Background: an optimization exercise with open tools, aiming at small area and a short achievable clock period. Do not read the settings as production practice. Only simulation tests tie the RTL to the original design; equivalence was not proved. Not every run is shown, and edits may drop behaviour that the tests do not exercise.

==> flow/run.sh <==
#!/bin/bash
# synth_recipe.tcl (not shown) runs the flow's synth.tcl, then flattens the netlist and writes it again
# the make line also repeats each setting of config.mk as NAME=value (left out here)
make -C /OpenROAD-flow-scripts/flow DESIGN_CONFIG=/design/flow/config.mk WORK_HOME=/design/flow/orfs CLKGATE_MAP_FILE= SYNTH_SCRIPT=/design/flow/synth_recipe.tcl finish
==> flow/config.mk <==
export PLATFORM = sky130hd
export DESIGN_NAME = dlfloat16_fpu
export DESIGN_NICKNAME = dlfloat16_fpu
export VERILOG_FILES = /design/flow/design.v
export SDC_FILE = /design/flow/constraint.sdc
export NUM_CORES = 4
export LEC_CHECK = 0
export CAP_MARGIN = 20
export CORE_MARGIN = 2
export CORE_UTILIZATION = 40
export SLEW_MARGIN = 20
==> flow/constraint.sdc <==
create_clock -name core_clock -period 200.0 [get_ports {clk}]
set_input_delay 40.0000 -clock core_clock [delete_from_list [all_inputs] [get_ports {clk}]]
set_output_delay 40.0000 -clock core_clock [all_outputs]
set_load 0.01 [all_outputs]
==> flow/design.v <==
module fp_add (
  input  [15:0] x,
  input  [15:0] y,
  input         ys,
  output [19:0] add_pre,
  output [19:0] fma_pre
);
  wire [5:0] e1 = x[14:9];
  wire [5:0] e2 = y[14:9];
  wire [8:0] m1 = x[8:0];
  wire [8:0] m2 = y[8:0];
  wire       s1 = x[15];
  wire       s2 = ys;
  wire [6:0] d12 = {1'b0, e1} - {1'b0, e2};
  wire       gt  = ~d12[6] & (d12[5:0] != 6'd0);    
  wire       eqe = (e1 == e2);
  wire [5:0] nsh = gt ? d12[5:0] : (6'd0 - d12[5:0]);
  wire       m_lt = (m1 < m2);
  wire       m_eq = (m1 == m2);
  wire       z   = (e1 == 6'd0) | (e2 == 6'd0);
  wire       same = (s1 == s2);
  wire       xbig = gt | (eqe & ~m_lt & ~z);
  wire [5:0] lexp = gt ? e1 : e2;
  wire [9:0] big  = xbig ? {1'b1, m1} : {1'b1, m2};
  wire [9:0] sml  = xbig ? {1'b1, m2} : {1'b1, m1};
  wire [9:0] smlsh = z ? 10'd0 : (sml >> nsh);
  wire       dosub = ~same & ~z;
  wire [10:0] sum = dosub ? ({1'b0, big} - {1'b0, smlsh}) : ({1'b0, big} + {1'b0, smlsh});
  reg [3:0] lsh;
  always @(*) begin
    casez (sum[9:0])
      10'b1?????????: lsh = 4'd0;
      10'b01????????: lsh = 4'd1;
      10'b001???????: lsh = 4'd2;
      10'b0001??????: lsh = 4'd3;
      10'b00001?????: lsh = 4'd4;
      10'b000001????: lsh = 4'd5;
      10'b0000001???: lsh = 4'd6;
      10'b00000001??: lsh = 4'd7;
      10'b000000001?: lsh = 4'd8;
      10'b0000000001: lsh = 4'd9;
      default:        lsh = 4'd0;
    endcase
  end
  wire [9:0] nrm = sum[10] ? sum[10:1] : (sum[9:0] << lsh);
  wire [5:0] fexp = sum[10] ? lexp + 6'd1 : lexp - {2'b0, lsh};
  wire sgn = same ? s1 : (~eqe ? (gt ? s1 : s2) : (m_eq ? 1'b0 : (m_lt ? s2 : s1)));
  wire add_inf  = (x == 16'hFFFF) | (y == 16'hFFFF);
  wire add_zero = (x == 16'h0000) & (y == 16'h0000);
  assign add_pre = add_inf ? 20'h0FFFF : add_zero ? 20'h0 : {sgn, fexp, 1'b0, nrm, 2'b00};
  wire ovf = (lexp == 6'd63) & sum[10];
  wire unf = (lexp >= 6'd1) & (lexp <= 6'd8) & ~sum[10] & ({2'b0, lsh} > lexp);
  wire [15:0] f16 = ovf ? (sgn ? 16'hFDFE : 16'h7DFE)
                  : unf ? (sgn ? 16'h8201 : 16'h0201)
                  : add_inf ? 16'hFFFF : add_zero ? 16'h0000 : {sgn, fexp, nrm[6:0], 2'b00};
  assign fma_pre = {4'b0, f16};
endmodule
module fp_mul (
  input  [15:0] a,
  input  [15:0] b,
  output [19:0] mul_pre,    
  output [15:0] fprod       
);
  wire [9:0] ma = {1'b1, a[8:0]};
  wire [9:0] mb = {1'b1, b[8:0]};
  wire       s  = a[15] ^ b[15];
  wire [6:0] esum = {1'b0, a[14:9]} + {1'b0, b[14:9]};
  wire [19:0] p = ma * mb;
  wire [5:0] e_temp = esum[5:0] - 6'd31;
  wire [5:0] exp = e_temp + {5'b0, p[19]};
  wire [12:0] mant = p[19] ? p[18:6] : p[17:5];
  reg        spec;
  reg [15:0] k;
  always @(*) begin
    spec = 1'b1;
    if (esum <= 7'd31)                    k = 16'h0000;
    else if (esum > 7'd94)                k = s ? 16'hFDFE : 16'h7DFE;
    else if (esum == 7'd94)               k = 16'hFFFF;
    else if (a == 16'hFFFF || b == 16'hFFFF) k = 16'hFFFF;
    else if (a == 16'h0000 || b == 16'h0000) k = 16'h0000;
    else begin spec = 1'b0; k = 16'h0000; end
  end
  assign mul_pre = spec ? {4'b0, k} : {s, exp, mant};
  assign fprod   = spec ? k : {s, exp, mant[12:4]};
endmodule
module fp_div (
  input  [15:0] a,
  input  [15:0] b,
  output reg [19:0] pre,
  output reg [4:0]  flags     
);
  wire [9:0] ma = {1'b1, a[8:0]};
  wire [9:0] mb = {1'b1, b[8:0]};
  wire s = a[15] ^ b[15];
  wire az = (a[14:0] == 15'd0);
  wire bz = (b[14:0] == 15'd0);
  wire ainf = (a[14:0] == 15'h7FFF);
  wire binf = (b[14:0] == 15'h7FFF);
  reg [15:0] q;
  reg [9:0]  r;
  reg [10:0] t, d;
  integer i;
  always @(*) begin
    q[15] = (ma >= mb);
    r = q[15] ? (ma - mb) : ma;
    for (i = 14; i >= 0; i = i - 1) begin
      t = {r, 1'b0};
      d = t - {1'b0, mb};
      q[i] = (t >= {1'b0, mb});
      r = q[i] ? d[9:0] : t[9:0];
    end
  end
  wire [5:0]  e_temp = a[14:9] - b[14:9] + 6'd31;
  wire [5:0]  exp  = e_temp + {5'b0, q[15]};
  wire [12:0] mant = q[15] ? q[14:2] : q[13:1];
  always @(*) begin
    flags = 5'b0;
    if (bz & az)        begin pre = {s, 15'h7FFF, 4'b0}; flags[4] = 1'b1; end
    else if (bz)        begin pre = {s, 15'h7FFF, 4'b0}; flags[0] = 1'b1; end
    else if (ainf)      begin pre = {s, 15'h7FFF, 4'b0}; flags[4] = binf; end
    else if (binf | az) begin pre = {s, 19'b0}; end
    else                begin pre = {s, exp, mant}; flags[3] = (q[3:0] != 4'b0); end
  end
endmodule
module fp_sqrt (
  input  [15:0] a,
  output reg [19:0] pre,
  output reg [4:0]  flags     
);
  wire [5:0]  e = a[14:9];
  wire [27:0] rad = e[0] ? {1'b0, 1'b1, a[8:0], 17'b0} : {1'b1, a[8:0], 18'b0};
  reg [13:0] root;
  reg [15:0] rem, trial;
  integer i;
  always @(*) begin
    root = 14'b0;
    rem  = 16'b0;
    for (i = 13; i >= 0; i = i - 1) begin
      rem = {rem[13:0], rad[2*i+1 -: 2]};
      trial = {root[13:0], 2'b01};
      if (rem >= trial) begin
        rem  = rem - trial;
        root = {root[12:0], 1'b1};
      end else begin
        root = {root[12:0], 1'b0};
      end
    end
  end
  wire [6:0] eo = ({1'b0, e} + 7'd31) >> 1;
  always @(*) begin
    flags = 5'b0;
    if (a == 16'h0000)      pre = 20'h00000;
    else if (a[15])         begin pre = 20'hFFFFF; flags[4] = 1'b1; end
    else if (e == 6'd0)     begin pre = 20'h00000; flags[1] = 1'b1; end
    else if (e == 6'd63)    pre = {a, 4'b0};
    else                    begin pre = {1'b0, eo[5:0], root[12:0]}; flags[3] = (rem != 16'b0); end
  end
endmodule
module fp_sign (
  input  [15:0] a,
  input  [15:0] b,
  input  [1:0]  op,
  output [15:0] out
);
  wire neg = (op == 2'b10);
  wire sgn = (op == 2'b11) ? a[15] : (op == 2'b00) ? ~a[15] : (op == 2'b01) ? (a[15] ^ b[15]) : ~a[15];
  assign out = {sgn, neg ? a[14:0] : b[14:0]};
endmodule
module fp_cmp (
  input  [15:0] a,
  input  [15:0] b,
  input  [1:0]  op,
  output [15:0] out
);
  wire mgt = (a[14:0] > b[14:0]);
  wire meq = (a[14:0] == b[14:0]);
  wire eq  = (a[15] == b[15]) & meq;
  wire gt  = (a[15] != b[15]) ? ~a[15] : (~meq & (mgt ^ a[15]));
  wire lt  = ~eq & ~gt;
  wire r = (op == 2'b11) ? lt : (op == 2'b00) ? eq : gt;
  assign out = {16{r}};
endmodule
module fp_i2f (
  input  [31:0] in_int,
  output [15:0] out
);
  wire sign = in_int[31];
  wire [31:0] ab = sign ? (32'd0 - in_int) : in_int;
  wire [31:0] n0 = ab;
  wire s4 = (n0[31:16] == 16'd0);
  wire [31:0] n1 = s4 ? {n0[15:0], 16'd0} : n0;
  wire s3 = (n1[31:24] == 8'd0);
  wire [31:0] n2 = s3 ? {n1[23:0], 8'd0} : n1;
  wire s2 = (n2[31:28] == 4'd0);
  wire [31:0] n3 = s2 ? {n2[27:0], 4'd0} : n2;
  wire s1 = (n3[31:30] == 2'd0);
  wire [31:0] n4 = s1 ? {n3[29:0], 2'd0} : n3;
  wire s0 = ~n4[31];
  wire [31:0] n5 = s0 ? {n4[30:0], 1'd0} : n4;
  wire [4:0] lz = {s4, s3, s2, s1, s0};
  wire intmin = ab[31];
  wire [5:0] ex = (ab == 32'd0) ? 6'd31 : 6'd62 - {1'b0, lz};
  assign out = intmin ? 16'hFF00 : {sign, ex, n5[30:22]};
endmodule
module fp_f2i (
  input  [15:0] a,
  output hi31,    
  output hi,      
  output lo       
);
  wire ez = (a[14:9] == 6'd0);
  wire pinf = (a[14:9] == 6'd63) & ~a[15];
  assign hi31 = ~ez & ~pinf;
  assign hi = pinf;
  assign lo = pinf;
endmodule
module fp_round (
  input  [19:0] in1,
  input         rn,
  output [15:0] out
);
  wire g = in1[3];
  wire r = in1[2];
  wire s = in1[1] | in1[0];
  wire inc = rn & g & (~(r ^ s) | in1[4]);
  assign out = {in1[19], in1[18:4] + {14'b0, inc}};
endmodule
module dlfloat16_fpu (
  input             clk,
  input             rst_n,
  input      [3:0]  op,
  input      [2:0]  rm,
  input      [31:0] op1,
  input      [15:0] op2,
  input      [15:0] op3,
  output     [31:0] result,
  output            invalid,
  output            inexact,
  output            overflow,
  output            underflow,
  output            div_by_zero
);
  localparam OP_ADD   = 4'd0;
  localparam OP_SUB   = 4'd1;
  localparam OP_MUL   = 4'd2;
  localparam OP_DIV   = 4'd3;
  localparam OP_SQRT  = 4'd4;
  localparam OP_FMA   = 4'd5;
  localparam OP_FMS   = 4'd6;
  localparam OP_SGNJ  = 4'd7;
  localparam OP_SGNJN = 4'd8;
  localparam OP_SGNJX = 4'd9;
  localparam OP_NEG   = 4'd10;
  localparam OP_FLT   = 4'd11;
  localparam OP_FEQ   = 4'd12;
  localparam OP_FGT   = 4'd13;
  localparam OP_F2I   = 4'd14;
  localparam OP_I2F   = 4'd15;
  reg [3:0]  q_op;
  reg        q_rn;
  reg [15:0] q_a, q_b, q_c;
  always @(posedge clk) begin
    q_op <= op;
    q_rn <= (rm == 3'd0);
    q_a  <= op1[15:0];
    q_b  <= op2;
    q_c  <= (op == OP_I2F) ? op1[31:16] : op3;
  end
  wire is_sub  = (q_op == OP_SUB);
  wire is_fma  = (q_op == OP_FMA) | (q_op == OP_FMS);
  wire is_fms  = (q_op == OP_FMS);
  wire [19:0] mul_pre;
  wire [15:0] fprod;
  fp_mul u_mul (.a(q_a), .b(q_b), .mul_pre(mul_pre), .fprod(fprod));
  wire [15:0] addend = {q_c[15] ^ is_fms, q_c[14:0]};
  wire [15:0] ax = is_fma ? fprod  : q_a;
  wire [15:0] ay = is_fma ? addend : q_b;
  wire        ys = is_fma ? addend[15] : (q_b[15] ^ is_sub);
  wire [19:0] add_pre, fma_pre;
  fp_add u_add (.x(ax), .y(ay), .ys(ys), .add_pre(add_pre), .fma_pre(fma_pre));
  wire [19:0] div_pre, sqrt_pre;
  wire [4:0]  div_flags, sqrt_flags;
  fp_div  u_div  (.a(q_a), .b(q_b), .pre(div_pre), .flags(div_flags));
  fp_sqrt u_sqrt (.a(q_a), .pre(sqrt_pre), .flags(sqrt_flags));
  reg [19:0] to_round;
  always @(*) begin
    case (q_op)
      OP_ADD, OP_SUB: to_round = add_pre;
      OP_MUL:         to_round = mul_pre;
      OP_DIV:         to_round = div_pre;
      OP_SQRT:        to_round = sqrt_pre;
      default:        to_round = fma_pre;
    endcase
  end
  wire [15:0] rounded;
  fp_round u_round (.in1(to_round), .rn(q_rn), .out(rounded));
  wire [15:0] sgn_out;
  fp_sign u_sign (.a(q_a), .b(q_b), .op(q_op[1:0]), .out(sgn_out));
  wire [15:0] cmp_out;
  fp_cmp u_cmp (.a(q_a), .b(q_b), .op(q_op[1:0]), .out(cmp_out));
  wire [15:0] i2f_out;
  fp_i2f u_i2f (.in_int({q_c, q_a}), .out(i2f_out));
  wire f2i_hi31, f2i_hi, f2i_lo;
  fp_f2i u_f2i (.a(q_a), .hi31(f2i_hi31), .hi(f2i_hi), .lo(f2i_lo));
  reg [15:0] res_lo;
  always @(*) begin
    case (q_op)
      OP_SGNJ, OP_SGNJN, OP_SGNJX, OP_NEG: res_lo = sgn_out;
      OP_FLT, OP_FEQ, OP_FGT:              res_lo = cmp_out;
      OP_F2I:                              res_lo = {16{f2i_lo}};
      OP_I2F:                              res_lo = i2f_out;
      default:                             res_lo = rounded;
    endcase
  end
  wire is_f2i  = (q_op == OP_F2I);
  wire is_div  = (q_op == OP_DIV);
  wire is_sqrt = (q_op == OP_SQRT);
  wire [4:0] flags = is_div ? div_flags : is_sqrt ? sqrt_flags : 5'b0;
  reg [15:0] r_lo;
  reg        r_31, r_hi;
  reg        r_inv, r_inx, r_unf, r_dbz;
  always @(posedge clk) begin
    if (!rst_n) begin
      r_lo <= 16'b0; r_31 <= 1'b0; r_hi <= 1'b0;
      r_inv <= 1'b0; r_inx <= 1'b0; r_unf <= 1'b0; r_dbz <= 1'b0;
    end else begin
      r_lo  <= res_lo;
      r_31  <= is_f2i & f2i_hi31;
      r_hi  <= is_f2i & f2i_hi;
      r_inv <= flags[4];
      r_inx <= flags[3];
      r_unf <= flags[1];
      r_dbz <= flags[0];
    end
  end
  assign result      = {r_31, {15{r_hi}}, r_lo};
  assign invalid     = r_inv;
  assign inexact     = r_inx;
  assign overflow    = 1'b0;    
  assign underflow   = r_unf;
  assign div_by_zero = r_dbz;
endmodule
==> notes.md, run 1 <==
- The congestion estimate from routability-driven global placement came to 1.03.
- After detailed routing, the average wire length per cell comes to 20.5 um.
- On the worst path, the slowest cell contributes a delay of 0.83 ns.
- The number of enable-type register cells in the synthesized netlist is 0.
- The number of endpoints failing setup at the final stage is 0.
- The start of the worst register-to-register path is q_b[1].
- The initial standard-cell utilization of the core is 40.2%.
- The number of gates resized after CTS was 0.
- The synthesized design spends more area on one cell type than any other, namely ha_1.
- The number of optimization iterations in the first detailed-route pass is 6.
- The share of the Yosys chip area taken by registers is 5.36%.
- The TritonCTS clock tree is done.
- The post-route clock skew is 0.0355 ns.
- The post-synthesis cell area is 28000 sq um.
- The fraction of the core area covered by cells at the end of the flow is 43.6%.
- The area of placed instances is 30000 sq um.
- Counting buffers and inverters, the worst setup path is 201 cells deep.
- The leading register cell type out of synthesis is dfxtp_1.
- The number of antenna cells inserted is 0.
- The slew at the pin with the worst max-slew slack is 1.06 ns.
- After layout, the minimum clock period comes to 43.20 ns.
- The worst hold-check slack is 0.781 ns.
- The final count of hold timing violations is 0.
- Sorting the synthesized cells by area gives the leading types as ha_1 15%, a21oi_1 5.9%, dfxtp_1 5.4%, fa_1 5.1%, xnor2_1 4.7%.
- The total number of placement rows is 97.
- Relative to the synthesized area, the layout overhead comes to 8.29%.
- The standard cell core area is 69700 sq um.
- Clock-pin slew was measured on the worst setup and hold paths at 0.09 ns.
- The maximum number of pins on one net before global-route repair is 40.
- The final instance area is 30300 sq um.
- In this run the remaining antenna-violating nets after routing total 0.
- The first global-routing pass estimated 155000 um of wire.
- The cell repeated most along the worst path is a21o_1.
- The count of buffers inserted at the top-level ports is 108.
- The run finished with no timing, DRC or antenna violations.
- Based on the critical path, the design can be clocked at up to 23.1 MHz.
- The worst hold path passes through 3 cells.
- The clock passes through at most 2 buffers.
- The count of fill cells added during filler insertion is 7274.
- The routed design has 99000 um of wire.
- The capture point of the worst reg-to-reg path is r_inx.
- Adding up every negative setup slack in the final design gives 0 ns.
- STA classifies the critical path endpoint as a register.
- CTS placed an instance of clkbuf_16 at the clock tree root.
- The number of global-route vias before repair came to 27600.
- In this run the most critical hold path is launched from q_rn.
- In the routed design, unresolved DRC markers number 0.
- The slowest stage of the critical path belongs to the cell a211oi_2.
- The floorplan step set the die width to 269 um.
- The remaining max-slew budget at the tightest pin is 27.3%.
- During synthesis, Yosys emitted a total of 5 warnings.
- The area enclosed by the die boundary is 72200 sq um.
- 110 I/O pins were placed.
- The later pin in the worst-skew pair is clocked with a latency of 0.41 ns.
- At the worst endpoint, the required time is 200.25 ns.
- Setup repair after global routing left no endpoint under its margin.
- The worst path uses 21.6% of the clock period.
- Of all nets on the critical path, the largest fanout is 20.
- The register bit total from synthesis is 75.
- The critical path is of the register to register type.
- The number of sinks on the clock net is 75.
-- run 1: worst min-delay path, delay by kind of cell (launching register included) --
family,cells,cell delay (ns)
flip-flops,1,0.35
AND/OR/NAND/NOR,1,0.10
AO/OA/AOI/OAI,2,0.26
-- run 1: cells by family (layout without fill, tap and decap cells) --
| family | after synthesis | after routing | share of synthesized area [%] |
|---|---|---|---|
| compound gates | 1272 | 1272 | 30.6 |
| simple gates | 1256 | 1256 | 22.1 |
| fa+ha+maj | 419 | 419 | 20.6 |
| buf+inv | 401 | 419 | 5.87 |
| xor+xnor | 246 | 246 | 7.74 |
| mux | 198 | 198 | 7.63 |
| flops | 75 | 75 | 5.36 |
| other cells | 2 | 14 | 0.0268 |
-- run 1: worst max-delay path by stage --
| stage | slack (ns) | from | endpoint |
|---|---|---|---|
| floorplan | 158.93 | op[3] | q_c[10] |
| global placement | 157.98 | rst_n | r_inx |
| detailed placement | 157.37 | q_b[1] | r_inx |
| CTS | 157.26 | q_b[1] | r_inx |
| global route | 152.90 | q_b[1] | r_inx |
| finish | 156.80 | q_b[1] | r_inx |
-- run 1: registers in the layout (all words and copies together), names as in the netlist, 4 cells and up --
name  cells
q_b      16
q_a      16
q_op      4
r_lo     16
q_c      16
-- run 1: routing by layer --
layer  GRT usage, %  wire length, um
met4           8.42             3020
met2           44.0            44500
met1           36.5            44900
met3           3.35             6630
met5              0                0
-- run 1: Yosys cell counts, types with 66 or more instances --
cell      number
a21o_1       145
and2_1        70
mux2_2        91
inv_1        227
o21ai_0      218
nand2_1      319
mux2i_1       96
a21oi_1      328
nand4_1       66
nor2_1       326
xnor2_1      151
clkbuf_1      94
xor2_1        94
nand3_1       72
dfxtp_1       75
fa_1          72
nor3_1       109
ha_1         347
-- run 1: per-stage QoR --
step	cells	setup WS [ns]
after floorplan	3881	158.93
after global placement	4823	157.98
after detailed placement	4823	157.37
after CTS	4839	157.26
after global routing	4839	152.90
final	4839	156.80
-- run 1: final cells by class --
cell class | count | area [sq um] | share of cell area [%]
clock buffers | 9 | 225 | 0.742
well taps | 940 | 1180 | 3.88
inverters | 246 | 923 | 3.04
flip-flops and latches | 75 | 1500 | 4.95
repair buffers | 157 | 1450 | 4.77
multi-input cells | 3405 | 25000 | 82.3
clock inverters | 7 | 93.8 | 0.309
-- run 1: cell usage in the layout (no fill, tap or decap), types with 22 or more instances in the layout --
cell type	Yosys	final
ha_1	347	347
a21oi_1	328	327
nor2_1	326	325
nand2_1	319	319
inv_1	227	227
o21ai_0	218	217
xnor2_1	151	151
a21o_1	145	145
nor3_1	109	108
clkdlybuf4s50_1	0	108
mux2i_1	96	96
xor2_1	94	94
mux2_2	91	91
dfxtp_1	75	74
nand3_1	72	72
fa_1	72	72
and2_1	70	70
nand4_1	66	66
a211oi_1	54	53
nand2b_1	53	53
a31oi_1	51	51
buf_4	25	49
o21a_1	45	45
o211ai_1	44	44
o21bai_1	38	38
o31ai_1	39	38
nor2b_1	38	37
or3_1	35	35
nor4_1	36	34
or2_2	31	31
and3_1	26	26
a211o_1	22	22
o22ai_1	22	22
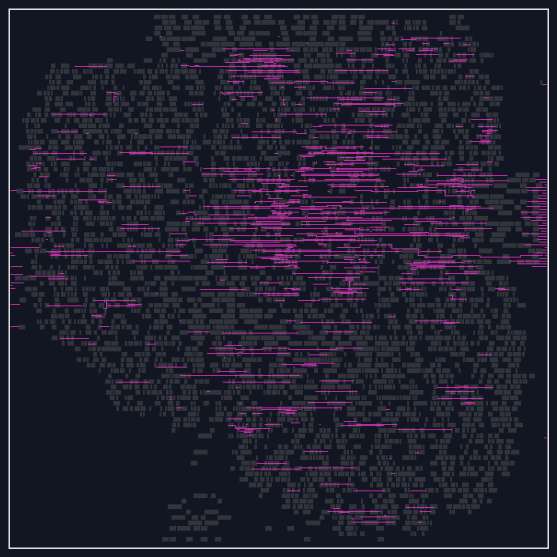
run_1/layer_met3.png
(2 px per um) Cells faint in the background.
longest straight run: 130 um
main direction: horizontal
share of all routed wire: 6.7%

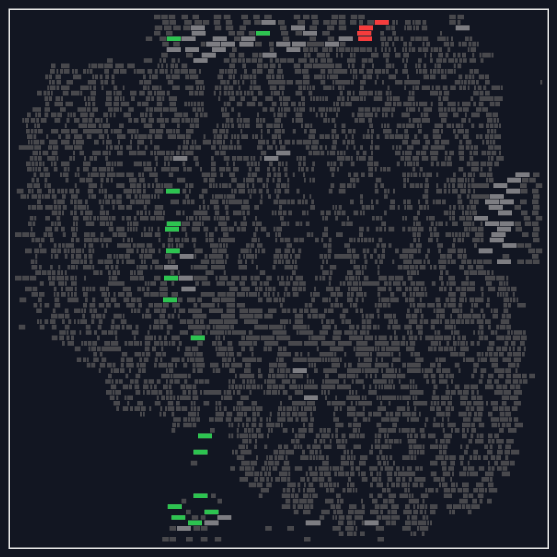
run_1/flops_by_reg.png
(2 px per um)
| color | netlist name | flops |
|---|---|---|
| red | `q_op` | 4 |
| green | `q_a` | 16 |
not colored: 55

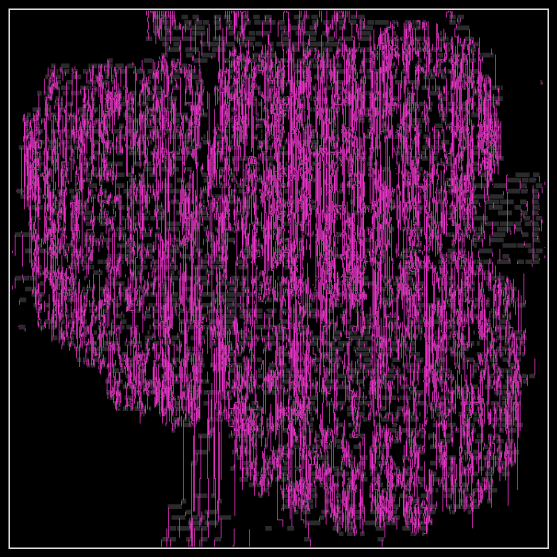
run_1/layer_met2.png
(2 px per um) Cells faint in the background.
longest straight run: 82.3 um
nets with wire on the layer: 3596
wire length on this layer: 44.5 mm
share of all routed wire: 45%

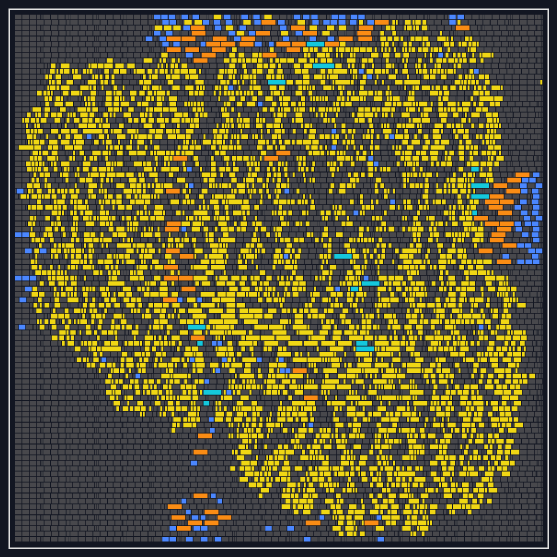
run_1/placement_by_type.png
(2 px per um) Fill, decap, tap and diode cells in gray.
| color | class | cells | share of their area |
|---|---|---|---|
| cyan | clock drivers and dummy loads | 16 | 1.1% |
| blue | remaining buffers and delay cells | 157 | 5.0% |
| orange | sequential cells | 75 | 5.2% |
| yellow | combinational and other logic | 3651 | 89% |

run_1/congestion.png
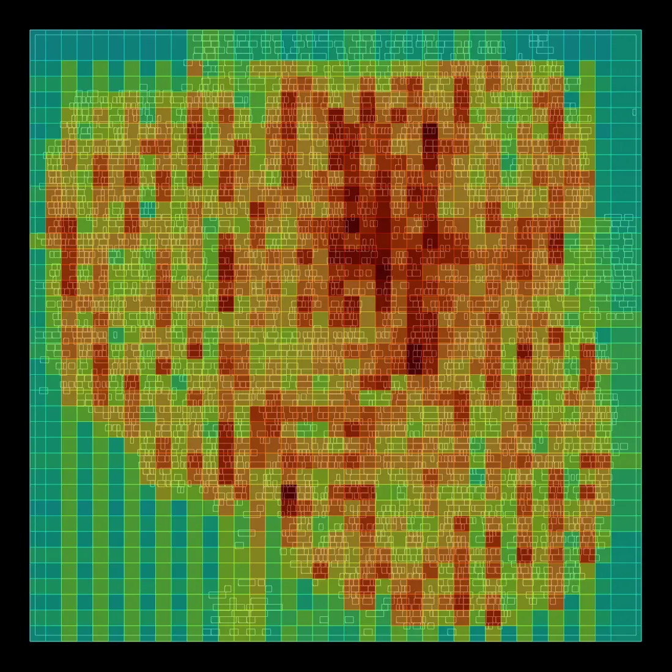

==> inputs of run 2 (changes only) <==
--- a/flow/config.mk
+++ b/flow/config.mk
@@ -6,6 +6,7 @@
 export NUM_CORES = 4
 export LEC_CHECK = 0
+export ABC_AREA = 1
 export CAP_MARGIN = 20
 export CORE_MARGIN = 2
-export CORE_UTILIZATION = 40
+export CORE_UTILIZATION = 60
 export SLEW_MARGIN = 20
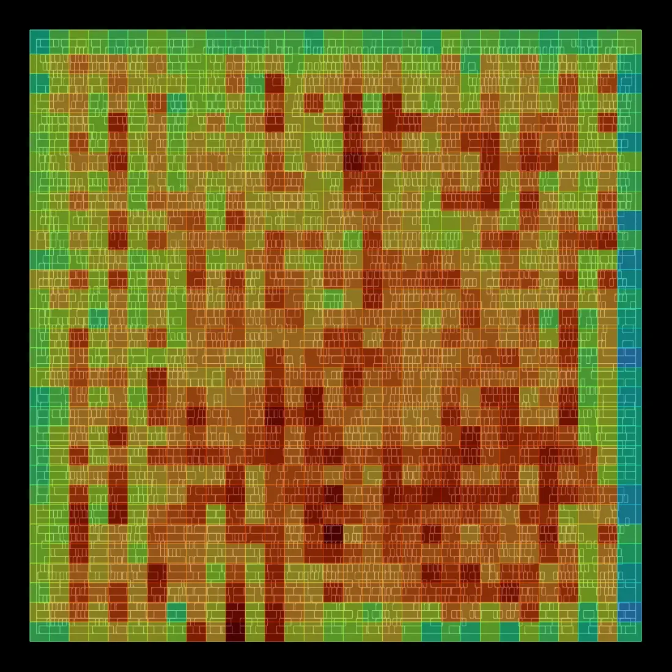
run_2/congestion.png
global-route usage over all layers: 36.5%
fraction of met2 tracks used by global routing: 60.3%

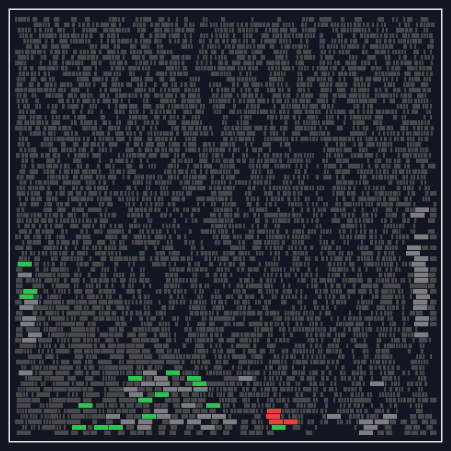
run_2/flops_by_reg.png
(2 px per um)
| color | netlist name | flops |
|---|---|---|
| red | `q_op` | 4 |
| green | `q_a` | 16 |

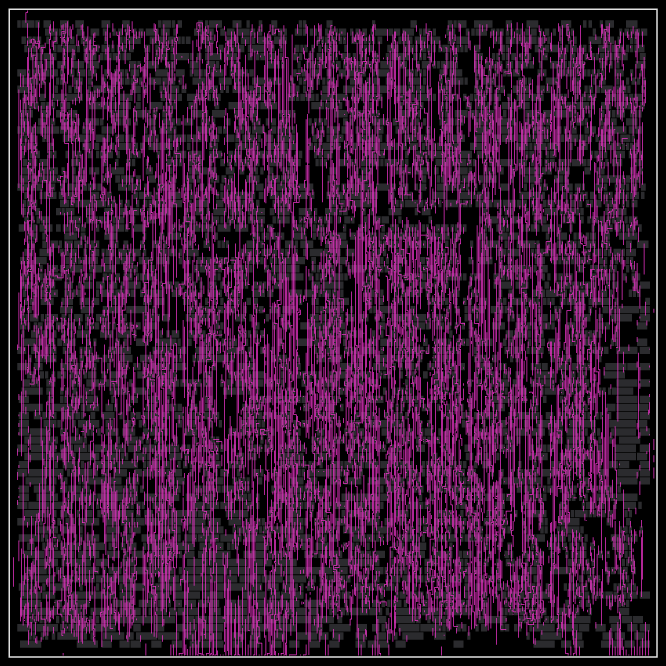
run_2/layer_met2.png
(3 px per um) Cells faint in the background.
wire length on this layer: 37.6 mm
main direction: vertical
nets with wire on the layer: 3899
longest straight run: 69.7 um

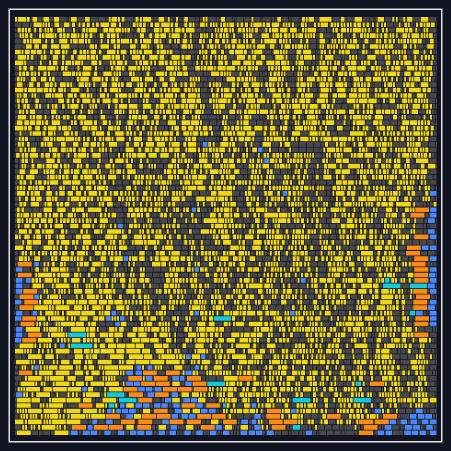
run_2/placement_by_type.png
(2 px per um) Fill, decap, tap and diode cells in gray.
| color | class | cells | share of their area |
|---|---|---|---|
| orange | sequential cells | 75 | 5.4% |
| cyan | clock drivers and dummy loads | 16 | 1.1% |
| blue | remaining buffers and delay cells | 144 | 4.8% |
| yellow | combinational and other logic | 4260 | 89% |

==> run 2 against run 1 <==
Compared with the run above:
- still clean
- wire length down 14%
- die area down 36%
- utilization up 21 points
- non-clock buffer count down 13
- clock skew down 0.026 ns
- register-to-register slack better by 3.3 ns
- critical path depth down 200
- first-iteration DRC count up 23%
==> notes.md, run 2 <==
- The run finished with no timing, DRC or antenna violations.
- The count of buffers inserted at the top-level ports is 108 (unchanged).
- The largest total area in the synthesized netlist belongs to ha_1.
- The maximum number of pins on one net before global-route repair is 39 (-2.5%).
- For this design, the slowest cell found on the critical path is clkdlybuf4s50_1.
- The most common cell after layout, fill and taps aside is nand2_1.
- The register bit total from synthesis was 75 (unchanged).
- The initial standard-cell utilization of the core came to 60.7% (+20 points).
- The final critical delay including setup and external delays is 41.55 ns (-1.65 ns).
- The global-route wire length before repair is 139000 um (-9.8%).
- The weighted congestion reported at the end of routability-driven placement is 1.03 (about the same).
- The commonest cells after synthesis are 1090 x nand2_1, 644 x inv_1, 354 x o21ai_0, 347 x ha_1.
- The number of global-route vias before repair was 27300 (-0.78%).
- In the layout the commonest cells are 1090 x nand2_1, 644 x inv_1, 354 x o21ai_0, 347 x ha_1, 285 x nand3_1.
- The kind of end point of the critical path is a primary output.
- Setup repair after global routing left no endpoint under its margin.
- In the synthesized netlist the dominant register cell turns out to be dfxtp_1.
- The post-synthesis cell area is 26800 sq um (-4.3%).
- The detailed router used layers up to and including met4.
- The worst hold-check slack is 0.840 ns (+0.0582 ns).
- The number of optimization iterations in the first detailed-route pass came to 7 (+1).
- The post-route clock skew is 0.00971 ns (-0.0258 ns).
- The peak fanout along the critical path is 15 (-25%).
- The DRC violation count after routing is 0 (unchanged).
- The total number of placement rows was 77 (-21%).
- The number of nets still failing antenna checks after routing is 0 (unchanged).
- The clock latency of the later-clocked register in the worst-skew pair is 0.37 ns (-0.04 ns).
- The remaining max-slew budget at the tightest pin was 37.7% (+10 points).
- The peak clock frequency supported by timing is 24.1 MHz (+4.0%).
- The number of sinks on the clock net is 75 (unchanged).
- The number of antenna cells inserted was 0 (unchanged).
- The count of fill cells added during filler insertion is 4370 (-40%).
- The wire length on met2 is 37600 um (-15%).
- The clock-pin slew on the worst setup and hold paths came to 0.06 ns (-0.03 ns).
- The total area of multi-input combinational cells came to 22200 sq um (-11%).
- The I/O pin count is 110 (unchanged).
- The worst-case clock buffer depth is 2 (unchanged).
- The slew at the pin with the worst max-slew slack is 0.935 ns (-0.128 ns).
- The floorplan die width is 215 um (-20%).
- The final worst-path cycle share is 20.8% (-0.83 points).
- The TritonCTS clock tree is done.
- The proportion of synthesized chip area in sequential cells came to 5.60% (+0.24 points).
- The number of enable-type register cells in the synthesized netlist is 0 (unchanged).
- The warning count from the yosys run came to 5 (unchanged).
- The final count of hold timing violations is 0 (unchanged).
- Clock tree synthesis selected as its root buffer the cell clkbuf_16.
- Compared with the post-synthesis result, the final layout area differs by 6.82%.
- The worst path required time is 160.00 ns (-40.25 ns).
- The average wire per cell in the routed design is 16.8 um (-18%).
- The length of routed met3 wiring is 7900 um (+19%).
- The area enclosed by the die boundary is 46400 sq um (-36%).
- The sum of negative setup slack is 0 ns (unchanged).
-- run 2: cell types whose count changed in the layout (fill, tap and decap cells not counted), sizes merged, moves of 52 or more --
cell    change
nor3       -53
inv       +433
mux2i      -90
and2       -67
nand3     +237
nand2b     -53
xor2       +86
mux2       -85
a211oi     -52
o21ai     +156
a21o      -116
xnor2      -80
nand2     +801
-- run 2: final cells by class --
cell class / count / area share (%)
clock inverters: 7 / 0.279
multi-input cells: 3579 / 77.5
clock buffers: 9 / 0.786
well taps: 592 / 2.58
flip-flops and latches: 75 / 5.24
inverters: 681 / 8.92
repair buffers: 144 / 4.72
-- run 2: metrics by stage --
stage               instance area (sq um)  setup WS [ns]  util (%)  instances
floorplan                           26900         158.77         -       4456
global placement                    28400         158.48      64.1       5071
detailed placement                  28400         158.44      64.1       5071
CTS                                 28700         158.42      64.8       5087
global route                        28700         155.48      64.8       5087
finish                              28700         158.45      64.8       5087
-- run 2: per-layer routing --
layer,up-vias,track usage (%)
met5,-,0
met4,0,10.2
met3,156,5.55
met2,1193,60.3
met1,13200,49.3
li1,14800,-
-- run 2: worst register-to-register path, delay by kind of cell (launching register included) --
kind	cells	cell delay, ns
AO/OA/AOI/OAI	130	19.61
flip-flops	1	0.83
adder cells (fa/ha/maj)	16	6.07
AND/OR/NAND/NOR	57	7.25
buffers and inverters	23	5.97
-- run 2: cell families (layout without fill, tap and decap cells) --
logic type	count (synthesis)	after routing	synth area share, %
other	2	14	0.0280
AOI/OAI and AO/OA	903	903	19.3
and+or+nand+nor	1970	1970	32.6
muxes	22	22	0.895
adders and majority gates	419	419	21.6
DFF	75	75	5.60
buffers and inverters	802	841	11.8
xor gates and xnor gates	251	251	8.19
-- run 2: final timing paths --
| path | from | slack, ns | cells after the start | to |
|---|---|---|---|---|
| max | r_hi | 158.45 | 1 | result[29] |
| min | q_op[3] | 0.84 | 4 | r_31 |
| max reg2reg | q_b[2] | 160.10 | 226 | r_inx |
| min reg2reg | q_op[3] | 0.84 | 4 | r_31 |
run_2/layer_met3.png
(2 px per um) Cells faint in the background.
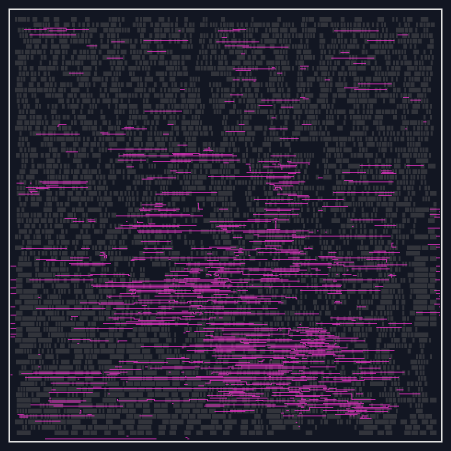

==> inputs of run 3 (changes only) <==
--- a/flow/design.v
+++ b/flow/design.v
@@ -1,2 +1,20 @@
+module rc_add #(parameter W = 8) (
+  input  [W-1:0] a,
+  input  [W-1:0] b,
+  input          ci,
+  output [W-1:0] s,
+  output         co
+);
+  wire [W:0] c;
+  assign c[0] = ci;
+  genvar i;
+  generate
+    for (i = 0; i < W; i = i + 1) begin : bc
+      assign s[i]   = a[i] ^ b[i] ^ c[i];
+      assign c[i+1] = (a[i] & b[i]) | (c[i] & (a[i] ^ b[i]));
+    end
+  endgenerate
+  assign co = c[W];
+endmodule
 module fp_add (
   input  [15:0] x,
@@ -12,19 +30,33 @@
   wire       s1 = x[15];
   wire       s2 = ys;
-  wire [6:0] d12 = {1'b0, e1} - {1'b0, e2};
-  wire       gt  = ~d12[6] & (d12[5:0] != 6'd0);    
-  wire       eqe = (e1 == e2);
-  wire [5:0] nsh = gt ? d12[5:0] : (6'd0 - d12[5:0]);
-  wire       m_lt = (m1 < m2);
-  wire       m_eq = (m1 == m2);
-  wire       z   = (e1 == 6'd0) | (e2 == 6'd0);
+  wire [5:0] u;
+  wire       gt;
+  rc_add #(6) u_ediff (.a(e1), .b(~e2), .ci(1'b0), .s(u), .co(gt));
+  wire       eqe = &u;
+  wire       m_lt, m_eq;
+  wire [8:0] mdif;
+  wire       mge;
+  rc_add #(9) u_mcmp (.a(m1), .b(~m2), .ci(1'b1), .s(mdif), .co(mge));
+  assign m_lt = ~mge;
+  assign m_eq = (m1 == m2);
+  wire       z    = (e1 == 6'd0) | (e2 == 6'd0);
   wire       same = (s1 == s2);
-  wire       xbig = gt | (eqe & ~m_lt & ~z);
+  wire       xbig = gt | (eqe & mge & ~z);
   wire [5:0] lexp = gt ? e1 : e2;
-  wire [9:0] big  = xbig ? {1'b1, m1} : {1'b1, m2};
-  wire [9:0] sml  = xbig ? {1'b1, m2} : {1'b1, m1};
-  wire [9:0] smlsh = z ? 10'd0 : (sml >> nsh);
+  wire [8:0] bigm = xbig ? m1 : m2;
+  wire [9:0] smlp = gt ? {2'b01, m2[8:1]} : {1'b1, (xbig ? m2 : m1)};
+  wire [5:0] amt  = gt ? u : ~u;
+  wire       far  = (amt[5:4] != 2'b00) | (amt[3] & (amt[2] | amt[1]));
+  wire [9:0] sh1  = amt[0] ? {1'b0, smlp[9:1]} : smlp;
+  wire [9:0] sh2  = amt[1] ? {2'b0, sh1[9:2]} : sh1;
+  wire [9:0] sh4  = amt[2] ? {4'b0, sh2[9:4]} : sh2;
+  wire [9:0] sh8  = amt[3] ? {8'b0, sh4[9:8]} : sh4;
+  wire [9:0] smlsh = (z | far) ? 10'd0 : sh8;
   wire       dosub = ~same & ~z;
-  wire [10:0] sum = dosub ? ({1'b0, big} - {1'b0, smlsh}) : ({1'b0, big} + {1'b0, smlsh});
+  wire [9:0] sum_l;
+  wire       sum_c;
+  rc_add #(10) u_add (.a({1'b1, bigm}), .b(smlsh ^ {10{dosub}}), .ci(dosub), .s(sum_l), .co(sum_c));
+  wire       sum10 = sum_c & ~dosub;
+  wire [10:0] sum = {sum10, sum_l};
   reg [3:0] lsh;
   always @(*) begin
@@ -43,12 +75,19 @@
     endcase
   end
-  wire [9:0] nrm = sum[10] ? sum[10:1] : (sum[9:0] << lsh);
-  wire [5:0] fexp = sum[10] ? lexp + 6'd1 : lexp - {2'b0, lsh};
-  wire sgn = same ? s1 : (~eqe ? (gt ? s1 : s2) : (m_eq ? 1'b0 : (m_lt ? s2 : s1)));
-  wire add_inf  = (x == 16'hFFFF) | (y == 16'hFFFF);
-  wire add_zero = (x == 16'h0000) & (y == 16'h0000);
+  wire [3:0] lshe = sum10 ? 4'd0 : lsh;
+  wire [9:0] n0 = sum10 ? sum[10:1] : sum[9:0];
+  wire [9:0] n1 = lshe[0] ? {n0[8:0], 1'b0} : n0;
+  wire [9:0] n2 = lshe[1] ? {n1[7:0], 2'b0} : n1;
+  wire [9:0] n3 = lshe[2] ? {n2[5:0], 4'b0} : n2;
+  wire [9:0] nrm = lshe[3] ? {n3[1:0], 8'b0} : n3;
+  wire [5:0] fexp;
+  wire       fexp_c;
+  rc_add #(6) u_fexp (.a(lexp), .b(sum10 ? 6'd0 : ~{2'b0, lsh}), .ci(1'b1), .s(fexp), .co(fexp_c));
+  wire sgn = same ? s1 : (eqe & m_eq) ? 1'b0 : (gt | (eqe & mge)) ? s1 : s2;
+  wire add_inf  = (&x) | (&y);
+  wire add_zero = ~(|x) & ~(|y);
   assign add_pre = add_inf ? 20'h0FFFF : add_zero ? 20'h0 : {sgn, fexp, 1'b0, nrm, 2'b00};
-  wire ovf = (lexp == 6'd63) & sum[10];
-  wire unf = (lexp >= 6'd1) & (lexp <= 6'd8) & ~sum[10] & ({2'b0, lsh} > lexp);
+  wire ovf = (lexp == 6'd63) & sum10;
+  wire unf = (lexp >= 6'd1) & (lexp <= 6'd8) & ~sum10 & ({2'b0, lsh} > lexp);
   wire [15:0] f16 = ovf ? (sgn ? 16'hFDFE : 16'h7DFE)
                   : unf ? (sgn ? 16'h8201 : 16'h0201)
@@ -66,21 +105,42 @@
   wire       s  = a[15] ^ b[15];
   wire [6:0] esum = {1'b0, a[14:9]} + {1'b0, b[14:9]};
-  wire [19:0] p = ma * mb;
-  wire [5:0] e_temp = esum[5:0] - 6'd31;
-  wire [5:0] exp = e_temp + {5'b0, p[19]};
+  wire [9:0]  acc [0:9];
+  wire [9:0]  cy;
+  wire [19:0] p;
+  assign acc[0] = ma & {10{mb[0]}};
+  assign cy[0]  = 1'b0;
+  assign p[0]   = acc[0][0];
+  genvar j, k;
+  generate
+    for (j = 1; j < 10; j = j + 1) begin : row
+      wire [9:0]  x = {cy[j-1], acc[j-1][9:1]};
+      wire [9:0]  y = ma & {10{mb[j]}};
+      wire [10:0] c;
+      assign c[0] = 1'b0;
+      for (k = 0; k < 10; k = k + 1) begin : bc
+        assign acc[j][k] = x[k] ^ y[k] ^ c[k];
+        assign c[k+1]    = (x[k] & y[k]) | (c[k] & (x[k] ^ y[k]));
+      end
+      assign cy[j] = c[10];
+      assign p[j]  = acc[j][0];
+    end
+  endgenerate
+  assign p[19:10] = {cy[9], acc[9][9:1]};
+  wire [5:0]  e_temp = esum[5:0] - 6'd31;
+  wire [5:0]  exp = e_temp + {5'b0, p[19]};
   wire [12:0] mant = p[19] ? p[18:6] : p[17:5];
   reg        spec;
-  reg [15:0] k;
+  reg [15:0] kc;
   always @(*) begin
     spec = 1'b1;
-    if (esum <= 7'd31)                    k = 16'h0000;
-    else if (esum > 7'd94)                k = s ? 16'hFDFE : 16'h7DFE;
-    else if (esum == 7'd94)               k = 16'hFFFF;
-    else if (a == 16'hFFFF || b == 16'hFFFF) k = 16'hFFFF;
-    else if (a == 16'h0000 || b == 16'h0000) k = 16'h0000;
-    else begin spec = 1'b0; k = 16'h0000; end
+    if (esum <= 7'd31)                       kc = 16'h0000;
+    else if (esum > 7'd94)                   kc = s ? 16'hFDFE : 16'h7DFE;
+    else if (esum == 7'd94)                  kc = 16'hFFFF;
+    else if (a == 16'hFFFF || b == 16'hFFFF) kc = 16'hFFFF;
+    else if (a == 16'h0000 || b == 16'h0000) kc = 16'h0000;
+    else begin spec = 1'b0; kc = 16'h0000; end
   end
-  assign mul_pre = spec ? {4'b0, k} : {s, exp, mant};
-  assign fprod   = spec ? k : {s, exp, mant[12:4]};
+  assign mul_pre = spec ? {4'b0, kc} : {s, exp, mant};
+  assign fprod   = spec ? kc : {s, exp, mant[12:4]};
 endmodule
 module fp_div (
@@ -123,4 +183,60 @@
   end
 endmodule
+module sub_w #(parameter W = 4, parameter FAST = 1) (input [W-1:0] a, input [W-1:0] b, input ci, output [W-1:0] d, output ok);
+  generate if (FAST) begin : f
+    wire [W:0] t = {1'b0, a} + {1'b0, ~b} + {{W{1'b0}}, ci};
+    assign d = t[W-1:0];
+    assign ok = t[W];
+  end else begin : r
+    wire [W:0] c;
+    wire [W-1:0] nb = ~b;
+    assign c[0] = ci;
+    genvar i;
+    for (i = 0; i < W; i = i + 1) begin : bc
+      assign d[i] = a[i] ^ nb[i] ^ c[i];
+      assign c[i+1] = (a[i] & nb[i]) | (c[i] & (a[i] ^ nb[i]));
+    end
+    assign ok = c[W];
+  end endgenerate
+endmodule
+module sq_core #(parameter FASTMASK = 13'h1F00) (input [9:0] i, output [13:0] o);
+  wire odd = i[9];
+  wire [8:0] m = i[8:0];
+  wire [1:0] pr [0:12];
+  assign pr[12] = odd ? m[8:7] : m[7:6];
+  assign pr[11] = odd ? m[6:5] : m[5:4];
+  assign pr[10] = odd ? m[4:3] : m[3:2];
+  assign pr[9]  = odd ? m[2:1] : m[1:0];
+  assign pr[8]  = {odd & m[0], 1'b0};
+  wire [13:0] rt;
+  assign rt[13] = 1'b1;
+  wire [15:0] rem [0:13];
+  assign rem[13] = {14'd0, ~odd & m[8], ~odd & ~m[8]};
+  genvar k;
+  generate
+    for (k = 12; k >= 0; k = k - 1) begin : row
+      localparam NB = 13 - k;           
+      wire [NB-1:0] root = rt[13 -: NB];
+      wire [NB:0]   rp = rem[k+1][NB:0];
+      if (k >= 8) begin : d
+        wire [NB+2:0] rin = {rp, pr[k]};
+        wire [NB+2:0] dif;
+        wire q;
+        sub_w #(NB+3, FASTMASK[k]) s(.a(rin), .b({1'b0, root, 2'b01}), .ci(1'b1), .d(dif), .ok(q));
+        assign rt[k] = q;
+        wire [NB+1:0] nr = q ? dif[NB+1:0] : rin[NB+1:0];
+        assign rem[k] = {{(16-NB-2){1'b0}}, nr};
+      end else begin : z
+        wire [NB:0] dif;
+        wire q;
+        sub_w #(NB+1, FASTMASK[k]) s(.a(rp), .b({1'b0, root}), .ci(1'b0), .d(dif), .ok(q));
+        assign rt[k] = q;
+        wire [NB+1:0] nr = q ? {dif[NB-1:0], 2'b11} : {rp, 2'b00};
+        assign rem[k] = {{(16-NB-2){1'b0}}, nr};
+      end
+    end
+  endgenerate
+  assign o = {rt[0] | (rem[1] != 16'd0), rt[12:0]};
+endmodule
 module fp_sqrt (
   input  [15:0] a,
@@ -129,22 +245,6 @@
 );
   wire [5:0]  e = a[14:9];
-  wire [27:0] rad = e[0] ? {1'b0, 1'b1, a[8:0], 17'b0} : {1'b1, a[8:0], 18'b0};
-  reg [13:0] root;
-  reg [15:0] rem, trial;
-  integer i;
-  always @(*) begin
-    root = 14'b0;
-    rem  = 16'b0;
-    for (i = 13; i >= 0; i = i - 1) begin
-      rem = {rem[13:0], rad[2*i+1 -: 2]};
-      trial = {root[13:0], 2'b01};
-      if (rem >= trial) begin
-        rem  = rem - trial;
-        root = {root[12:0], 1'b1};
-      end else begin
-        root = {root[12:0], 1'b0};
-      end
-    end
-  end
+  wire [13:0] sq;
+  sq_core u_core (.i({e[0], a[8:0]}), .o(sq));
   wire [6:0] eo = ({1'b0, e} + 7'd31) >> 1;
   always @(*) begin
@@ -154,5 +254,5 @@
     else if (e == 6'd0)     begin pre = 20'h00000; flags[1] = 1'b1; end
     else if (e == 6'd63)    pre = {a, 4'b0};
-    else                    begin pre = {1'b0, eo[5:0], root[12:0]}; flags[3] = (rem != 16'b0); end
+    else                    begin pre = {1'b0, eo[5:0], sq[12:0]}; flags[3] = sq[13]; end
   end
 endmodule
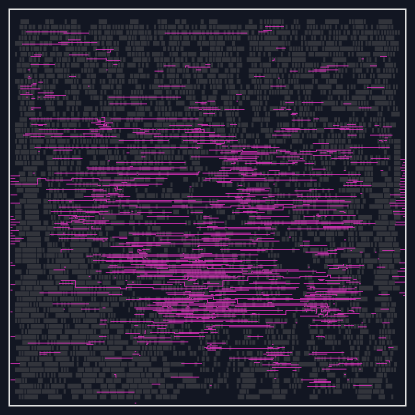
run_3/layer_met3.png
(2 px per um) Cells faint in the background.
main direction: horizontal
nets with wire on the layer: 456
share of all routed wire: 10%

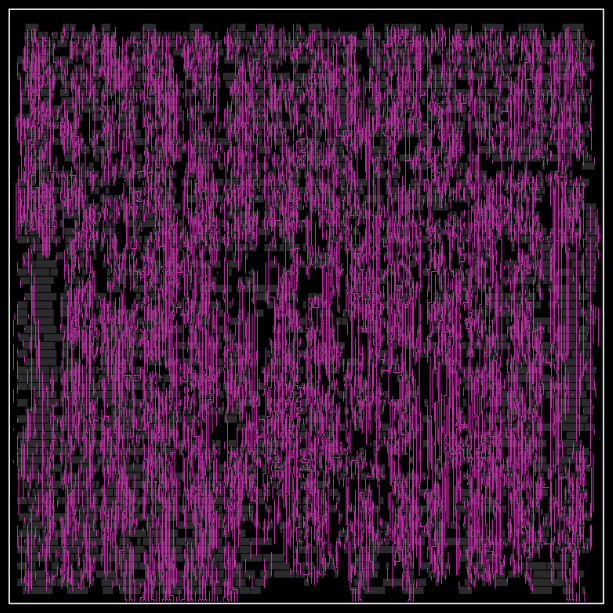
run_3/layer_met2.png
(3 px per um) Cells faint in the background.
main direction: vertical
share of all routed wire: 45%
nets with wire on the layer: 3312
wire length on this layer: 34.6 mm
longest straight run: 78.5 um

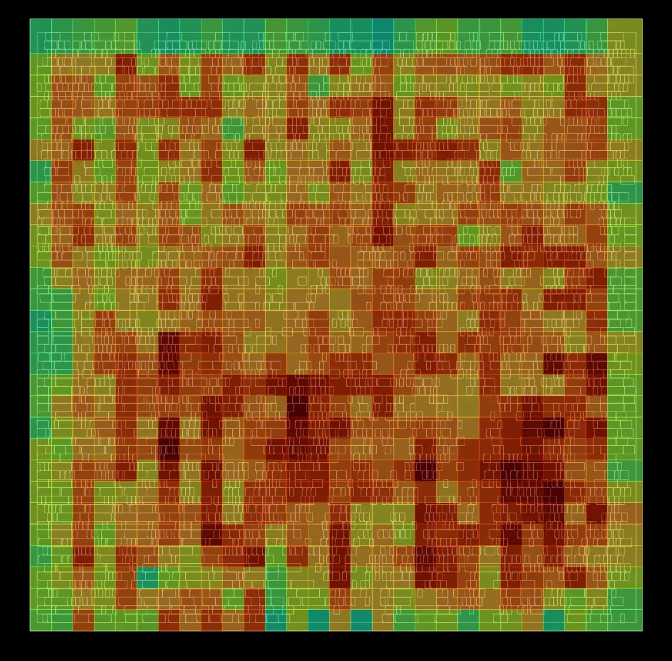
run_3/congestion.png
global-route met1 utilization: 50.4%
global route hottest layer: met2
routed len/inst: 18.9 um
final standard cell utilization of the core: 65.7%

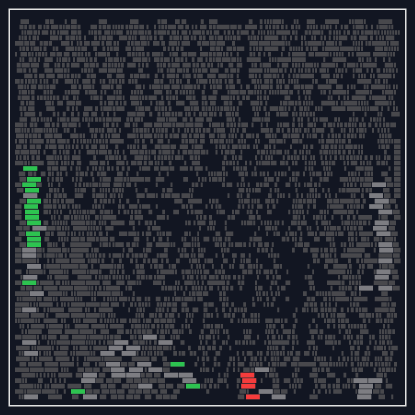
run_3/flops_by_reg.png
(2 px per um)
| color | netlist name | flops |
|---|---|---|
| green | `q_a` | 16 |
| red | `q_op` | 4 |

==> run 3 against run 2 <==
Compared with the run above:
- setup slack better by 0.013 ns
- wire length decreased by 10%
- register-to-register slack improved by 2.3 ns
- first-iteration DRC count fell by 15%
- global-route usage rose by 3.0 points
- utilization increased by 0.85 points
- die area shrank 16%
- synthesized cell count shrank 20%
- still clean
- cell count is 20% lower
- count of clock-buffer cells in the layout grew 2
==> notes.md, run 3 <==
- Summed over all nets, the half-perimeter wirelength after detailed placement is 62500 um.
- The commonest cells after synthesis are 894 x nand2_1, 519 x inv_1, 255 x o21ai_0, 225 x ha_1, 207 x nor2_1.
- The DRC violation count after routing is 0 (unchanged).
- The number of sinks on the clock net was 75 (unchanged).
- STA classifies the critical path endpoint as a primary output.
- The final count of hold timing violations is 0 (unchanged).
- After synthesis, the netlist uses 70 different library cells.
- The clock-pin slew on the worst setup and hold paths is 0.06 ns (about the same).
- The library cells used most frequently in the layout, excluding fill and tap cells, are 894 x nand2_1, 519 x inv_1, 255 x o21ai_0, 225 x ha_1, 206 x nor2_1.
- The total number of placement rows is 70 (-9.1%).
- The run finished with no timing, DRC or antenna violations.
- For this block, the via count after detailed routing is 24600.
- The most used flip-flop cell after synthesis is dfxtp_1.
- Of all cell types, the one taking the most synthesized area is nand2_1.
- The hold path depth is 4 (unchanged).
- The initial standard-cell utilization of the core is 61.1% (+0.43 points).
- The number of global-route vias before repair was 23600 (-14%).
- Relative to the synthesized area, the layout overhead comes to 7.46%.
- Setup repair after global routing left no endpoint under its margin.
- The combinational family with the most area after synthesis is simple AND/OR/NAND/NOR gates.
- The peak fanout along the critical path is 15 (unchanged).
- The weighted congestion reported at the end of routability-driven placement is 1.11 (+8.0%).
- The flop-to-flop setup slack is 162.40 ns (+2.30 ns).
- The peak clock frequency supported by timing came to 24.1 MHz (about the same).
- The worst path required time is 160.00 ns (about the same).
- The number of optimization iterations in the first detailed-route pass is 8 (+1).
- The worst register-to-register path begins at q_a[0].
- The most common cell after layout, fill and taps aside is nand2_1.
- The area share of and/or/nand/nor cells after synthesis is 30.6% (-2.0 points).
- The sum of negative setup slack is 0 ns (unchanged).
- The worst hold path terminates at r_31.
- The path depth of the worst reg2reg path is 221 (-2.2%).
- The overall routing resource usage came to 39.5% (+3.0 points).
- The count of fill cells added during filler insertion came to 3383 (-23%).
- The final worst-path cycle share is 20.8% (about the same).
- Walking the worst path, the cells encountered are clkdlybuf4s50_1.
- The warning count from the yosys run is 6 (+1).
- The post-synthesis cell area was 22500 sq um (-16%).
- The number of enable-type register cells in the synthesized netlist is 0 (unchanged).
- The clock latency of the later-clocked register in the worst-skew pair is 0.36 ns (about the same).
- The area share of fa/ha/maj cells after synthesis is 24.8% (+3.3 points).
- The xor and xnor fraction of the mapped netlist area was 7.13% (-1.1 points).
- The proportion of synthesized chip area in sequential cells is 6.68% (+1.1 points).
- The mux share of post-synthesis cell area was 1.38% (+0.49 points).
- The area enclosed by the die boundary came to 39000 sq um (-16%).
- The global-route wire length before repair is 122000 um (-12%).
- The maximum number of pins on one net before global-route repair was 48 (+23%).
- The final critical delay including setup and external delays came to 41.54 ns (-0.0130 ns).
- The largest individual stage delay along the critical path comes from the cell clkdlybuf4s50_1.
- The count of buffers inserted at the top-level ports came to 108 (unchanged).
## run 3: cell count changes after synthesis, sizes merged, moves of 17 or more
cell / before / now
inv: 669 / 538
nand2: 1124 / 948
buf: 42 / 59
ha: 347 / 225
xnor2: 71 / 45
clkbuf: 79 / 52
fa: 72 / 138
nand4: 83 / 56
nor2: 311 / 218
a21oi: 287 / 198
xor2: 180 / 138
nand3: 309 / 214
o21ai: 395 / 317
## run 3: worst register-to-register path, delay by kind of cell, from the launching register on
kind                     cells  cell delay, ns
AO/OA/AOI/OAI              113           18.71
AND/OR/NAND/NOR             69            7.21
buffers and inverters       22            5.18
adder cells (fa/ha/maj)     17            6.04
flip-flops                   1            0.30
## run 3: logic make-up after synthesis
group / count (synthesis)
other: 1
muxes: 29
AOI/OAI and AO/OA: 688
xor gates and xnor gates: 183
DFF: 75
and+or+nand+nor: 1560
buffers and inverters: 657
adders and majority gates: 363
## run 3: layout make-up
class	count	area, sq um	area share, %
diodes	1	2.50	0.0104
clock buffers	11	233	0.964
clock inverters	5	85.1	0.352
inverters	546	2050	8.49
multi-input cells	2824	18400	76.1
flip-flops and latches	75	1500	6.22
well taps	468	586	2.42
repair buffers	139	1310	5.44
## run 3: worst max path at each step
stage / from / cells past startpoint / to
floorplan: op[3] / 4 / q_c[10]
global placement: op[3] / 4 / q_c[7]
detailed placement: op[1] / 4 / q_c[14]
CTS: op[1] / 4 / q_c[1]
global route: r_hi / 1 / result[27]
finish: r_hi / 1 / result[27]
## run 3: layer usage
| metal | up-vias | wire length [um] | track usage, % |
|---|---|---|---|
| met1 | 11400 | 31300 | 50.4 |
| met5 | - | 0 | 0 |
| met2 | 1235 | 34600 | 65.0 |
| li1 | 11700 | - | - |
| met3 | 228 | 7940 | 8.84 |
| met4 | 0 | 3040 | 15.1 |
## run 3: metrics by stage
stage | instance area [sq um] | hold WS [ns] | setup WS, ns | instances
floorplan | 22500 | 0.572 | 158.77 | 3556
global placement | 23800 | 0.768 | 158.05 | 4052
detailed placement | 23800 | 0.770 | 157.95 | 4052
CTS | 24100 | 0.779 | 158.32 | 4068
global route | 24200 | 0.844 | 158.37 | 4068
finish | 24200 | 0.813 | 158.46 | 4069
run_3/placement_by_type.png
(2 px per um) Fill, decap, tap and diode cells in gray.
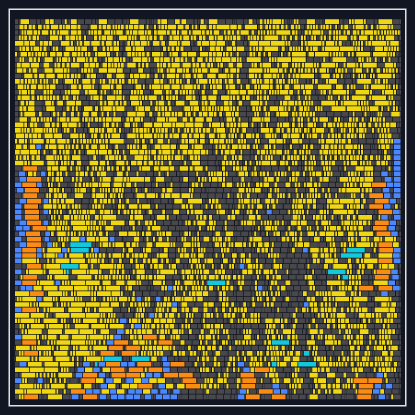

==> inputs of run 4 (changes only) <==
--- a/flow/design.v
+++ b/flow/design.v
@@ -22,5 +22,7 @@
   input         ys,
   output [19:0] add_pre,
-  output [19:0] fma_pre
+  output [19:0] fma_pre,
+  output        mag_gt,     
+  output        mag_eq      
 );
   wire [5:0] e1 = x[14:9];
@@ -40,4 +42,6 @@
   assign m_lt = ~mge;
   assign m_eq = (m1 == m2);
+  assign mag_gt = gt | (eqe & mge & ~m_eq);
+  assign mag_eq = eqe & m_eq;
   wire       z    = (e1 == 6'd0) | (e2 == 6'd0);
   wire       same = (s1 == s2);
@@ -268,13 +272,13 @@
 endmodule
 module fp_cmp (
-  input  [15:0] a,
-  input  [15:0] b,
+  input         sa,
+  input         sb,
+  input         mgt,
+  input         meq,
   input  [1:0]  op,
   output [15:0] out
 );
-  wire mgt = (a[14:0] > b[14:0]);
-  wire meq = (a[14:0] == b[14:0]);
-  wire eq  = (a[15] == b[15]) & meq;
-  wire gt  = (a[15] != b[15]) ? ~a[15] : (~meq & (mgt ^ a[15]));
+  wire eq  = (sa == sb) & meq;
+  wire gt  = (sa != sb) ? ~sa : (~meq & (mgt ^ sa));
   wire lt  = ~eq & ~gt;
   wire r = (op == 2'b11) ? lt : (op == 2'b00) ? eq : gt;
@@ -286,20 +290,26 @@
 );
   wire sign = in_int[31];
-  wire [31:0] ab = sign ? (32'd0 - in_int) : in_int;
-  wire [31:0] n0 = ab;
-  wire s4 = (n0[31:16] == 16'd0);
-  wire [31:0] n1 = s4 ? {n0[15:0], 16'd0} : n0;
-  wire s3 = (n1[31:24] == 8'd0);
+  wire [31:0] low;    
+  wire [31:0] ab;
+  assign low[0] = 1'b0;
+  genvar i;
+  generate
+    for (i = 1; i < 32; i = i + 1) begin : lo
+      assign low[i] = low[i-1] | in_int[i-1];
+    end
+  endgenerate
+  assign ab = in_int ^ ({32{sign}} & low);
+  wire s4 = ~|ab[31:16];
+  wire [31:0] n1 = s4 ? {ab[15:0], 16'd0} : ab;
+  wire s3 = ~|n1[31:24];
   wire [31:0] n2 = s3 ? {n1[23:0], 8'd0} : n1;
-  wire s2 = (n2[31:28] == 4'd0);
+  wire s2 = ~|n2[31:28];
   wire [31:0] n3 = s2 ? {n2[27:0], 4'd0} : n2;
-  wire s1 = (n3[31:30] == 2'd0);
+  wire s1 = ~|n3[31:30];
   wire [31:0] n4 = s1 ? {n3[29:0], 2'd0} : n3;
   wire s0 = ~n4[31];
   wire [31:0] n5 = s0 ? {n4[30:0], 1'd0} : n4;
-  wire [4:0] lz = {s4, s3, s2, s1, s0};
-  wire intmin = ab[31];
-  wire [5:0] ex = (ab == 32'd0) ? 6'd31 : 6'd62 - {1'b0, lz};
-  assign out = intmin ? 16'hFF00 : {sign, ex, n5[30:22]};
+  wire [5:0] ex = 6'd62 - {1'b0, s4, s3, s2, s1, s0};
+  assign out = ab[31] ? 16'hFF00 : {sign, ex, n5[30:22]};
 endmodule
 module fp_f2i (
@@ -378,5 +388,6 @@
   wire        ys = is_fma ? addend[15] : (q_b[15] ^ is_sub);
   wire [19:0] add_pre, fma_pre;
-  fp_add u_add (.x(ax), .y(ay), .ys(ys), .add_pre(add_pre), .fma_pre(fma_pre));
+  wire mag_gt, mag_eq;
+  fp_add u_add (.x(ax), .y(ay), .ys(ys), .add_pre(add_pre), .fma_pre(fma_pre), .mag_gt(mag_gt), .mag_eq(mag_eq));
   wire [19:0] div_pre, sqrt_pre;
   wire [4:0]  div_flags, sqrt_flags;
@@ -398,5 +409,5 @@
   fp_sign u_sign (.a(q_a), .b(q_b), .op(q_op[1:0]), .out(sgn_out));
   wire [15:0] cmp_out;
-  fp_cmp u_cmp (.a(q_a), .b(q_b), .op(q_op[1:0]), .out(cmp_out));
+  fp_cmp u_cmp (.sa(q_a[15]), .sb(q_b[15]), .mgt(mag_gt), .meq(mag_eq), .op(q_op[1:0]), .out(cmp_out));
   wire [15:0] i2f_out;
   fp_i2f u_i2f (.in_int({q_c, q_a}), .out(i2f_out));
==> flow/flow/run.sh (new file) <==
#!/bin/bash
# Own flow: the standard layout (standard.sh, all steps), with one change in synthesis:
# ABC maps the logic with flow/area.abc, an area-oriented script, instead of ORFS's script.
# Everything else (Yosys passes, flattening, renaming, registers, floorplan to routing) is
# the standard flow's own.
set -euo pipefail
W="$(cd "$(dirname "${BASH_SOURCE[0]}")/.." && pwd)"
cd "$W"
{
  head -n 1 synth_recipe.tcl
  echo "proc abc {args} { set i [lsearch \$args -script]; lset args [expr {\$i + 1}] {$W/flow/area.abc}; yosys abc {*}\$args }"
  tail -n +2 synth_recipe.tcl
} > own_synth.tcl
sed "s#SYNTH_SCRIPT=[^ ]*#SYNTH_SCRIPT=$W/own_synth.tcl#" standard.sh > own_standard.sh
grep -q "SYNTH_SCRIPT=$W/own_synth.tcl" own_standard.sh
bash own_standard.sh > own_flow.log 2>&1
==> flow/flow/area.abc (new file) <==
strash
dch
map -a
topo
stime -c
dnsize -c
==> flow/standard.sh (new file) <==
#!/bin/bash
# synth_recipe.tcl (not shown) runs the flow's synth.tcl, then flattens the netlist and writes it again
# the make line also repeats each setting of config.mk as NAME=value (left out here)
make -C /OpenROAD-flow-scripts/flow DESIGN_CONFIG=/design/flow/config.mk WORK_HOME=/design/flow/orfs CLKGATE_MAP_FILE= SYNTH_SCRIPT=/design/flow/synth_recipe.tcl "${@:-finish}"
--- a/flow/config.mk
+++ b/flow/config.mk
@@ -6,5 +6,4 @@
 export NUM_CORES = 4
 export LEC_CHECK = 0
-export ABC_AREA = 1
 export CAP_MARGIN = 20
 export CORE_MARGIN = 2
removed: flow/run.sh
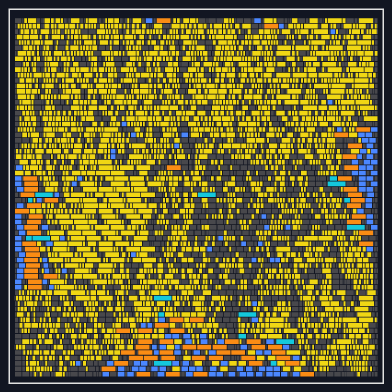
run_4/placement_by_type.png
(2 px per um) Fill, decap, tap and diode cells in gray.
| color | class | cells | share of their area |
|---|---|---|---|
| orange | sequential cells | 75 | 7.0% |
| cyan | clock drivers and dummy loads | 16 | 1.4% |
| yellow | combinational and other logic | 2952 | 85% |
| blue | remaining buffers and delay cells | 148 | 6.4% |

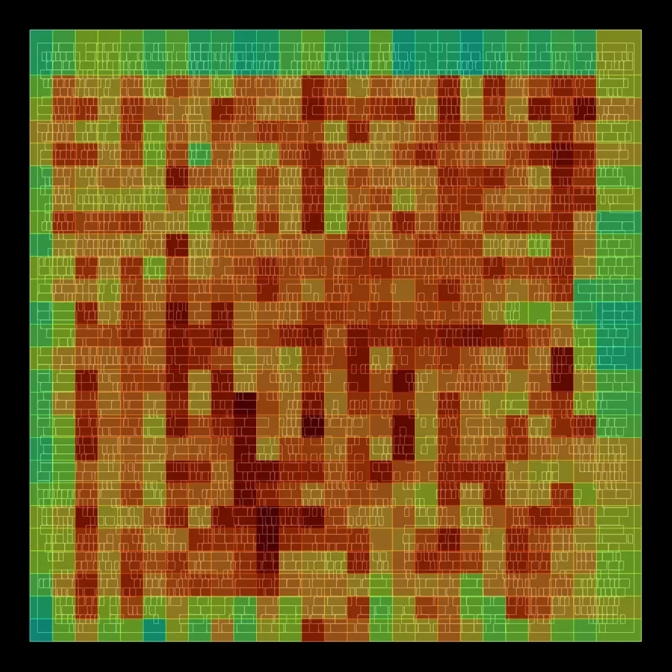
run_4/congestion.png
met3 layer usage reported by global route: 11.2%
global-route usage over all layers: 41.1%
routed len/inst: 19.4 um
final standard cell utilization of the core: 67.6%

==> run 4 against run 3 <==
Compared with the run above:
- clock skew increased by 0.024 ns
- first-iteration DRC count shrank 11%
- utilization rose by 1.9 points
- largest cell class unchanged
- setup slack worse by 0.23 ns
- cell count shrank 11%
==> notes.md, run 4 <==
- The number of global-route vias before repair was 21400 (-9.5%).
- The area share of and/or/nand/nor cells after synthesis was 25.2% (-5.4 points).
- The library cell with the largest summed area after synthesis is ha_1.
- The area share of fa/ha/maj cells after synthesis was 27.6% (+2.8 points).
- The final worst-path cycle share is 20.9% (+0.12 points).
- The count of hold-fix buffers inserted at cts is 0.
- The leading register cell type out of synthesis is dfxtp_1.
- The number of setup buffers added after CTS is 0.
- The area enclosed by the die boundary is 34700 sq um (-11%).
- The run finished with no timing, DRC or antenna violations.
- The post-synthesis cell area is 19900 sq um (-11%).
- The initial standard-cell utilization of the core is 61.1% (about the same).
- After synthesis, the largest family of logic cells by area is adder cells.
- The mux share of post-synthesis cell area is 1.61% (+0.23 points).
- The placed wire-length estimate after detailed placement is 55800 um (-11%).
- In the synthesized netlist, the cells that appear most often are 507 x nor2_1, 470 x nand2_1, 382 x clkinv_1, 314 x a21oi_1, 263 x o21ai_0.
- The peak fanout along the critical path was 19 (+4).
- The clock-pin slew on the worst setup and hold paths was 0.07 ns (about the same).
- The path depth of the worst reg2reg path is 274 (+24%).
- The critical path goes through clkdlybuf4s50_1 > clkinv_1 > nor4_1.
- The worst path required time is 200.27 ns (+40.27 ns).
- STA classifies the critical path endpoint as a register.
- The xor and xnor fraction of the mapped netlist area was 7.56% (+0.43 points).
- The peak clock frequency supported by timing came to 23.9 MHz (-0.56%).
- The total stage count of the critical path is 3 (+2).
- The number of sinks on the clock net is 75 (unchanged).
- The final critical delay including setup and external delays is 41.77 ns (+0.232 ns).
- The worst register-to-register path ends at r_inx.
- The sum of negative setup slack is 0 ns (unchanged).
- The maximum number of pins on one net before global-route repair is 39 (-19%).
- The max-slew violation total from the final report is 0.
- The number of optimization iterations in the first detailed-route pass was 8 (unchanged).
- The count of mapped cells out of synthesis is 3044.
- The global-route wire length before repair is 111000 um (-8.9%).
- The DRC violation count after routing is 0 (unchanged).
- The proportion of synthesized chip area in sequential cells is 7.54% (+0.86 points).
- The critical path endpoint is r_unf.
- Leaving out fill and tap cells, the most frequent cells in the layout are 506 x nor2_1, 470 x nand2_1, 382 x clkinv_1, 314 x a21oi_1, 262 x o21ai_0.
- The initial antenna violation count is 1.
- The start of the worst register-to-register path is q_b[3].
- 110 I/O pins were placed.
- The most common cell after layout, fill and taps aside is nor2_1.
- The final count of hold timing violations came to 0 (unchanged).
- After synthesis the netlist holds a flip-flop and latch count of 75.
- The count of buffers inserted at the top-level ports is 108 (unchanged).
- Setup repair after global routing left no endpoint under its margin.
- The number of enable-type register cells in the synthesized netlist came to 0 (unchanged).
- The count of vias placed by the detailed router is 22600 (-8.1%).
- The slowest stage of the critical path is the clkinv_1 cell.
- The warning count from the yosys run is 6 (unchanged).
- The flop-to-flop setup slack is 158.29 ns (-4.11 ns).
- The total number of placement rows is 66 (-5.7%).
- In this run the worst setup path begins at rst_n.
- The weighted congestion reported at the end of routability-driven placement was 1.10 (-1.4%).
- The clock latency of the later-clocked register in the worst-skew pair is 0.40 ns (+0.04 ns).
- The total buffers and inverters traversed by the critical path is 2.
- After detailed routing, the number of vias per cell comes to 6.21.
- The distinct cell type count after synthesis was 48 (-31%).
- The number of antenna cells inserted is 0 (-1).
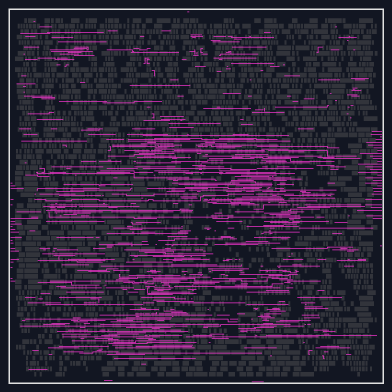
run_4/layer_met3.png
(2 px per um) Cells faint in the background.
wire length on this layer: 8380 um
main direction: horizontal
longest straight run: 81.0 um

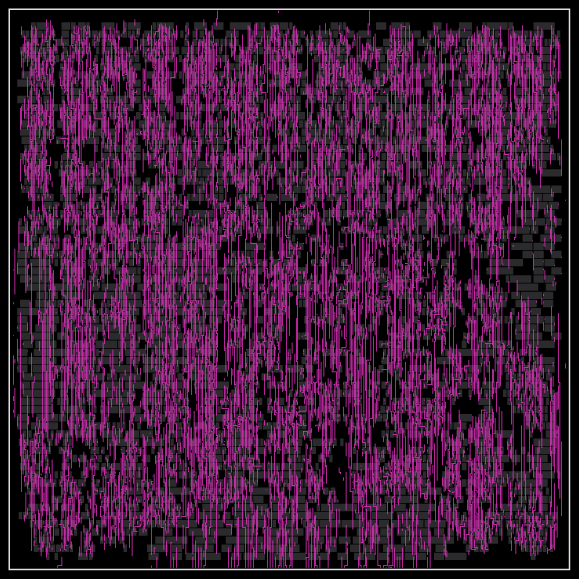
run_4/layer_met2.png
(3 px per um) Cells faint in the background.
main direction: vertical
longest straight run: 65.4 um
nets with wire on the layer: 3040
share of all routed wire: 43%

==> run 4: cell types whose count changed after synthesis, moves of 22 or more <==
cell / previous run / this run
a21oi_1: 188 / 314
buf_2: 32 / 0
clkbuf_1: 52 / 0
clkinv_1: 8 / 382
inv_1: 519 / 0
nand2_1: 894 / 470
nand2_2: 45 / 0
nand3_1: 193 / 82
nor2_1: 207 / 507
o21ai_1: 57 / 0
o31ai_1: 7 / 29
xnor2_1: 45 / 22
==> run 4: worst min path at each step <==
| stage | cells after the start | slack, ns | from | endpoint |
|---|---|---|---|---|
| after floorplan | 2 | 0.59 | q_b[5] | r_lo[5] |
| after global placement | 2 | 0.70 | q_a[15] | r_unf |
| after detailed placement | 2 | 0.68 | q_b[8] | r_lo[8] |
| after CTS | 6 | 0.72 | q_op[2] | r_hi |
| after global routing | 2 | 0.73 | q_a[15] | r_unf |
| final | 2 | 0.72 | q_b[5] | r_lo[5] |
==> run 4: cell families after synthesis <==
logic type / count (synthesis)
flops: 75
other cells: 1
compound gates: 788
buf+inv: 399
xor+xnor: 172
mux: 30
fa+ha+maj: 358
simple gates: 1221
==> run 4: final cells by class <==
| type | count | area (sq um) |
|---|---|---|
| Inverter | 382 | 1430 |
| Multi-Input combinational cell | 2570 | 16900 |
| Timing Repair Buffer | 148 | 1390 |
| Clock buffer | 9 | 225 |
| Sequential cell | 75 | 1500 |
| Tap cell | 442 | 553 |
| Fill cell | 2935 | 10600 |
| Clock inverter | 7 | 65.1 |
==> run 4: worst min-delay path: cells and delay by family, from the launching register on <==
family | cells | cell delay, ns
AO/OA/AOI/OAI | 2 | 0.29
flip-flops | 1 | 0.38
==> run 4: per-layer routing <==
layer | track usage, % | part of all wire [%] | vias to the layer above
met1 | 53.2 | 41 | 10400
met5 | 0 | 0 | -
met4 | 15.5 | 3.7 | 0
li1 | - | - | 10700
met2 | 65.4 | 43 | 1230
met3 | 11.2 | 12 | 231
==> run 4: stage by stage <==
| step | setup WS [ns] | instance area [sq um] | hold slack [ns] | std cells | utilization (%) |
|---|---|---|---|---|---|
| 2_1_floorplan | 158.95 | 19900 | 0.588 | 3044 | - |
| 4_1_cts | 158.37 | 22000 | 0.715 | 3632 | 67.5 |
| 6_report | 158.23 | 22000 | 0.723 | 3633 | 67.6 |
| 3_3_place_gp | 158.08 | 21700 | 0.703 | 3616 | 66.6 |
| 3_5_place_dp | 157.96 | 21700 | 0.680 | 3616 | 66.6 |
| 5_1_grt | 153.52 | 22000 | 0.726 | 3633 | 67.6 |
run_4/flops_by_reg.png
(2 px per um)
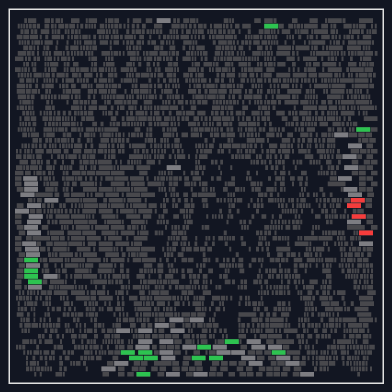

==> inputs of run 5 (changes only) <==
--- a/flow/design.v
+++ b/flow/design.v
@@ -161,21 +161,24 @@
   wire ainf = (a[14:0] == 15'h7FFF);
   wire binf = (b[14:0] == 15'h7FFF);
-  reg [15:0] q;
-  reg [9:0]  r;
-  reg [10:0] t, d;
-  integer i;
-  always @(*) begin
-    q[15] = (ma >= mb);
-    r = q[15] ? (ma - mb) : ma;
-    for (i = 14; i >= 0; i = i - 1) begin
-      t = {r, 1'b0};
-      d = t - {1'b0, mb};
-      q[i] = (t >= {1'b0, mb});
-      r = q[i] ? d[9:0] : t[9:0];
+  wire [15:3] q;
+  wire [9:0]  r [3:15];
+  wire [10:0] d15 = {1'b0, ma} - {1'b0, mb};
+  assign q[15] = ~d15[10];
+  assign r[15] = q[15] ? d15[9:0] : ma;
+  genvar i;
+  generate
+    for (i = 14; i >= 3; i = i - 1) begin : row
+      wire [10:0] t = {r[i+1], 1'b0};
+      wire [11:0] dif = {1'b0, t} - {2'b0, mb};
+      assign q[i] = ~dif[11];
+      assign r[i] = q[i] ? dif[9:0] : t[9:0];
     end
-  end
+  endgenerate
+  wire st_hi = ({r[4], 2'b00} >= {2'b00, mb});
+  wire st_lo = ({r[3], 2'b00} >= {2'b00, mb});
+  wire nz4   = ({r[4], 4'b0000} >= {4'b0000, mb});
   wire [5:0]  e_temp = a[14:9] - b[14:9] + 6'd31;
   wire [5:0]  exp  = e_temp + {5'b0, q[15]};
-  wire [12:0] mant = q[15] ? q[14:2] : q[13:1];
+  wire [12:0] mant = q[15] ? {q[14:4], st_hi, 1'b0} : {q[13:3], st_lo, 1'b0};
   always @(*) begin
     flags = 5'b0;
@@ -184,5 +187,5 @@
     else if (ainf)      begin pre = {s, 15'h7FFF, 4'b0}; flags[4] = binf; end
     else if (binf | az) begin pre = {s, 19'b0}; end
-    else                begin pre = {s, exp, mant}; flags[3] = (q[3:0] != 4'b0); end
+    else                begin pre = {s, exp, mant}; flags[3] = nz4; end
   end
 endmodule
@@ -375,5 +378,5 @@
     q_a  <= op1[15:0];
     q_b  <= op2;
-    q_c  <= (op == OP_I2F) ? op1[31:16] : op3;
+    q_c  <= op[3] ? op1[31:16] : op3;    
   end
   wire is_sub  = (q_op == OP_SUB);
==> flow/flow/area.abc (replaced) <==
strash
ifraig
scorr
dc2
strash
dch -f
map -a
topo
stime -c
dnsize -c
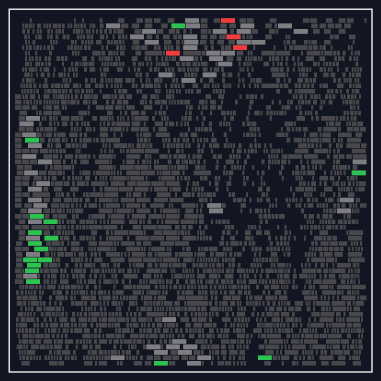
run_5/flops_by_reg.png
(2 px per um)
| color | netlist name | flops |
|---|---|---|
| green | `q_a` | 16 |
| red | `q_op` | 4 |
not colored: 55

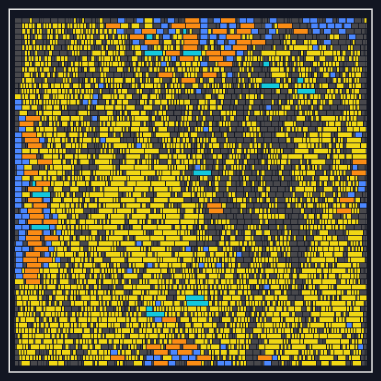
run_5/placement_by_type.png
(2 px per um) Fill, decap, tap and diode cells in gray.
| color | class | cells | share of their area |
|---|---|---|---|
| cyan | clock drivers and dummy loads | 16 | 1.5% |
| orange | sequential cells | 75 | 7.4% |
| yellow | combinational and other logic | 2743 | 84% |
| blue | remaining buffers and delay cells | 149 | 6.8% |

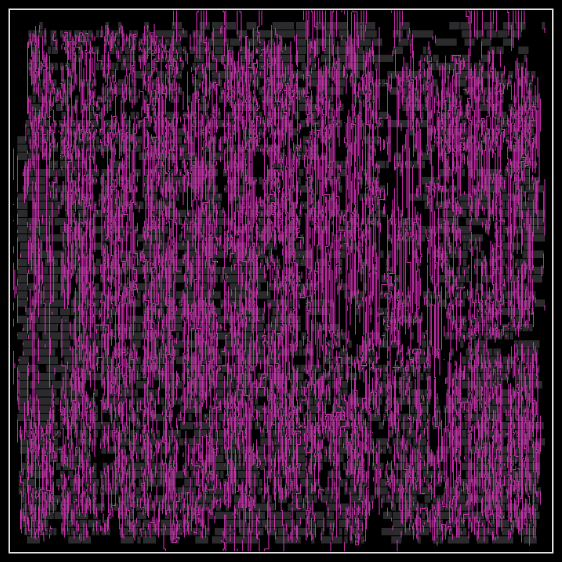
run_5/layer_met2.png
(3 px per um) Cells faint in the background.
longest straight run: 76.2 um
nets with wire on the layer: 2844

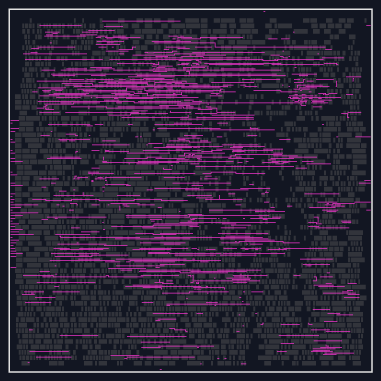
run_5/layer_met3.png
(2 px per um) Cells faint in the background.
nets with wire on the layer: 391
main direction: horizontal

==> run 5 against run 4 <==
Compared with the run above:
- still clean
- hold slack better by 0.0026 ns
- critical path depth down 2
- sequential cell count unchanged
- critical endpoint is now result[30]
- largest cell class unchanged
==> notes.md, run 5 <==
- The post-synthesis cell area came to 18700 sq um (-6.0%).
- The register bit total from synthesis is 75 (unchanged).
- The count of mapped cells out of synthesis was 2836 (-6.8%).
- The remaining max-slew budget at the tightest pin is 21.7%.
- The via density per instance was 6.22 (about the same).
- The I/O pin count is 110 (unchanged).
- The clock-pin slew on the worst setup and hold paths was 0.08 ns (about the same).
- The largest individual stage delay along the critical path comes from the cell clkdlybuf4s50_1.
- The worst setup path is captured at a primary output.
- The standard cell core area is 30700 sq um.
- In the layout the commonest cells are 460 x nand2_1, 417 x nor2_1, 370 x clkinv_1, 329 x a21oi_1, 295 x o21ai_0.
- The detail route stage leaves a number of antenna-violating nets equal to 0.
- The count of buffers inserted at the top-level ports was 108 (unchanged).
- The worst setup path is launched from a register.
- From left edge to right edge, the die measures 181 um.
- The number of enable-type register cells in the synthesized netlist is 0 (unchanged).
- TritonCTS built the clock tree.
- The wire length on met2 is 30600 um (+0.22%).
- The initial antenna violation count is 0 (-1).
- The count of fill cells added during filler insertion is 2730 (-7.0%).
- Counting along the longest clock path gives a buffer depth of 2.
- The total buffers and inverters traversed by the critical path came to 1 (-1).
- Data arrives at the worst endpoint at 1.57 ns.
- The final count of hold timing violations is 0 (unchanged).
- The max-cap violation count is 0.
- The global-route wire length before repair was 107000 um (-4.1%).
- The number of placed cells counting well taps is 3363 (-7.0%).
- The initial standard-cell utilization of the core is 61.1% (about the same).
- The root buffer cell is clkbuf_16.
- The length of routed met3 wiring came to 7180 um (-14%).
- In this run, post-CTS repair resized a total of 0 instances.
- After synthesis, the cell types taking the most area are fa_1 15%, ha_1 14%, nand2_1 9.2%, a21oi_1 8.8%, nor2_1 8.4%.
- In this run the biggest area consumer among cell types represents 14.5% of the synthesized area.
- The most used flip-flop cell after synthesis is dfxtp_1.
- In the final layout, the share of cells above drive strength 1 is 3.35%.
- The DRC violation count after routing is 0 (unchanged).
- The clock latency of the later-clocked register in the worst-skew pair is 0.39 ns (about the same).
- Global routing finished with a remaining overflow of 0.
- From synthesis to final layout, the design area changed by 11.0%.
- The number of optimization iterations in the first detailed-route pass is 6 (-2).
- The average wire per cell in the routed design is 20.1 um (+3.7%).
- The count of hold-fix buffers inserted at cts is 0 (unchanged).
- The final critical delay including setup and external delays came to 41.57 ns (-0.195 ns).
- By instance count, the leading cell after synthesis is nand2_1.
- The overall routing resource usage is 41.0% (about the same).
- The max-slew violation total from the final report came to 0 (unchanged).
- The distinct cell type count after synthesis was 50 (+4.2%).
- The fraction of the core area covered by cells at the end of the flow was 67.8% (+0.23 points).
- Measured along the y axis, the die boundary spans 181 um.
- The total number of placement rows came to 64 (-3.0%).
- The path class of the tightest hold or removal check is register to register.
- By count the netlist is led by 460 x nand2_1, 417 x nor2_1, 370 x clkinv_1, 329 x a21oi_1, 296 x o21ai_0.
- The worst path required time is 160.00 ns (-40.27 ns).
- The post-route clock skew is 0.0205 ns.
- The count of vias placed by the detailed router is 21000 (-6.9%).
- Summed over all instances, the cell type with the most area after synthesis is fa_1.
- The area used by sequential logic in the layout is 1500 sq um (unchanged).
- The stage delay of the slowest cell on the critical path is 0.63 ns.
- The final cell count without fillers is 3382 (-6.9%).
- The highest signal layer in the routed design is met4.
- For the pin with the worst max-slew slack, the measured transition is 1.16 ns.
- The final worst-path cycle share is 20.8% (-0.098 points).
- A synthesized cell averages 6.60 sq um.
- The CTS H-tree depth is 3.
- The proportion of synthesized chip area in sequential cells is 8.02% (+0.48 points).
- For this block, the initial DRC count from the detailed router was 2134.
- The final layout contains routed wiring with a total length of 67900 um.
- The placed wire-length estimate after detailed placement is 54000 um (-3.3%).
- The net count of the finished layout is 3403.
- The library cell used most frequently in the layout, excluding fill and tap cells, is nand2_1.
- Traced cell by cell, the critical path runs through clkdlybuf4s50_1.
- The area enclosed by the die boundary came to 32600 sq um (-5.9%).
- The number of global-route vias before repair was 20100 (-5.8%).
- The peak fanout along the critical path is 15 (-4).
- The sum of negative setup slack came to 0 ns (unchanged).
- Setup violations remaining at the end of the flow were counted as 0.
- Setup repair after global routing left no endpoint under its margin.
- The number of buffers added for setup after CTS is 0 (unchanged).
- The warning count from the yosys run came to 6 (unchanged).
- The maximum number of pins on one net before global-route repair was 48 (+23%).
- The critical path is of the register to primary output type.
- The total area of multi-input combinational cells is 15700 sq um (-6.9%).
- The async set or reset register ratio after synthesis is 0%.
- The routed metal-1 wire length is 26600 um (-7.5%).
- The peak clock frequency supported by timing was 24.1 MHz (+0.47%).
- The number of clock buffers inserted by TritonCTS is 9.
- The worst hold-check slack is 0.726 ns (+0.00259 ns).
- The area of placed instances is 20500 sq um (-5.7%).
- The final instance area is 20800 sq um (-5.6%).
- The weighted congestion reported at the end of routability-driven placement was 1.04 (-5.5%).
- The number of sinks on the clock net was 75 (unchanged).
- The flow ran to the end and the layout has no timing, DRC or antenna violations.
- Broken down by cell family, the worst path's largest delay share belongs to buffers and inverters.
-- run 5: final timing paths --
check / cells after the start / start / endpoint / slack [ns]
min reg2reg: 4 / q_op[2] / r_31 / 0.73
max: 1 / r_hi / result[30] / 158.43
min: 4 / q_op[2] / r_31 / 0.73
max reg2reg: 188 / q_b[1] / r_lo[0] / 163.21
-- run 5: stage by stage --
step                      worst slack, ns
after detailed placement           158.24
after global placement             158.27
after CTS                          158.40
final                              158.43
after floorplan                    159.25
after global routing               158.33
-- run 5: cell families (layout without fill, tap and decap cells) --
family / after synthesis / after routing / synth area share, %
simple gates: 1047 / 1047 / 22.8
compound gates: 787 / 787 / 23.1
buf+inv: 388 / 535 / 8.12
fa+ha+maj: 352 / 352 / 29.0
xor+xnor: 156 / 156 / 7.29
flops: 75 / 75 / 8.02
mux: 30 / 30 / 1.74
other cells: 1 / 4 / 0.0200
-- run 5: area by class of cell --
| class | count | area share [%] |
|---|---|---|
| multi-input combinational | 2373 | 75.6 |
| clock buffer | 9 | 1.08 |
| inverter | 370 | 6.68 |
| sequential | 75 | 7.22 |
| tap | 396 | 2.38 |
| timing repair buffer | 149 | 6.68 |
| clock inverter | 7 | 0.361 |
| antenna | 3 | 0.0361 |
-- run 5: routing by layer --
| metal | vias to the layer above | GRT usage (%) |
|---|---|---|
| li1 | 9887 | - |
| met1 | 9743 | 52.1 |
| met2 | 1143 | 66.3 |
| met3 | 252 | 8.45 |
| met4 | 0 | 20.3 |
| met5 | - | 0 |
run_5/congestion.png
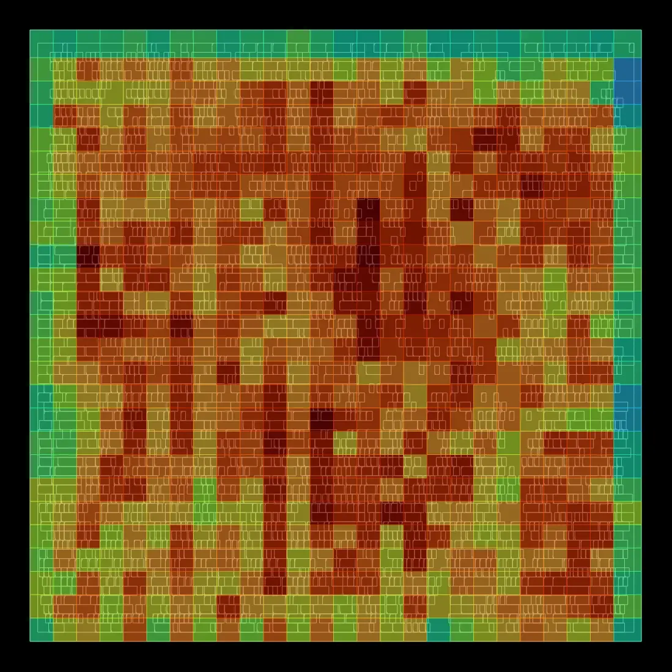

==> inputs of run 6 (changes only) <==
==> flow/flow/run.sh (replaced) <==
#!/bin/bash
# Own flow: the standard layout (standard.sh, all steps) with these changes:
#  - synthesis keeps the large units (SYNTH_HIERARCHICAL 1, SYNTH_MINIMUM_KEEP_SIZE 1000)
#    until ABC has mapped them, then flattens as synth_recipe.tcl does;
#  - ABC maps the divider (module fp_div, the critical path) with flow/fast.abc and every
#    other module with flow/area.abc, an area-oriented script, instead of ORFS's script;
#  - no full-adder extraction before ABC (ADDER_MAP_FILE empty), so ABC maps the adders;
#  - port buffers are sky130_fd_sc_hd__buf_1 (BUFFER_PORTS_ARGS) instead of the default.
# Registers, floorplan, placement, CTS and routing are the standard flow's own.
set -euo pipefail
W="$(cd "$(dirname "${BASH_SOURCE[0]}")/.." && pwd)"
cd "$W"
{
  head -n 1 synth_recipe.tcl
  cat <<TCL
proc abc {args} {
  set i [lsearch \$args -script]
  set fast \$args
  lset fast [expr {\$i + 1}] {$W/flow/fast.abc}
  set area \$args
  lset area [expr {\$i + 1}] {$W/flow/area.abc}
  yosys tee -o {$W/abc_modules.log} ls
  if {[catch { yosys abc {*}\$fast fp_div } err]} { puts "abc fp_div: \$err" }
  foreach m {dlfloat16_fpu fp_sqrt sq_core fp_mul fp_add fp_i2f fp_round fp_sign fp_cmp fp_f2i} {
    if {[catch { yosys abc {*}\$area \$m } err]} { puts "abc \$m: \$err" }
  }
}
TCL
  tail -n +2 synth_recipe.tcl
} > own_synth.tcl
sed -e "s#SYNTH_SCRIPT=[^ ]*#SYNTH_SCRIPT=$W/own_synth.tcl SYNTH_HIERARCHICAL=1 SYNTH_MINIMUM_KEEP_SIZE=1000 ADDER_MAP_FILE= BUFFER_PORTS_ARGS='-buffer_cell sky130_fd_sc_hd__buf_1'#" standard.sh > own_standard.sh
grep -q "SYNTH_SCRIPT=$W/own_synth.tcl" own_standard.sh
bash own_standard.sh > own_flow.log 2>&1
==> flow/flow/area.abc (replaced) <==
strash
balance
rewrite
refactor
balance
rewrite
rewrite -z
balance
refactor -z
rewrite -z
balance
dch -f
amap
topo
stime -c
dnsize -c
==> flow/flow/fast.abc (new file) <==
strash
ifraig
scorr
dc2
strash
dch -f
map -a
topo
stime -c
dnsize -c
--- a/flow/config.mk
+++ b/flow/config.mk
@@ -8,4 +8,5 @@
 export CAP_MARGIN = 20
 export CORE_MARGIN = 2
-export CORE_UTILIZATION = 60
+export CORE_UTILIZATION = 70
+export PLACE_DENSITY = 0.8
 export SLEW_MARGIN = 20
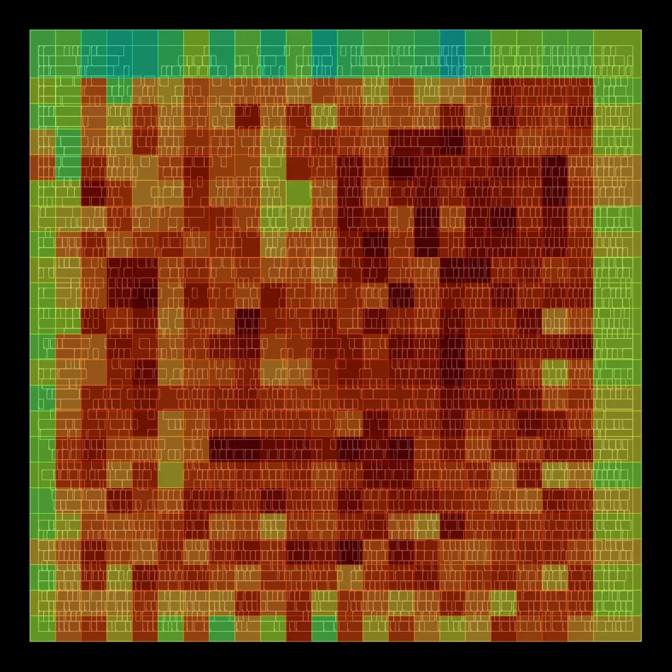
run_6/congestion.png
global-route usage over all layers: 51.0%
met3 layer usage reported by global route: 17.4%
routed len/inst: 18.5 um

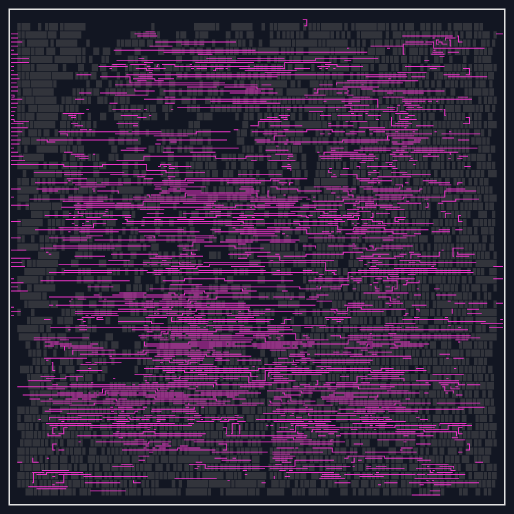
run_6/layer_met3.png
(3 px per um) Cells faint in the background.
main direction: horizontal
share of all routed wire: 15%
nets with wire on the layer: 645

==> run 6 against run 5 <==
Compared with the run above:
- wire length increased by 5.2%
- still clean
- synthesized cell count increased by 20%
- die area decreased by 17%
- count of clock-buffer cells in the layout unchanged
- cell count increased by 14%
- sequential cell count unchanged
- synthesized area decreased by 3.5%
- setup slack improved by 0.19 ns
- utilization increased by 8.7 points
- via count increased by 27%
- maximum frequency increased by 0.46%
==> notes.md, run 6 <==
- The run finished with no timing, DRC or antenna violations.
- The fraction of the core area covered by cells at the end of the flow is 76.5% (+8.7 points).
- The worst setup path is launched from an input pin.
- The total buffers and inverters traversed by the critical path is 2 (+1).
- The root buffer cell is clkbuf_16.
- The signal on the critical path passes through buf_1 > clkinv_1 > a221oi_1.
- The standard cell core area is 25300 sq um (-18%).
- The number of antenna cells inserted is 0 (-3).
- The remaining max-slew budget at the tightest pin is 29.8% (+8.2 points).
- The worst hold-check slack is 0.560 ns (-0.166 ns).
- The warning count from the yosys run was 20 (+14).
- The final critical delay including setup and external delays is 41.38 ns (-0.190 ns).
- The maximum number of pins on one net before global-route repair is 36 (-25%).
- The number of buffers added for setup after CTS was 0 (unchanged).
- The clock-pin slew on the worst setup and hold paths is 0.08 ns (about the same).
- The post-synthesis cell area was 18100 sq um (-3.5%).
- The most common cell after layout, fill and taps aside is nand2_1.
- The cell at the slowest stage of the critical path is clkinv_1.
- The number of clock buffers inserted by TritonCTS is 9 (unchanged).
- The number of nets still failing antenna checks after routing was 0 (unchanged).
- The area enclosed by the die boundary is 27100 sq um (-17%).
- The via density per instance is 6.89 (+11%).
- The total number of placement rows is 58 (-9.4%).
- The CTS H-tree depth is 3 (unchanged).
- The total grt overflow was 0 (unchanged).
- The post-cts resize count came to 0 (unchanged).
- The peak fanout along the critical path is 19 (+4).
- The kind of end point of the critical path is a register.
- The area of placed instances is 19000 sq um (-7.1%).
- The area added between synthesis and finish is 6.92%.
- The count of hold-fix buffers inserted at cts was 0 (unchanged).
- The peak clock frequency supported by timing is 24.2 MHz (+0.46%).
- The number of endpoints failing setup at the final stage is 0 (unchanged).
- The clock latency of the later-clocked register in the worst-skew pair was 0.39 ns (about the same).
- The arrival time of data at the critical path endpoint was 41.61 ns (+40.04 ns).
- The final count of hold timing violations is 0 (unchanged).
- The average size of a mapped cell is 5.33 sq um (-19%).
- The sum of negative setup slack is 0 ns (unchanged).
- The stage delay of the slowest cell on the critical path is 0.85 ns (+0.22 ns).
- The placed wire-length estimate after detailed placement is 53000 um (-1.8%).
- The share of layout cells above drive strength 1 is 2.41% (-0.95 points).
- The initial standard-cell utilization of the core is 71.6% (+11 points).
- The I/O pin count is 110 (unchanged).
- The count of buffers inserted at the top-level ports came to 108 (unchanged).
- Setup repair after global routing left no endpoint under its margin.
- The final instance area is 19300 sq um (-7.0%).
- The min-delay analysis places its worst path in the category register to register.
- The net count of the finished layout came to 3601 (+5.8%).
- The TritonCTS clock tree is done.
- The number of optimization iterations in the first detailed-route pass is 12 (+6).
- The die height was 165 um (-8.8%).
- The max-slew violation total from the final report is 0 (unchanged).
- The worst path required time is 200.23 ns (+40.23 ns).
- The number of sinks on the clock net is 75 (unchanged).
- The post-route clock skew is 0.0327 ns (+0.0122 ns).
- The global-route wire length before repair came to 113000 um (+5.8%).
- The slew at the pin with the worst max-slew slack is 1.05 ns (-0.117 ns).
- The floorplan die width is 165 um (-8.8%).
- The DRC violation count after routing is 0 (unchanged).
- The critical path is of the input pin to register type.
- The top cell types in the final layout, fill and taps aside, are 727 x nand2_1, 643 x nor2_1, 400 x clkinv_1, 335 x o21ai_0, 203 x a21oi_1.
- The top cell family by delay on the critical path is buffers and inverters.
- The wire length after detailed routing is 71500 um (+5.2%).
- The initial antenna violation count was 1 (+1).
- The count of vias placed by the detailed router is 26600 (+27%).
- The worst-case clock buffer depth is 2 (unchanged).
- The max-cap violation count came to 0 (unchanged).
- The DRC violation total after the first TritonRoute iteration is 4368 (+100%).
- The weighted congestion reported at the end of routability-driven placement is 1.04 (+0.35%).
- The count of mapped cells out of synthesis was 3393 (+20%).
- The number of global-route vias before repair is 24000 (+19%).
- The final worst-path cycle share is 20.7% (-0.095 points).
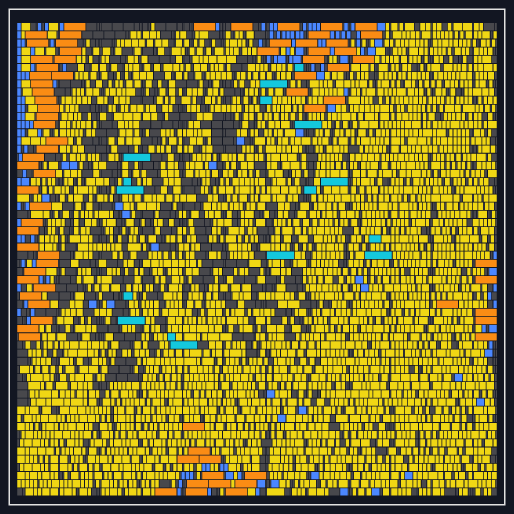
run_6/placement_by_type.png
(3 px per um) Fill, decap, tap and diode cells in gray.
| color | class | cells | share of their area |
|---|---|---|---|
| orange | sequential cells | 75 | 7.9% |
| blue | remaining buffers and delay cells | 146 | 3.7% |
| yellow | combinational and other logic | 3296 | 87% |
| cyan | clock drivers and dummy loads | 16 | 1.5% |

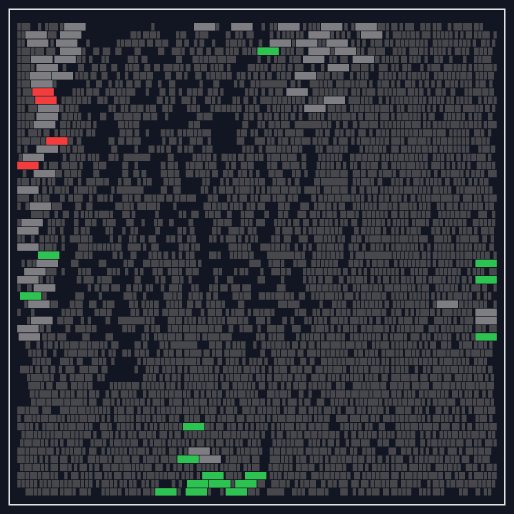
run_6/flops_by_reg.png
(3 px per um)
| color | netlist name | flops |
|---|---|---|
| green | `q_a` | 16 |
| red | `q_op` | 4 |
not colored: 55

[run 6: final timing paths]
kind | slack [ns] | depth (start not counted) | start | end
min | 0.56 | 2 | q_op[3] | r_31
max | 158.62 | 3 | rst_n | r_lo[1]
max reg2reg | 163.19 | 197 | q_b[0] | r_lo[0]
min reg2reg | 0.56 | 2 | q_op[3] | r_31
[run 6: layout make-up]
class | instances | area [sq um]
fillers | 2048 | 5920
clock buffers | 9 | 225
inverters | 400 | 1500
well taps | 330 | 413
repair buffers | 146 | 691
flip-flops and latches | 75 | 1500
clock inverters | 7 | 66.3
multi-input cells | 2896 | 14900
[run 6: worst register-to-register path: cells and delay by family, from the launching register on]
family	cells	cell delay (ns)
xor+xnor	1	0.14
buf+inv	33	7.84
flops	1	0.34
simple gates	101	14.48
compound gates	62	13.89
[run 6: stage by stage]
stage          setup WS (ns)  std cells
6_report              158.62       3863
5_1_grt               158.62       3863
4_1_cts               158.78       3863
3_5_place_dp          158.43       3847
3_3_place_gp          158.54       3847
2_1_floorplan         159.30       3394
[run 6: layer usage]
| metal | wire [um] | track usage [%] |
|---|---|---|
| met1 | 25000 | 58.8 |
| met2 | 29900 | 80.2 |
| met3 | 10800 | 17.4 |
| met4 | 5680 | 33.5 |
| met5 | 0 | 0 |
run_6/layer_met2.png
(3 px per um) Cells faint in the background.
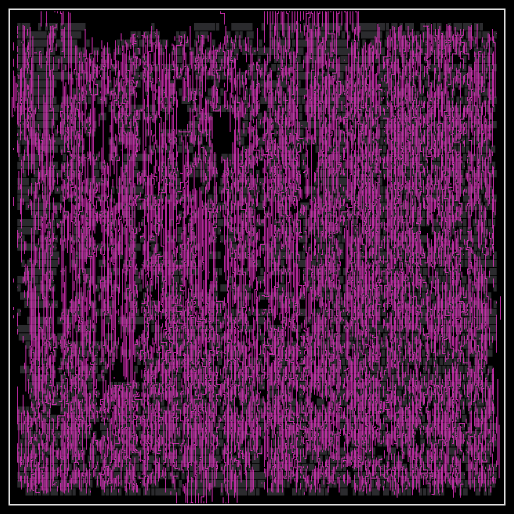

==> inputs of run 7 (changes only) <==
==> flow/flow/fast.abc (replaced) <==
strash
dc2
dch -f
map -a
topo
stime -c
dnsize -c
--- a/flow/config.mk
+++ b/flow/config.mk
@@ -8,5 +8,4 @@
 export CAP_MARGIN = 20
 export CORE_MARGIN = 2
-export CORE_UTILIZATION = 70
-export PLACE_DENSITY = 0.8
+export CORE_UTILIZATION = 60
 export SLEW_MARGIN = 20
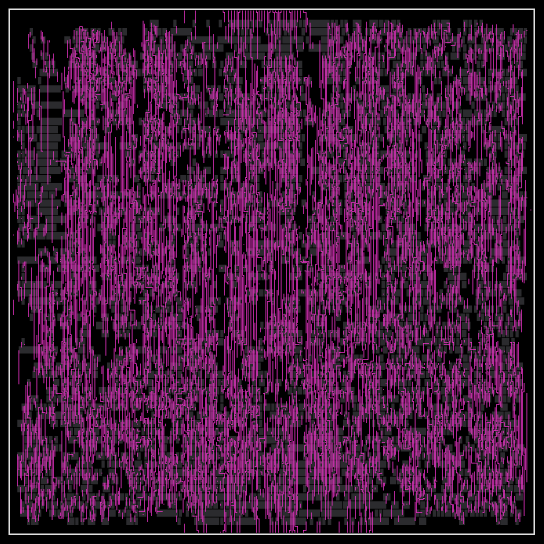
run_7/layer_met2.png
(3 px per um) Cells faint in the background.
wire length on this layer: 29.0 mm
longest straight run: 68.0 um
main direction: vertical

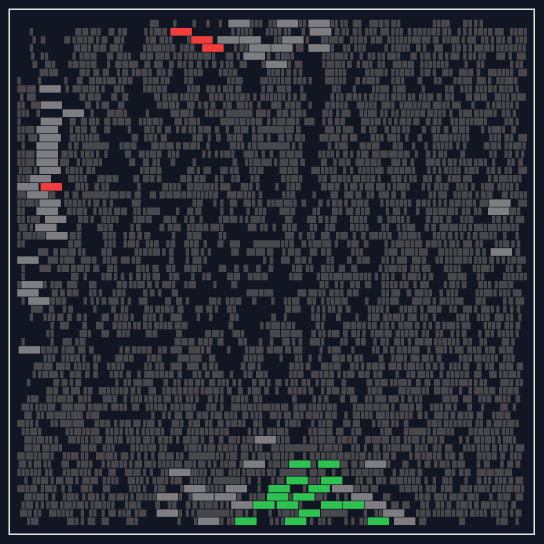
run_7/flops_by_reg.png
(3 px per um)
| color | netlist name | flops |
|---|---|---|
| red | `q_op` | 4 |
| green | `q_a` | 16 |

==> run 7 against run 6 <==
Compared with the run above:
- die area is 12% higher
- hold slack improved by 0.098 ns
- sequential cell count stayed put
- cell count decreased by 2.6%
==> notes.md, run 7 <==
- The startpoint type of the worst setup path is an input pin.
- The total buffers and inverters traversed by the critical path is 2 (unchanged).
- The post-cts resize count was 0 (unchanged).
- The slew at the pin with the worst max-slew slack is 1.11 ns (+0.0635 ns).
- The via density per instance was 6.52 (-5.3%).
- The die height is 175 um (+6.0%).
- The maximum number of pins on one net before global-route repair was 36 (unchanged).
- The initial standard-cell utilization of the core was 60.8% (-11 points).
- The number of nets still failing antenna checks after routing is 0 (unchanged).
- The initial antenna violation count is 0 (-1).
- The post-route clock skew is 0.0162 ns (-0.0164 ns).
- The flow ran to the end and the layout has no timing, DRC or antenna violations.
- The flop-to-flop setup slack is 161.46 ns (-1.73 ns).
- The clock-pin slew on the worst setup and hold paths is 0.06 ns (-0.02 ns).
- The area added between synthesis and finish is 8.02%.
- The CTS H-tree depth is 3 (unchanged).
- The number of global-route vias before repair came to 21300 (-11%).
- The critical path endpoint is r_31.
- In the layout the commonest cells are 745 x nand2_1, 553 x nor2_1, 348 x clkinv_1, 335 x o21ai_0, 193 x a21oi_1.
- The stage delay of the slowest cell on the critical path is 0.76 ns (-0.09 ns).
- The number of optimization iterations in the first detailed-route pass was 10 (-2).
- The capture point of the worst reg-to-reg path is r_lo[0].
- The floorplan die width came to 175 um (+6.0%).
- Setup repair after global routing left no endpoint under its margin.
- The remaining max-slew budget at the tightest pin is 25.9% (-3.9 points).
- The clock latency of the later-clocked register in the worst-skew pair is 0.37 ns (-0.02 ns).
- The placed wire-length estimate after detailed placement is 50800 um (-4.2%).
- The worst setup path is captured at a register.
- The weighted congestion reported at the end of routability-driven placement is 1.06 (+1.9%).
- The share of layout cells above drive strength 1 came to 2.40% (-0.0094 points).
- The start of the worst register-to-register path is q_b[0].
- The count of vias placed by the detailed router is 24500 (-7.8%).
- The DRC violation count after routing was 0 (unchanged).
- The average size of a mapped cell is 5.39 sq um (+1.1%).
- The global-route wire length before repair is 105000 um (-7.1%).
- The min-delay analysis places its worst path in the category register to register.
- The TritonCTS clock tree is done.
- The classification of the worst setup path is input pin to register.
- The average wire per cell in the routed design is 17.9 um (-3.3%).
- The wire length after detailed routing is 67300 um (-5.8%).
- The worst-case clock buffer depth came to 2 (unchanged).
- The post-synthesis cell area is 17400 sq um (-3.5%).
- Broken down by cell family, the worst path's largest delay share belongs to buffers and inverters.
- The worst path required time came to 200.25 ns (+0.02 ns).
- The I/O pin count came to 110 (unchanged).
- The arrival time of data at the critical path endpoint came to 41.44 ns (-0.17 ns).
- The total grt overflow is 0 (unchanged).
- The final cell count without fillers is 3764 (-2.6%).
- The most common cell after layout, fill and taps aside is nand2_1.
- The root buffer cell is clkbuf_16.
- The peak fanout along the critical path is 19 (unchanged).
- The DRC violation total after the first TritonRoute iteration came to 2882 (-34%).
- The number of sinks on the clock net is 75 (unchanged).
- The standard cell core area is 28700 sq um (+14%).
- The count of mapped cells out of synthesis is 3237 (-4.6%).
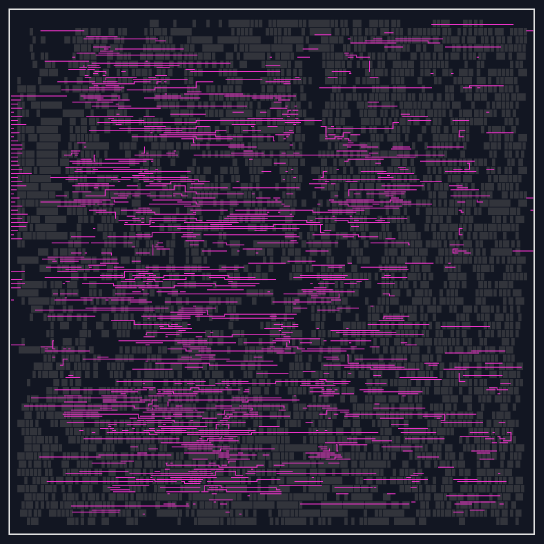
run_7/layer_met3.png
(3 px per um) Cells faint in the background.
share of all routed wire: 11%
main direction: horizontal
longest straight run: 58.7 um
wire length on this layer: 7540 um
nets with wire on the layer: 477

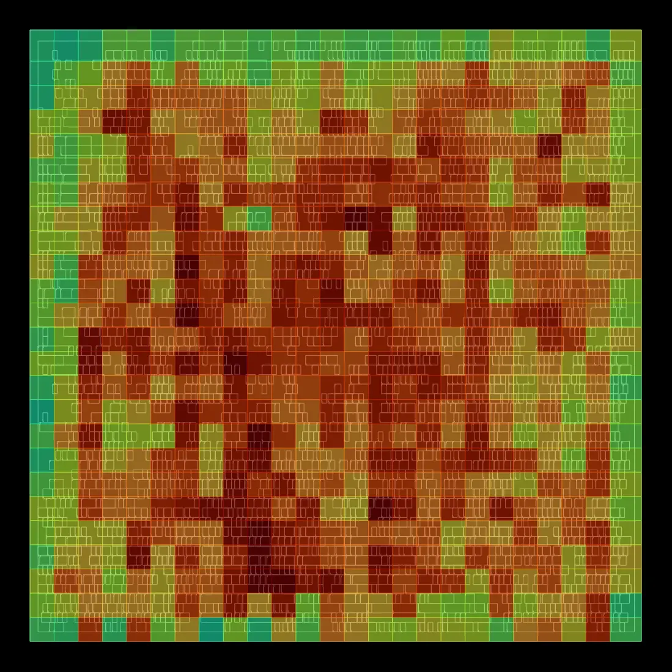
run_7/congestion.png
global-route met1 utilization: 51.3%
final standard cell utilization of the core: 65.7%

[run 7: worst min-delay path by stage]
stage,startpoint,to,cells after the start
2_1_floorplan,q_op[3],r_31,2
3_3_place_gp,q_op[3],r_31,2
3_5_place_dp,q_op[3],r_31,2
4_1_cts,q_op[3],r_31,2
5_1_grt,q_op[3],r_31,2
6_report,q_op[3],r_31,2
[run 7: cell type report]
type	count	area [sq um]	share of cell area, %
clock buffers	11	243	1.29
clock inverters	4	98.8	0.525
inverters	348	1310	6.93
multi-input cells	2792	14500	76.9
flip-flops and latches	75	1500	7.97
well taps	384	480	2.55
repair buffers	150	721	3.82
[run 7: layer usage]
| layer | wire [um] | share of wire (%) | track usage (%) |
|---|---|---|---|
| met2 | 29000 | 43 | 68.0 |
| met4 | 4980 | 7.4 | 27.1 |
| met1 | 25800 | 38 | 51.3 |
| met5 | 20 | 0.030 | 0 |
| met3 | 7540 | 11 | 7.11 |
[run 7: worst min-delay path: stages (launching register included)]
cell and delay (ns):
dfxtp_1 0.40, nand3_1 0.14, nor4_1 0.07
[run 7: metrics by stage]
stage	setup slack, ns	instance area, sq um
floorplan	159.30	17400
global placement	158.58	18500
detailed placement	158.46	18500
CTS	158.83	18800
global route	156.92	18800
finish	158.81	18800
run_7/placement_by_type.png
(3 px per um) Fill, decap, tap and diode cells in gray.
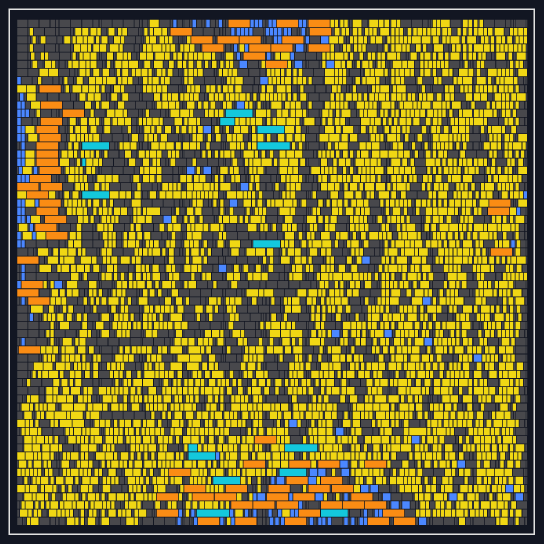

==> inputs of run 8 (changes only) <==
==> flow/flow/area.abc (replaced) <==
strash
&get -n
&deepsyn -T 20
&put
dch -f
amap
topo
stime -c
dnsize -c
==> flow/flow/fast.abc (replaced) <==
strash
ifraig
scorr
dc2
strash
dch -f
map -a
topo
stime -c
dnsize -c
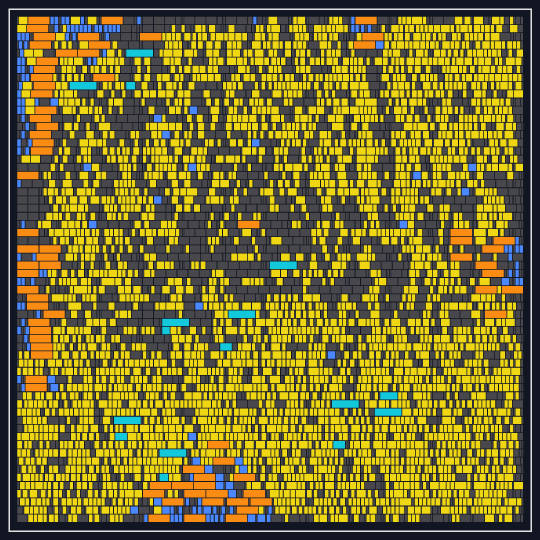
run_8/placement_by_type.png
(3 px per um) Fill, decap, tap and diode cells in gray.
| color | class | cells | share of their area |
|---|---|---|---|
| orange | sequential cells | 75 | 8.3% |
| blue | remaining buffers and delay cells | 142 | 3.7% |
| yellow | combinational and other logic | 3202 | 86% |
| cyan | clock drivers and dummy loads | 16 | 1.7% |

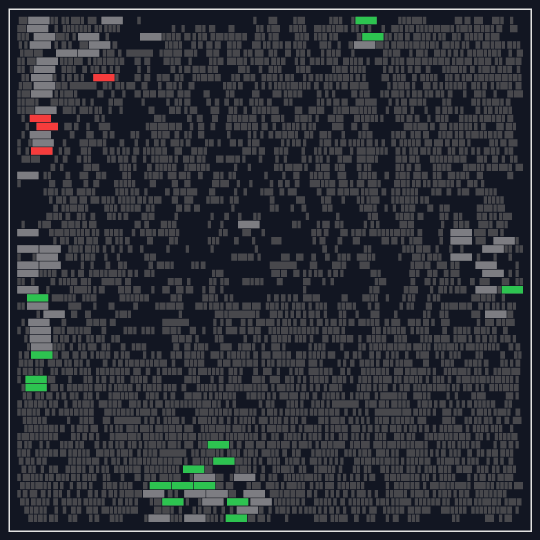
run_8/flops_by_reg.png
(3 px per um)
| color | netlist name | flops | where |
|---|---|---|---|
| green | `q_a` | 16 | widely spread |
| red | `q_op` | 4 | upper left |

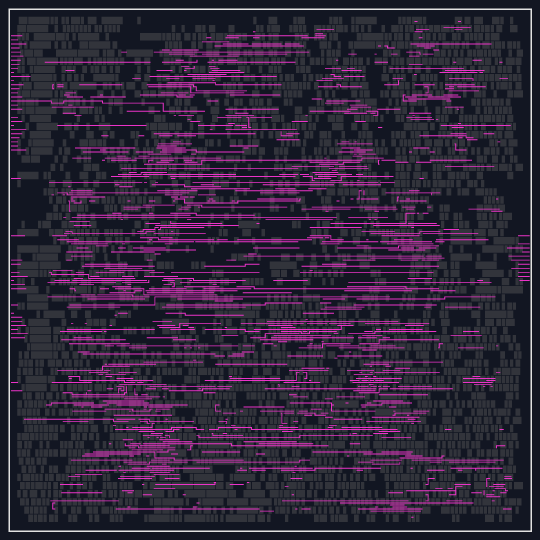
run_8/layer_met3.png
(3 px per um) Cells faint in the background.
share of all routed wire: 12%
longest straight run: 88.1 um

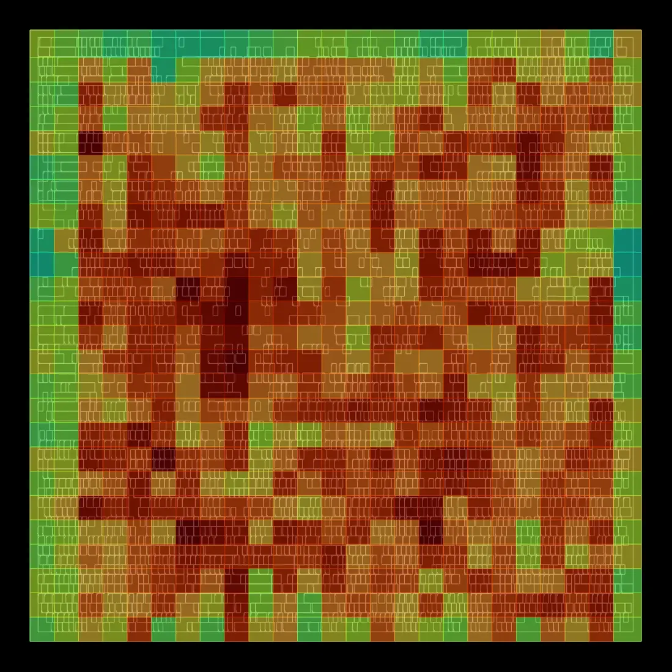
run_8/congestion.png
fraction of met2 tracks used by global routing: 68.4%
routed len/inst: 17.8 um
met3 layer usage reported by global route: 8.20%

==> run 8 against run 7 <==
Compared with the run above:
- non-clock buffer count decreased by 8
- utilization is 0.52 points lower
- synthesized area decreased by 1.2%
- first-iteration DRC count rose by 8.2%
- synthesized cell count grew 1.9%
- wire length rose by 1.2%
- cell area is 1.6% lower
- clock skew decreased by 0.00081 ns
- critical path depth increased by 2
- via count decreased by 0.53%
- die area shrank 1.2%
- critical path type unchanged
- critical endpoint is now r_lo[12]
==> notes.md, run 8 <==
- STA classifies the critical path endpoint as a register.
- After floorplanning, the core was divided into 62 placement rows.
- The net count of the finished layout is 3503.
- The initial standard-cell utilization of the core is 60.5% (-0.24 points).
- The DRC violation count after routing is 0 (unchanged).
- The worst-case clock buffer depth is 2 (unchanged).
- The flow ran to the end and the layout has no timing, DRC or antenna violations.
- The area added between synthesis and finish is 7.58%.
- The number of optimization iterations in the first detailed-route pass is 9 (-1).
- The slew at the pin with the worst max-slew slack came to 1.19 ns (+0.0783 ns).
- The count of mapped cells out of synthesis was 3299 (+1.9%).
- The final count of hold timing violations was 0.
- The most common cell after layout, fill and taps aside is nor2_1.
- Leaving out fill and tap cells, the most frequent cells in the layout are 712 x nor2_1, 616 x nand2_1, 400 x o21ai_0, 386 x clkinv_1, 258 x a21oi_1.
- The warning count from the yosys run is 20.
- Subtracting the final worst setup slack from the clock period gives 41.95 ns.
- The post-route clock skew is 0.0154 ns (-0.000813 ns).
- The max-slew violation total from the final report was 0.
- The share of layout cells above drive strength 1 is 2.36% (-0.038 points).
- The routing usage on met1 is 54.7% (+3.4 points).
- The clock latency of the later-clocked register in the worst-skew pair came to 0.38 ns (about the same).
- The DRC violation total after the first TritonRoute iteration is 3119 (+8.2%).
- The worst path required time is 200.22 ns (-0.03 ns).
- The maximum number of pins on one net before global-route repair is 31 (-14%).
- The overall routing resource usage is 43.5%.
- The worst hold-check slack is 0.790 ns.
- The average size of a mapped cell is 5.22 sq um (-3.1%).
- The max-cap violation count is 0.
- The floorplan die width was 173 um (-0.59%).
- The post-synthesis cell area is 17200 sq um (-1.2%).
- The CTS H-tree depth is 3 (unchanged).
- After filler insertion, the fill cell instance count of the layout stands at 2863.
- Setup violations remaining at the end of the flow were counted as 0.
- The peak fanout along the critical path is 18 (-1).
- The die height is 173 um (-0.59%).
- The I/O pin count came to 110 (unchanged).
- The sum of negative setup slack is 0 ns.
- The total grt overflow is 0 (unchanged).
- The worst setup path is launched from an input pin.
- The final critical path takes up 21.0% of the cycle.
- The wire length after detailed routing is 68100 um (+1.2%).
- Once the clock tree was built, the setup fixing pass inserted 0 buffers.
- The number of clock buffers inserted by TritonCTS is 9.
- The number of global-route vias before repair is 21500 (+1.1%).
- The number of sinks on the clock net was 75 (unchanged).
- The remaining max-slew budget at the tightest pin is 20.1% (-5.8 points).
- The count of buffers inserted at the top-level ports is 108.
- The number of hold buffers added after CTS was 0.
- The weighted congestion reported at the end of routability-driven placement is 1.06 (-0.18%).
- The initial antenna violation count came to 2 (+2).
- The count of vias placed by the detailed router is 24400 (-0.53%).
- The arrival time of data at the critical path endpoint came to 42.17 ns (+0.73 ns).
- Setup repair after global routing left no endpoint under its margin.
- The standard cell core area is 28500 sq um (-0.81%).
- The number of nets still failing antenna checks after routing was 0 (unchanged).
- The placed wire-length estimate after detailed placement was 52100 um (+2.5%).
- The via density per instance is 6.39 (-2.0%).
- The area used by sequential logic in the layout is 1500 sq um (unchanged).
- After global routing, the most crowded layer is met2.
- The peak clock frequency supported by timing is 23.8 MHz.
- The post-cts resize count was 0 (unchanged).
- The die covers 30100 sq um.
- The total area of multi-input combinational cells is 14100 sq um (-2.4%).
- The TritonCTS clock tree is done.
- The root buffer cell is clkbuf_16.
- The critical path is of the input pin to register type.
- The global-route wire length before repair is 107000 um (+2.3%).
- The clock-pin slew on the worst setup and hold paths is 0.07 ns (about the same).
- The kind of path behind the tightest hold check is register to register.
run 8: worst max-delay path, stage by stage:
cell,delay (ns)
buf_1,0.25
clkinv_1,0.69
nor2_1,0.38
clkinv_1,0.25
o32ai_1,0.59
run 8: path summary, 6_finish.rpt:
check / cells past startpoint / to / slack, ns / start
setup reg to reg: 194 / r_lo[0] / 163.77 / q_b[0]
setup / recovery: 5 / r_lo[12] / 158.05 / rst_n
hold reg to reg: 3 / r_31 / 0.79 / q_op[2]
hold / removal: 3 / r_31 / 0.79 / q_op[2]
run 8: area by class of cell:
cell class / instances / share of cell area, %
Antenna cell: 2 / 0.0270
Multi-Input combinational cell: 2816 / 76.3
Sequential cell: 75 / 8.10
Timing Repair Buffer: 142 / 3.56
Clock inverter: 7 / 0.405
Clock buffer: 9 / 1.21
Tap cell: 384 / 2.59
Inverter: 386 / 7.81
run 8: routing by layer:
layer	up-vias	part of all wire [%]
li1	11800	-
met1	10700	39
met2	1538	42
met3	390	12
met4	2	7.1
met5	-	0.019
run 8: stage by stage:
stage                     cells  instance area (sq um)  worst slack [ns]  utilization [%]
after global placement     3803                  18200            157.92             64.0
after global routing       3819                  18500            157.97             65.1
after floorplan            3300                  17200            159.07                -
final                      3821                  18500            158.05             65.1
after CTS                  3819                  18500            158.18             65.0
after detailed placement   3803                  18200            157.79             64.0

port drivers added, routing unchanged:
How much do the figures lean on ideal ports? The routed layouts below were timed once more, with nothing changed but the port constraints.
Step 1, drivers: a clkbuf_16 drives clk and a buf_2 each remaining input, both assumed.
Step 2 also shifts input and output timing later by t, the mid clock arrival at the registers, as if the neighbouring blocks saw the same clock.
Three values: ideal ports, drivers, drivers and shift; two values: the first two.
run	t, ns	setup slack, ns	clock arrival spread, ns	slew at the worst register clock pin (ns)	worst data-port slew with drivers (ns)
run 1	0.451	156.799 / 156.799 / 156.799	0.036 / 0.036	0.10 / 0.10	0.05
run 2	0.414	158.449 / 158.399 / 158.391	0.010 / 0.010	0.06 / 0.06	0.06
run 3	0.413	158.462 / 158.410 / 158.247	0.004 / 0.004	0.06 / 0.06	0.06
run 4	0.436	158.230 / 158.254 / 157.818	0.028 / 0.028	0.09 / 0.09	0.05
run 5	0.422	158.425 / 158.381 / 158.152	0.022 / 0.022	0.08 / 0.08	0.05
run 6	0.422	158.615 / 158.639 / 158.217	0.033 / 0.033	0.10 / 0.10	0.05
run 7	0.414	158.807 / 158.825 / 158.423	0.016 / 0.016	0.07 / 0.07	0.03
run 8	0.426	158.049 / 158.074 / 157.648	0.016 / 0.016	0.08 / 0.08	0.04
After both steps setup and hold are still met in every run listed. For run 4, which loses most, drivers alone change the setup slack by +0.024 ns; drivers and shift together by -0.412 ns.
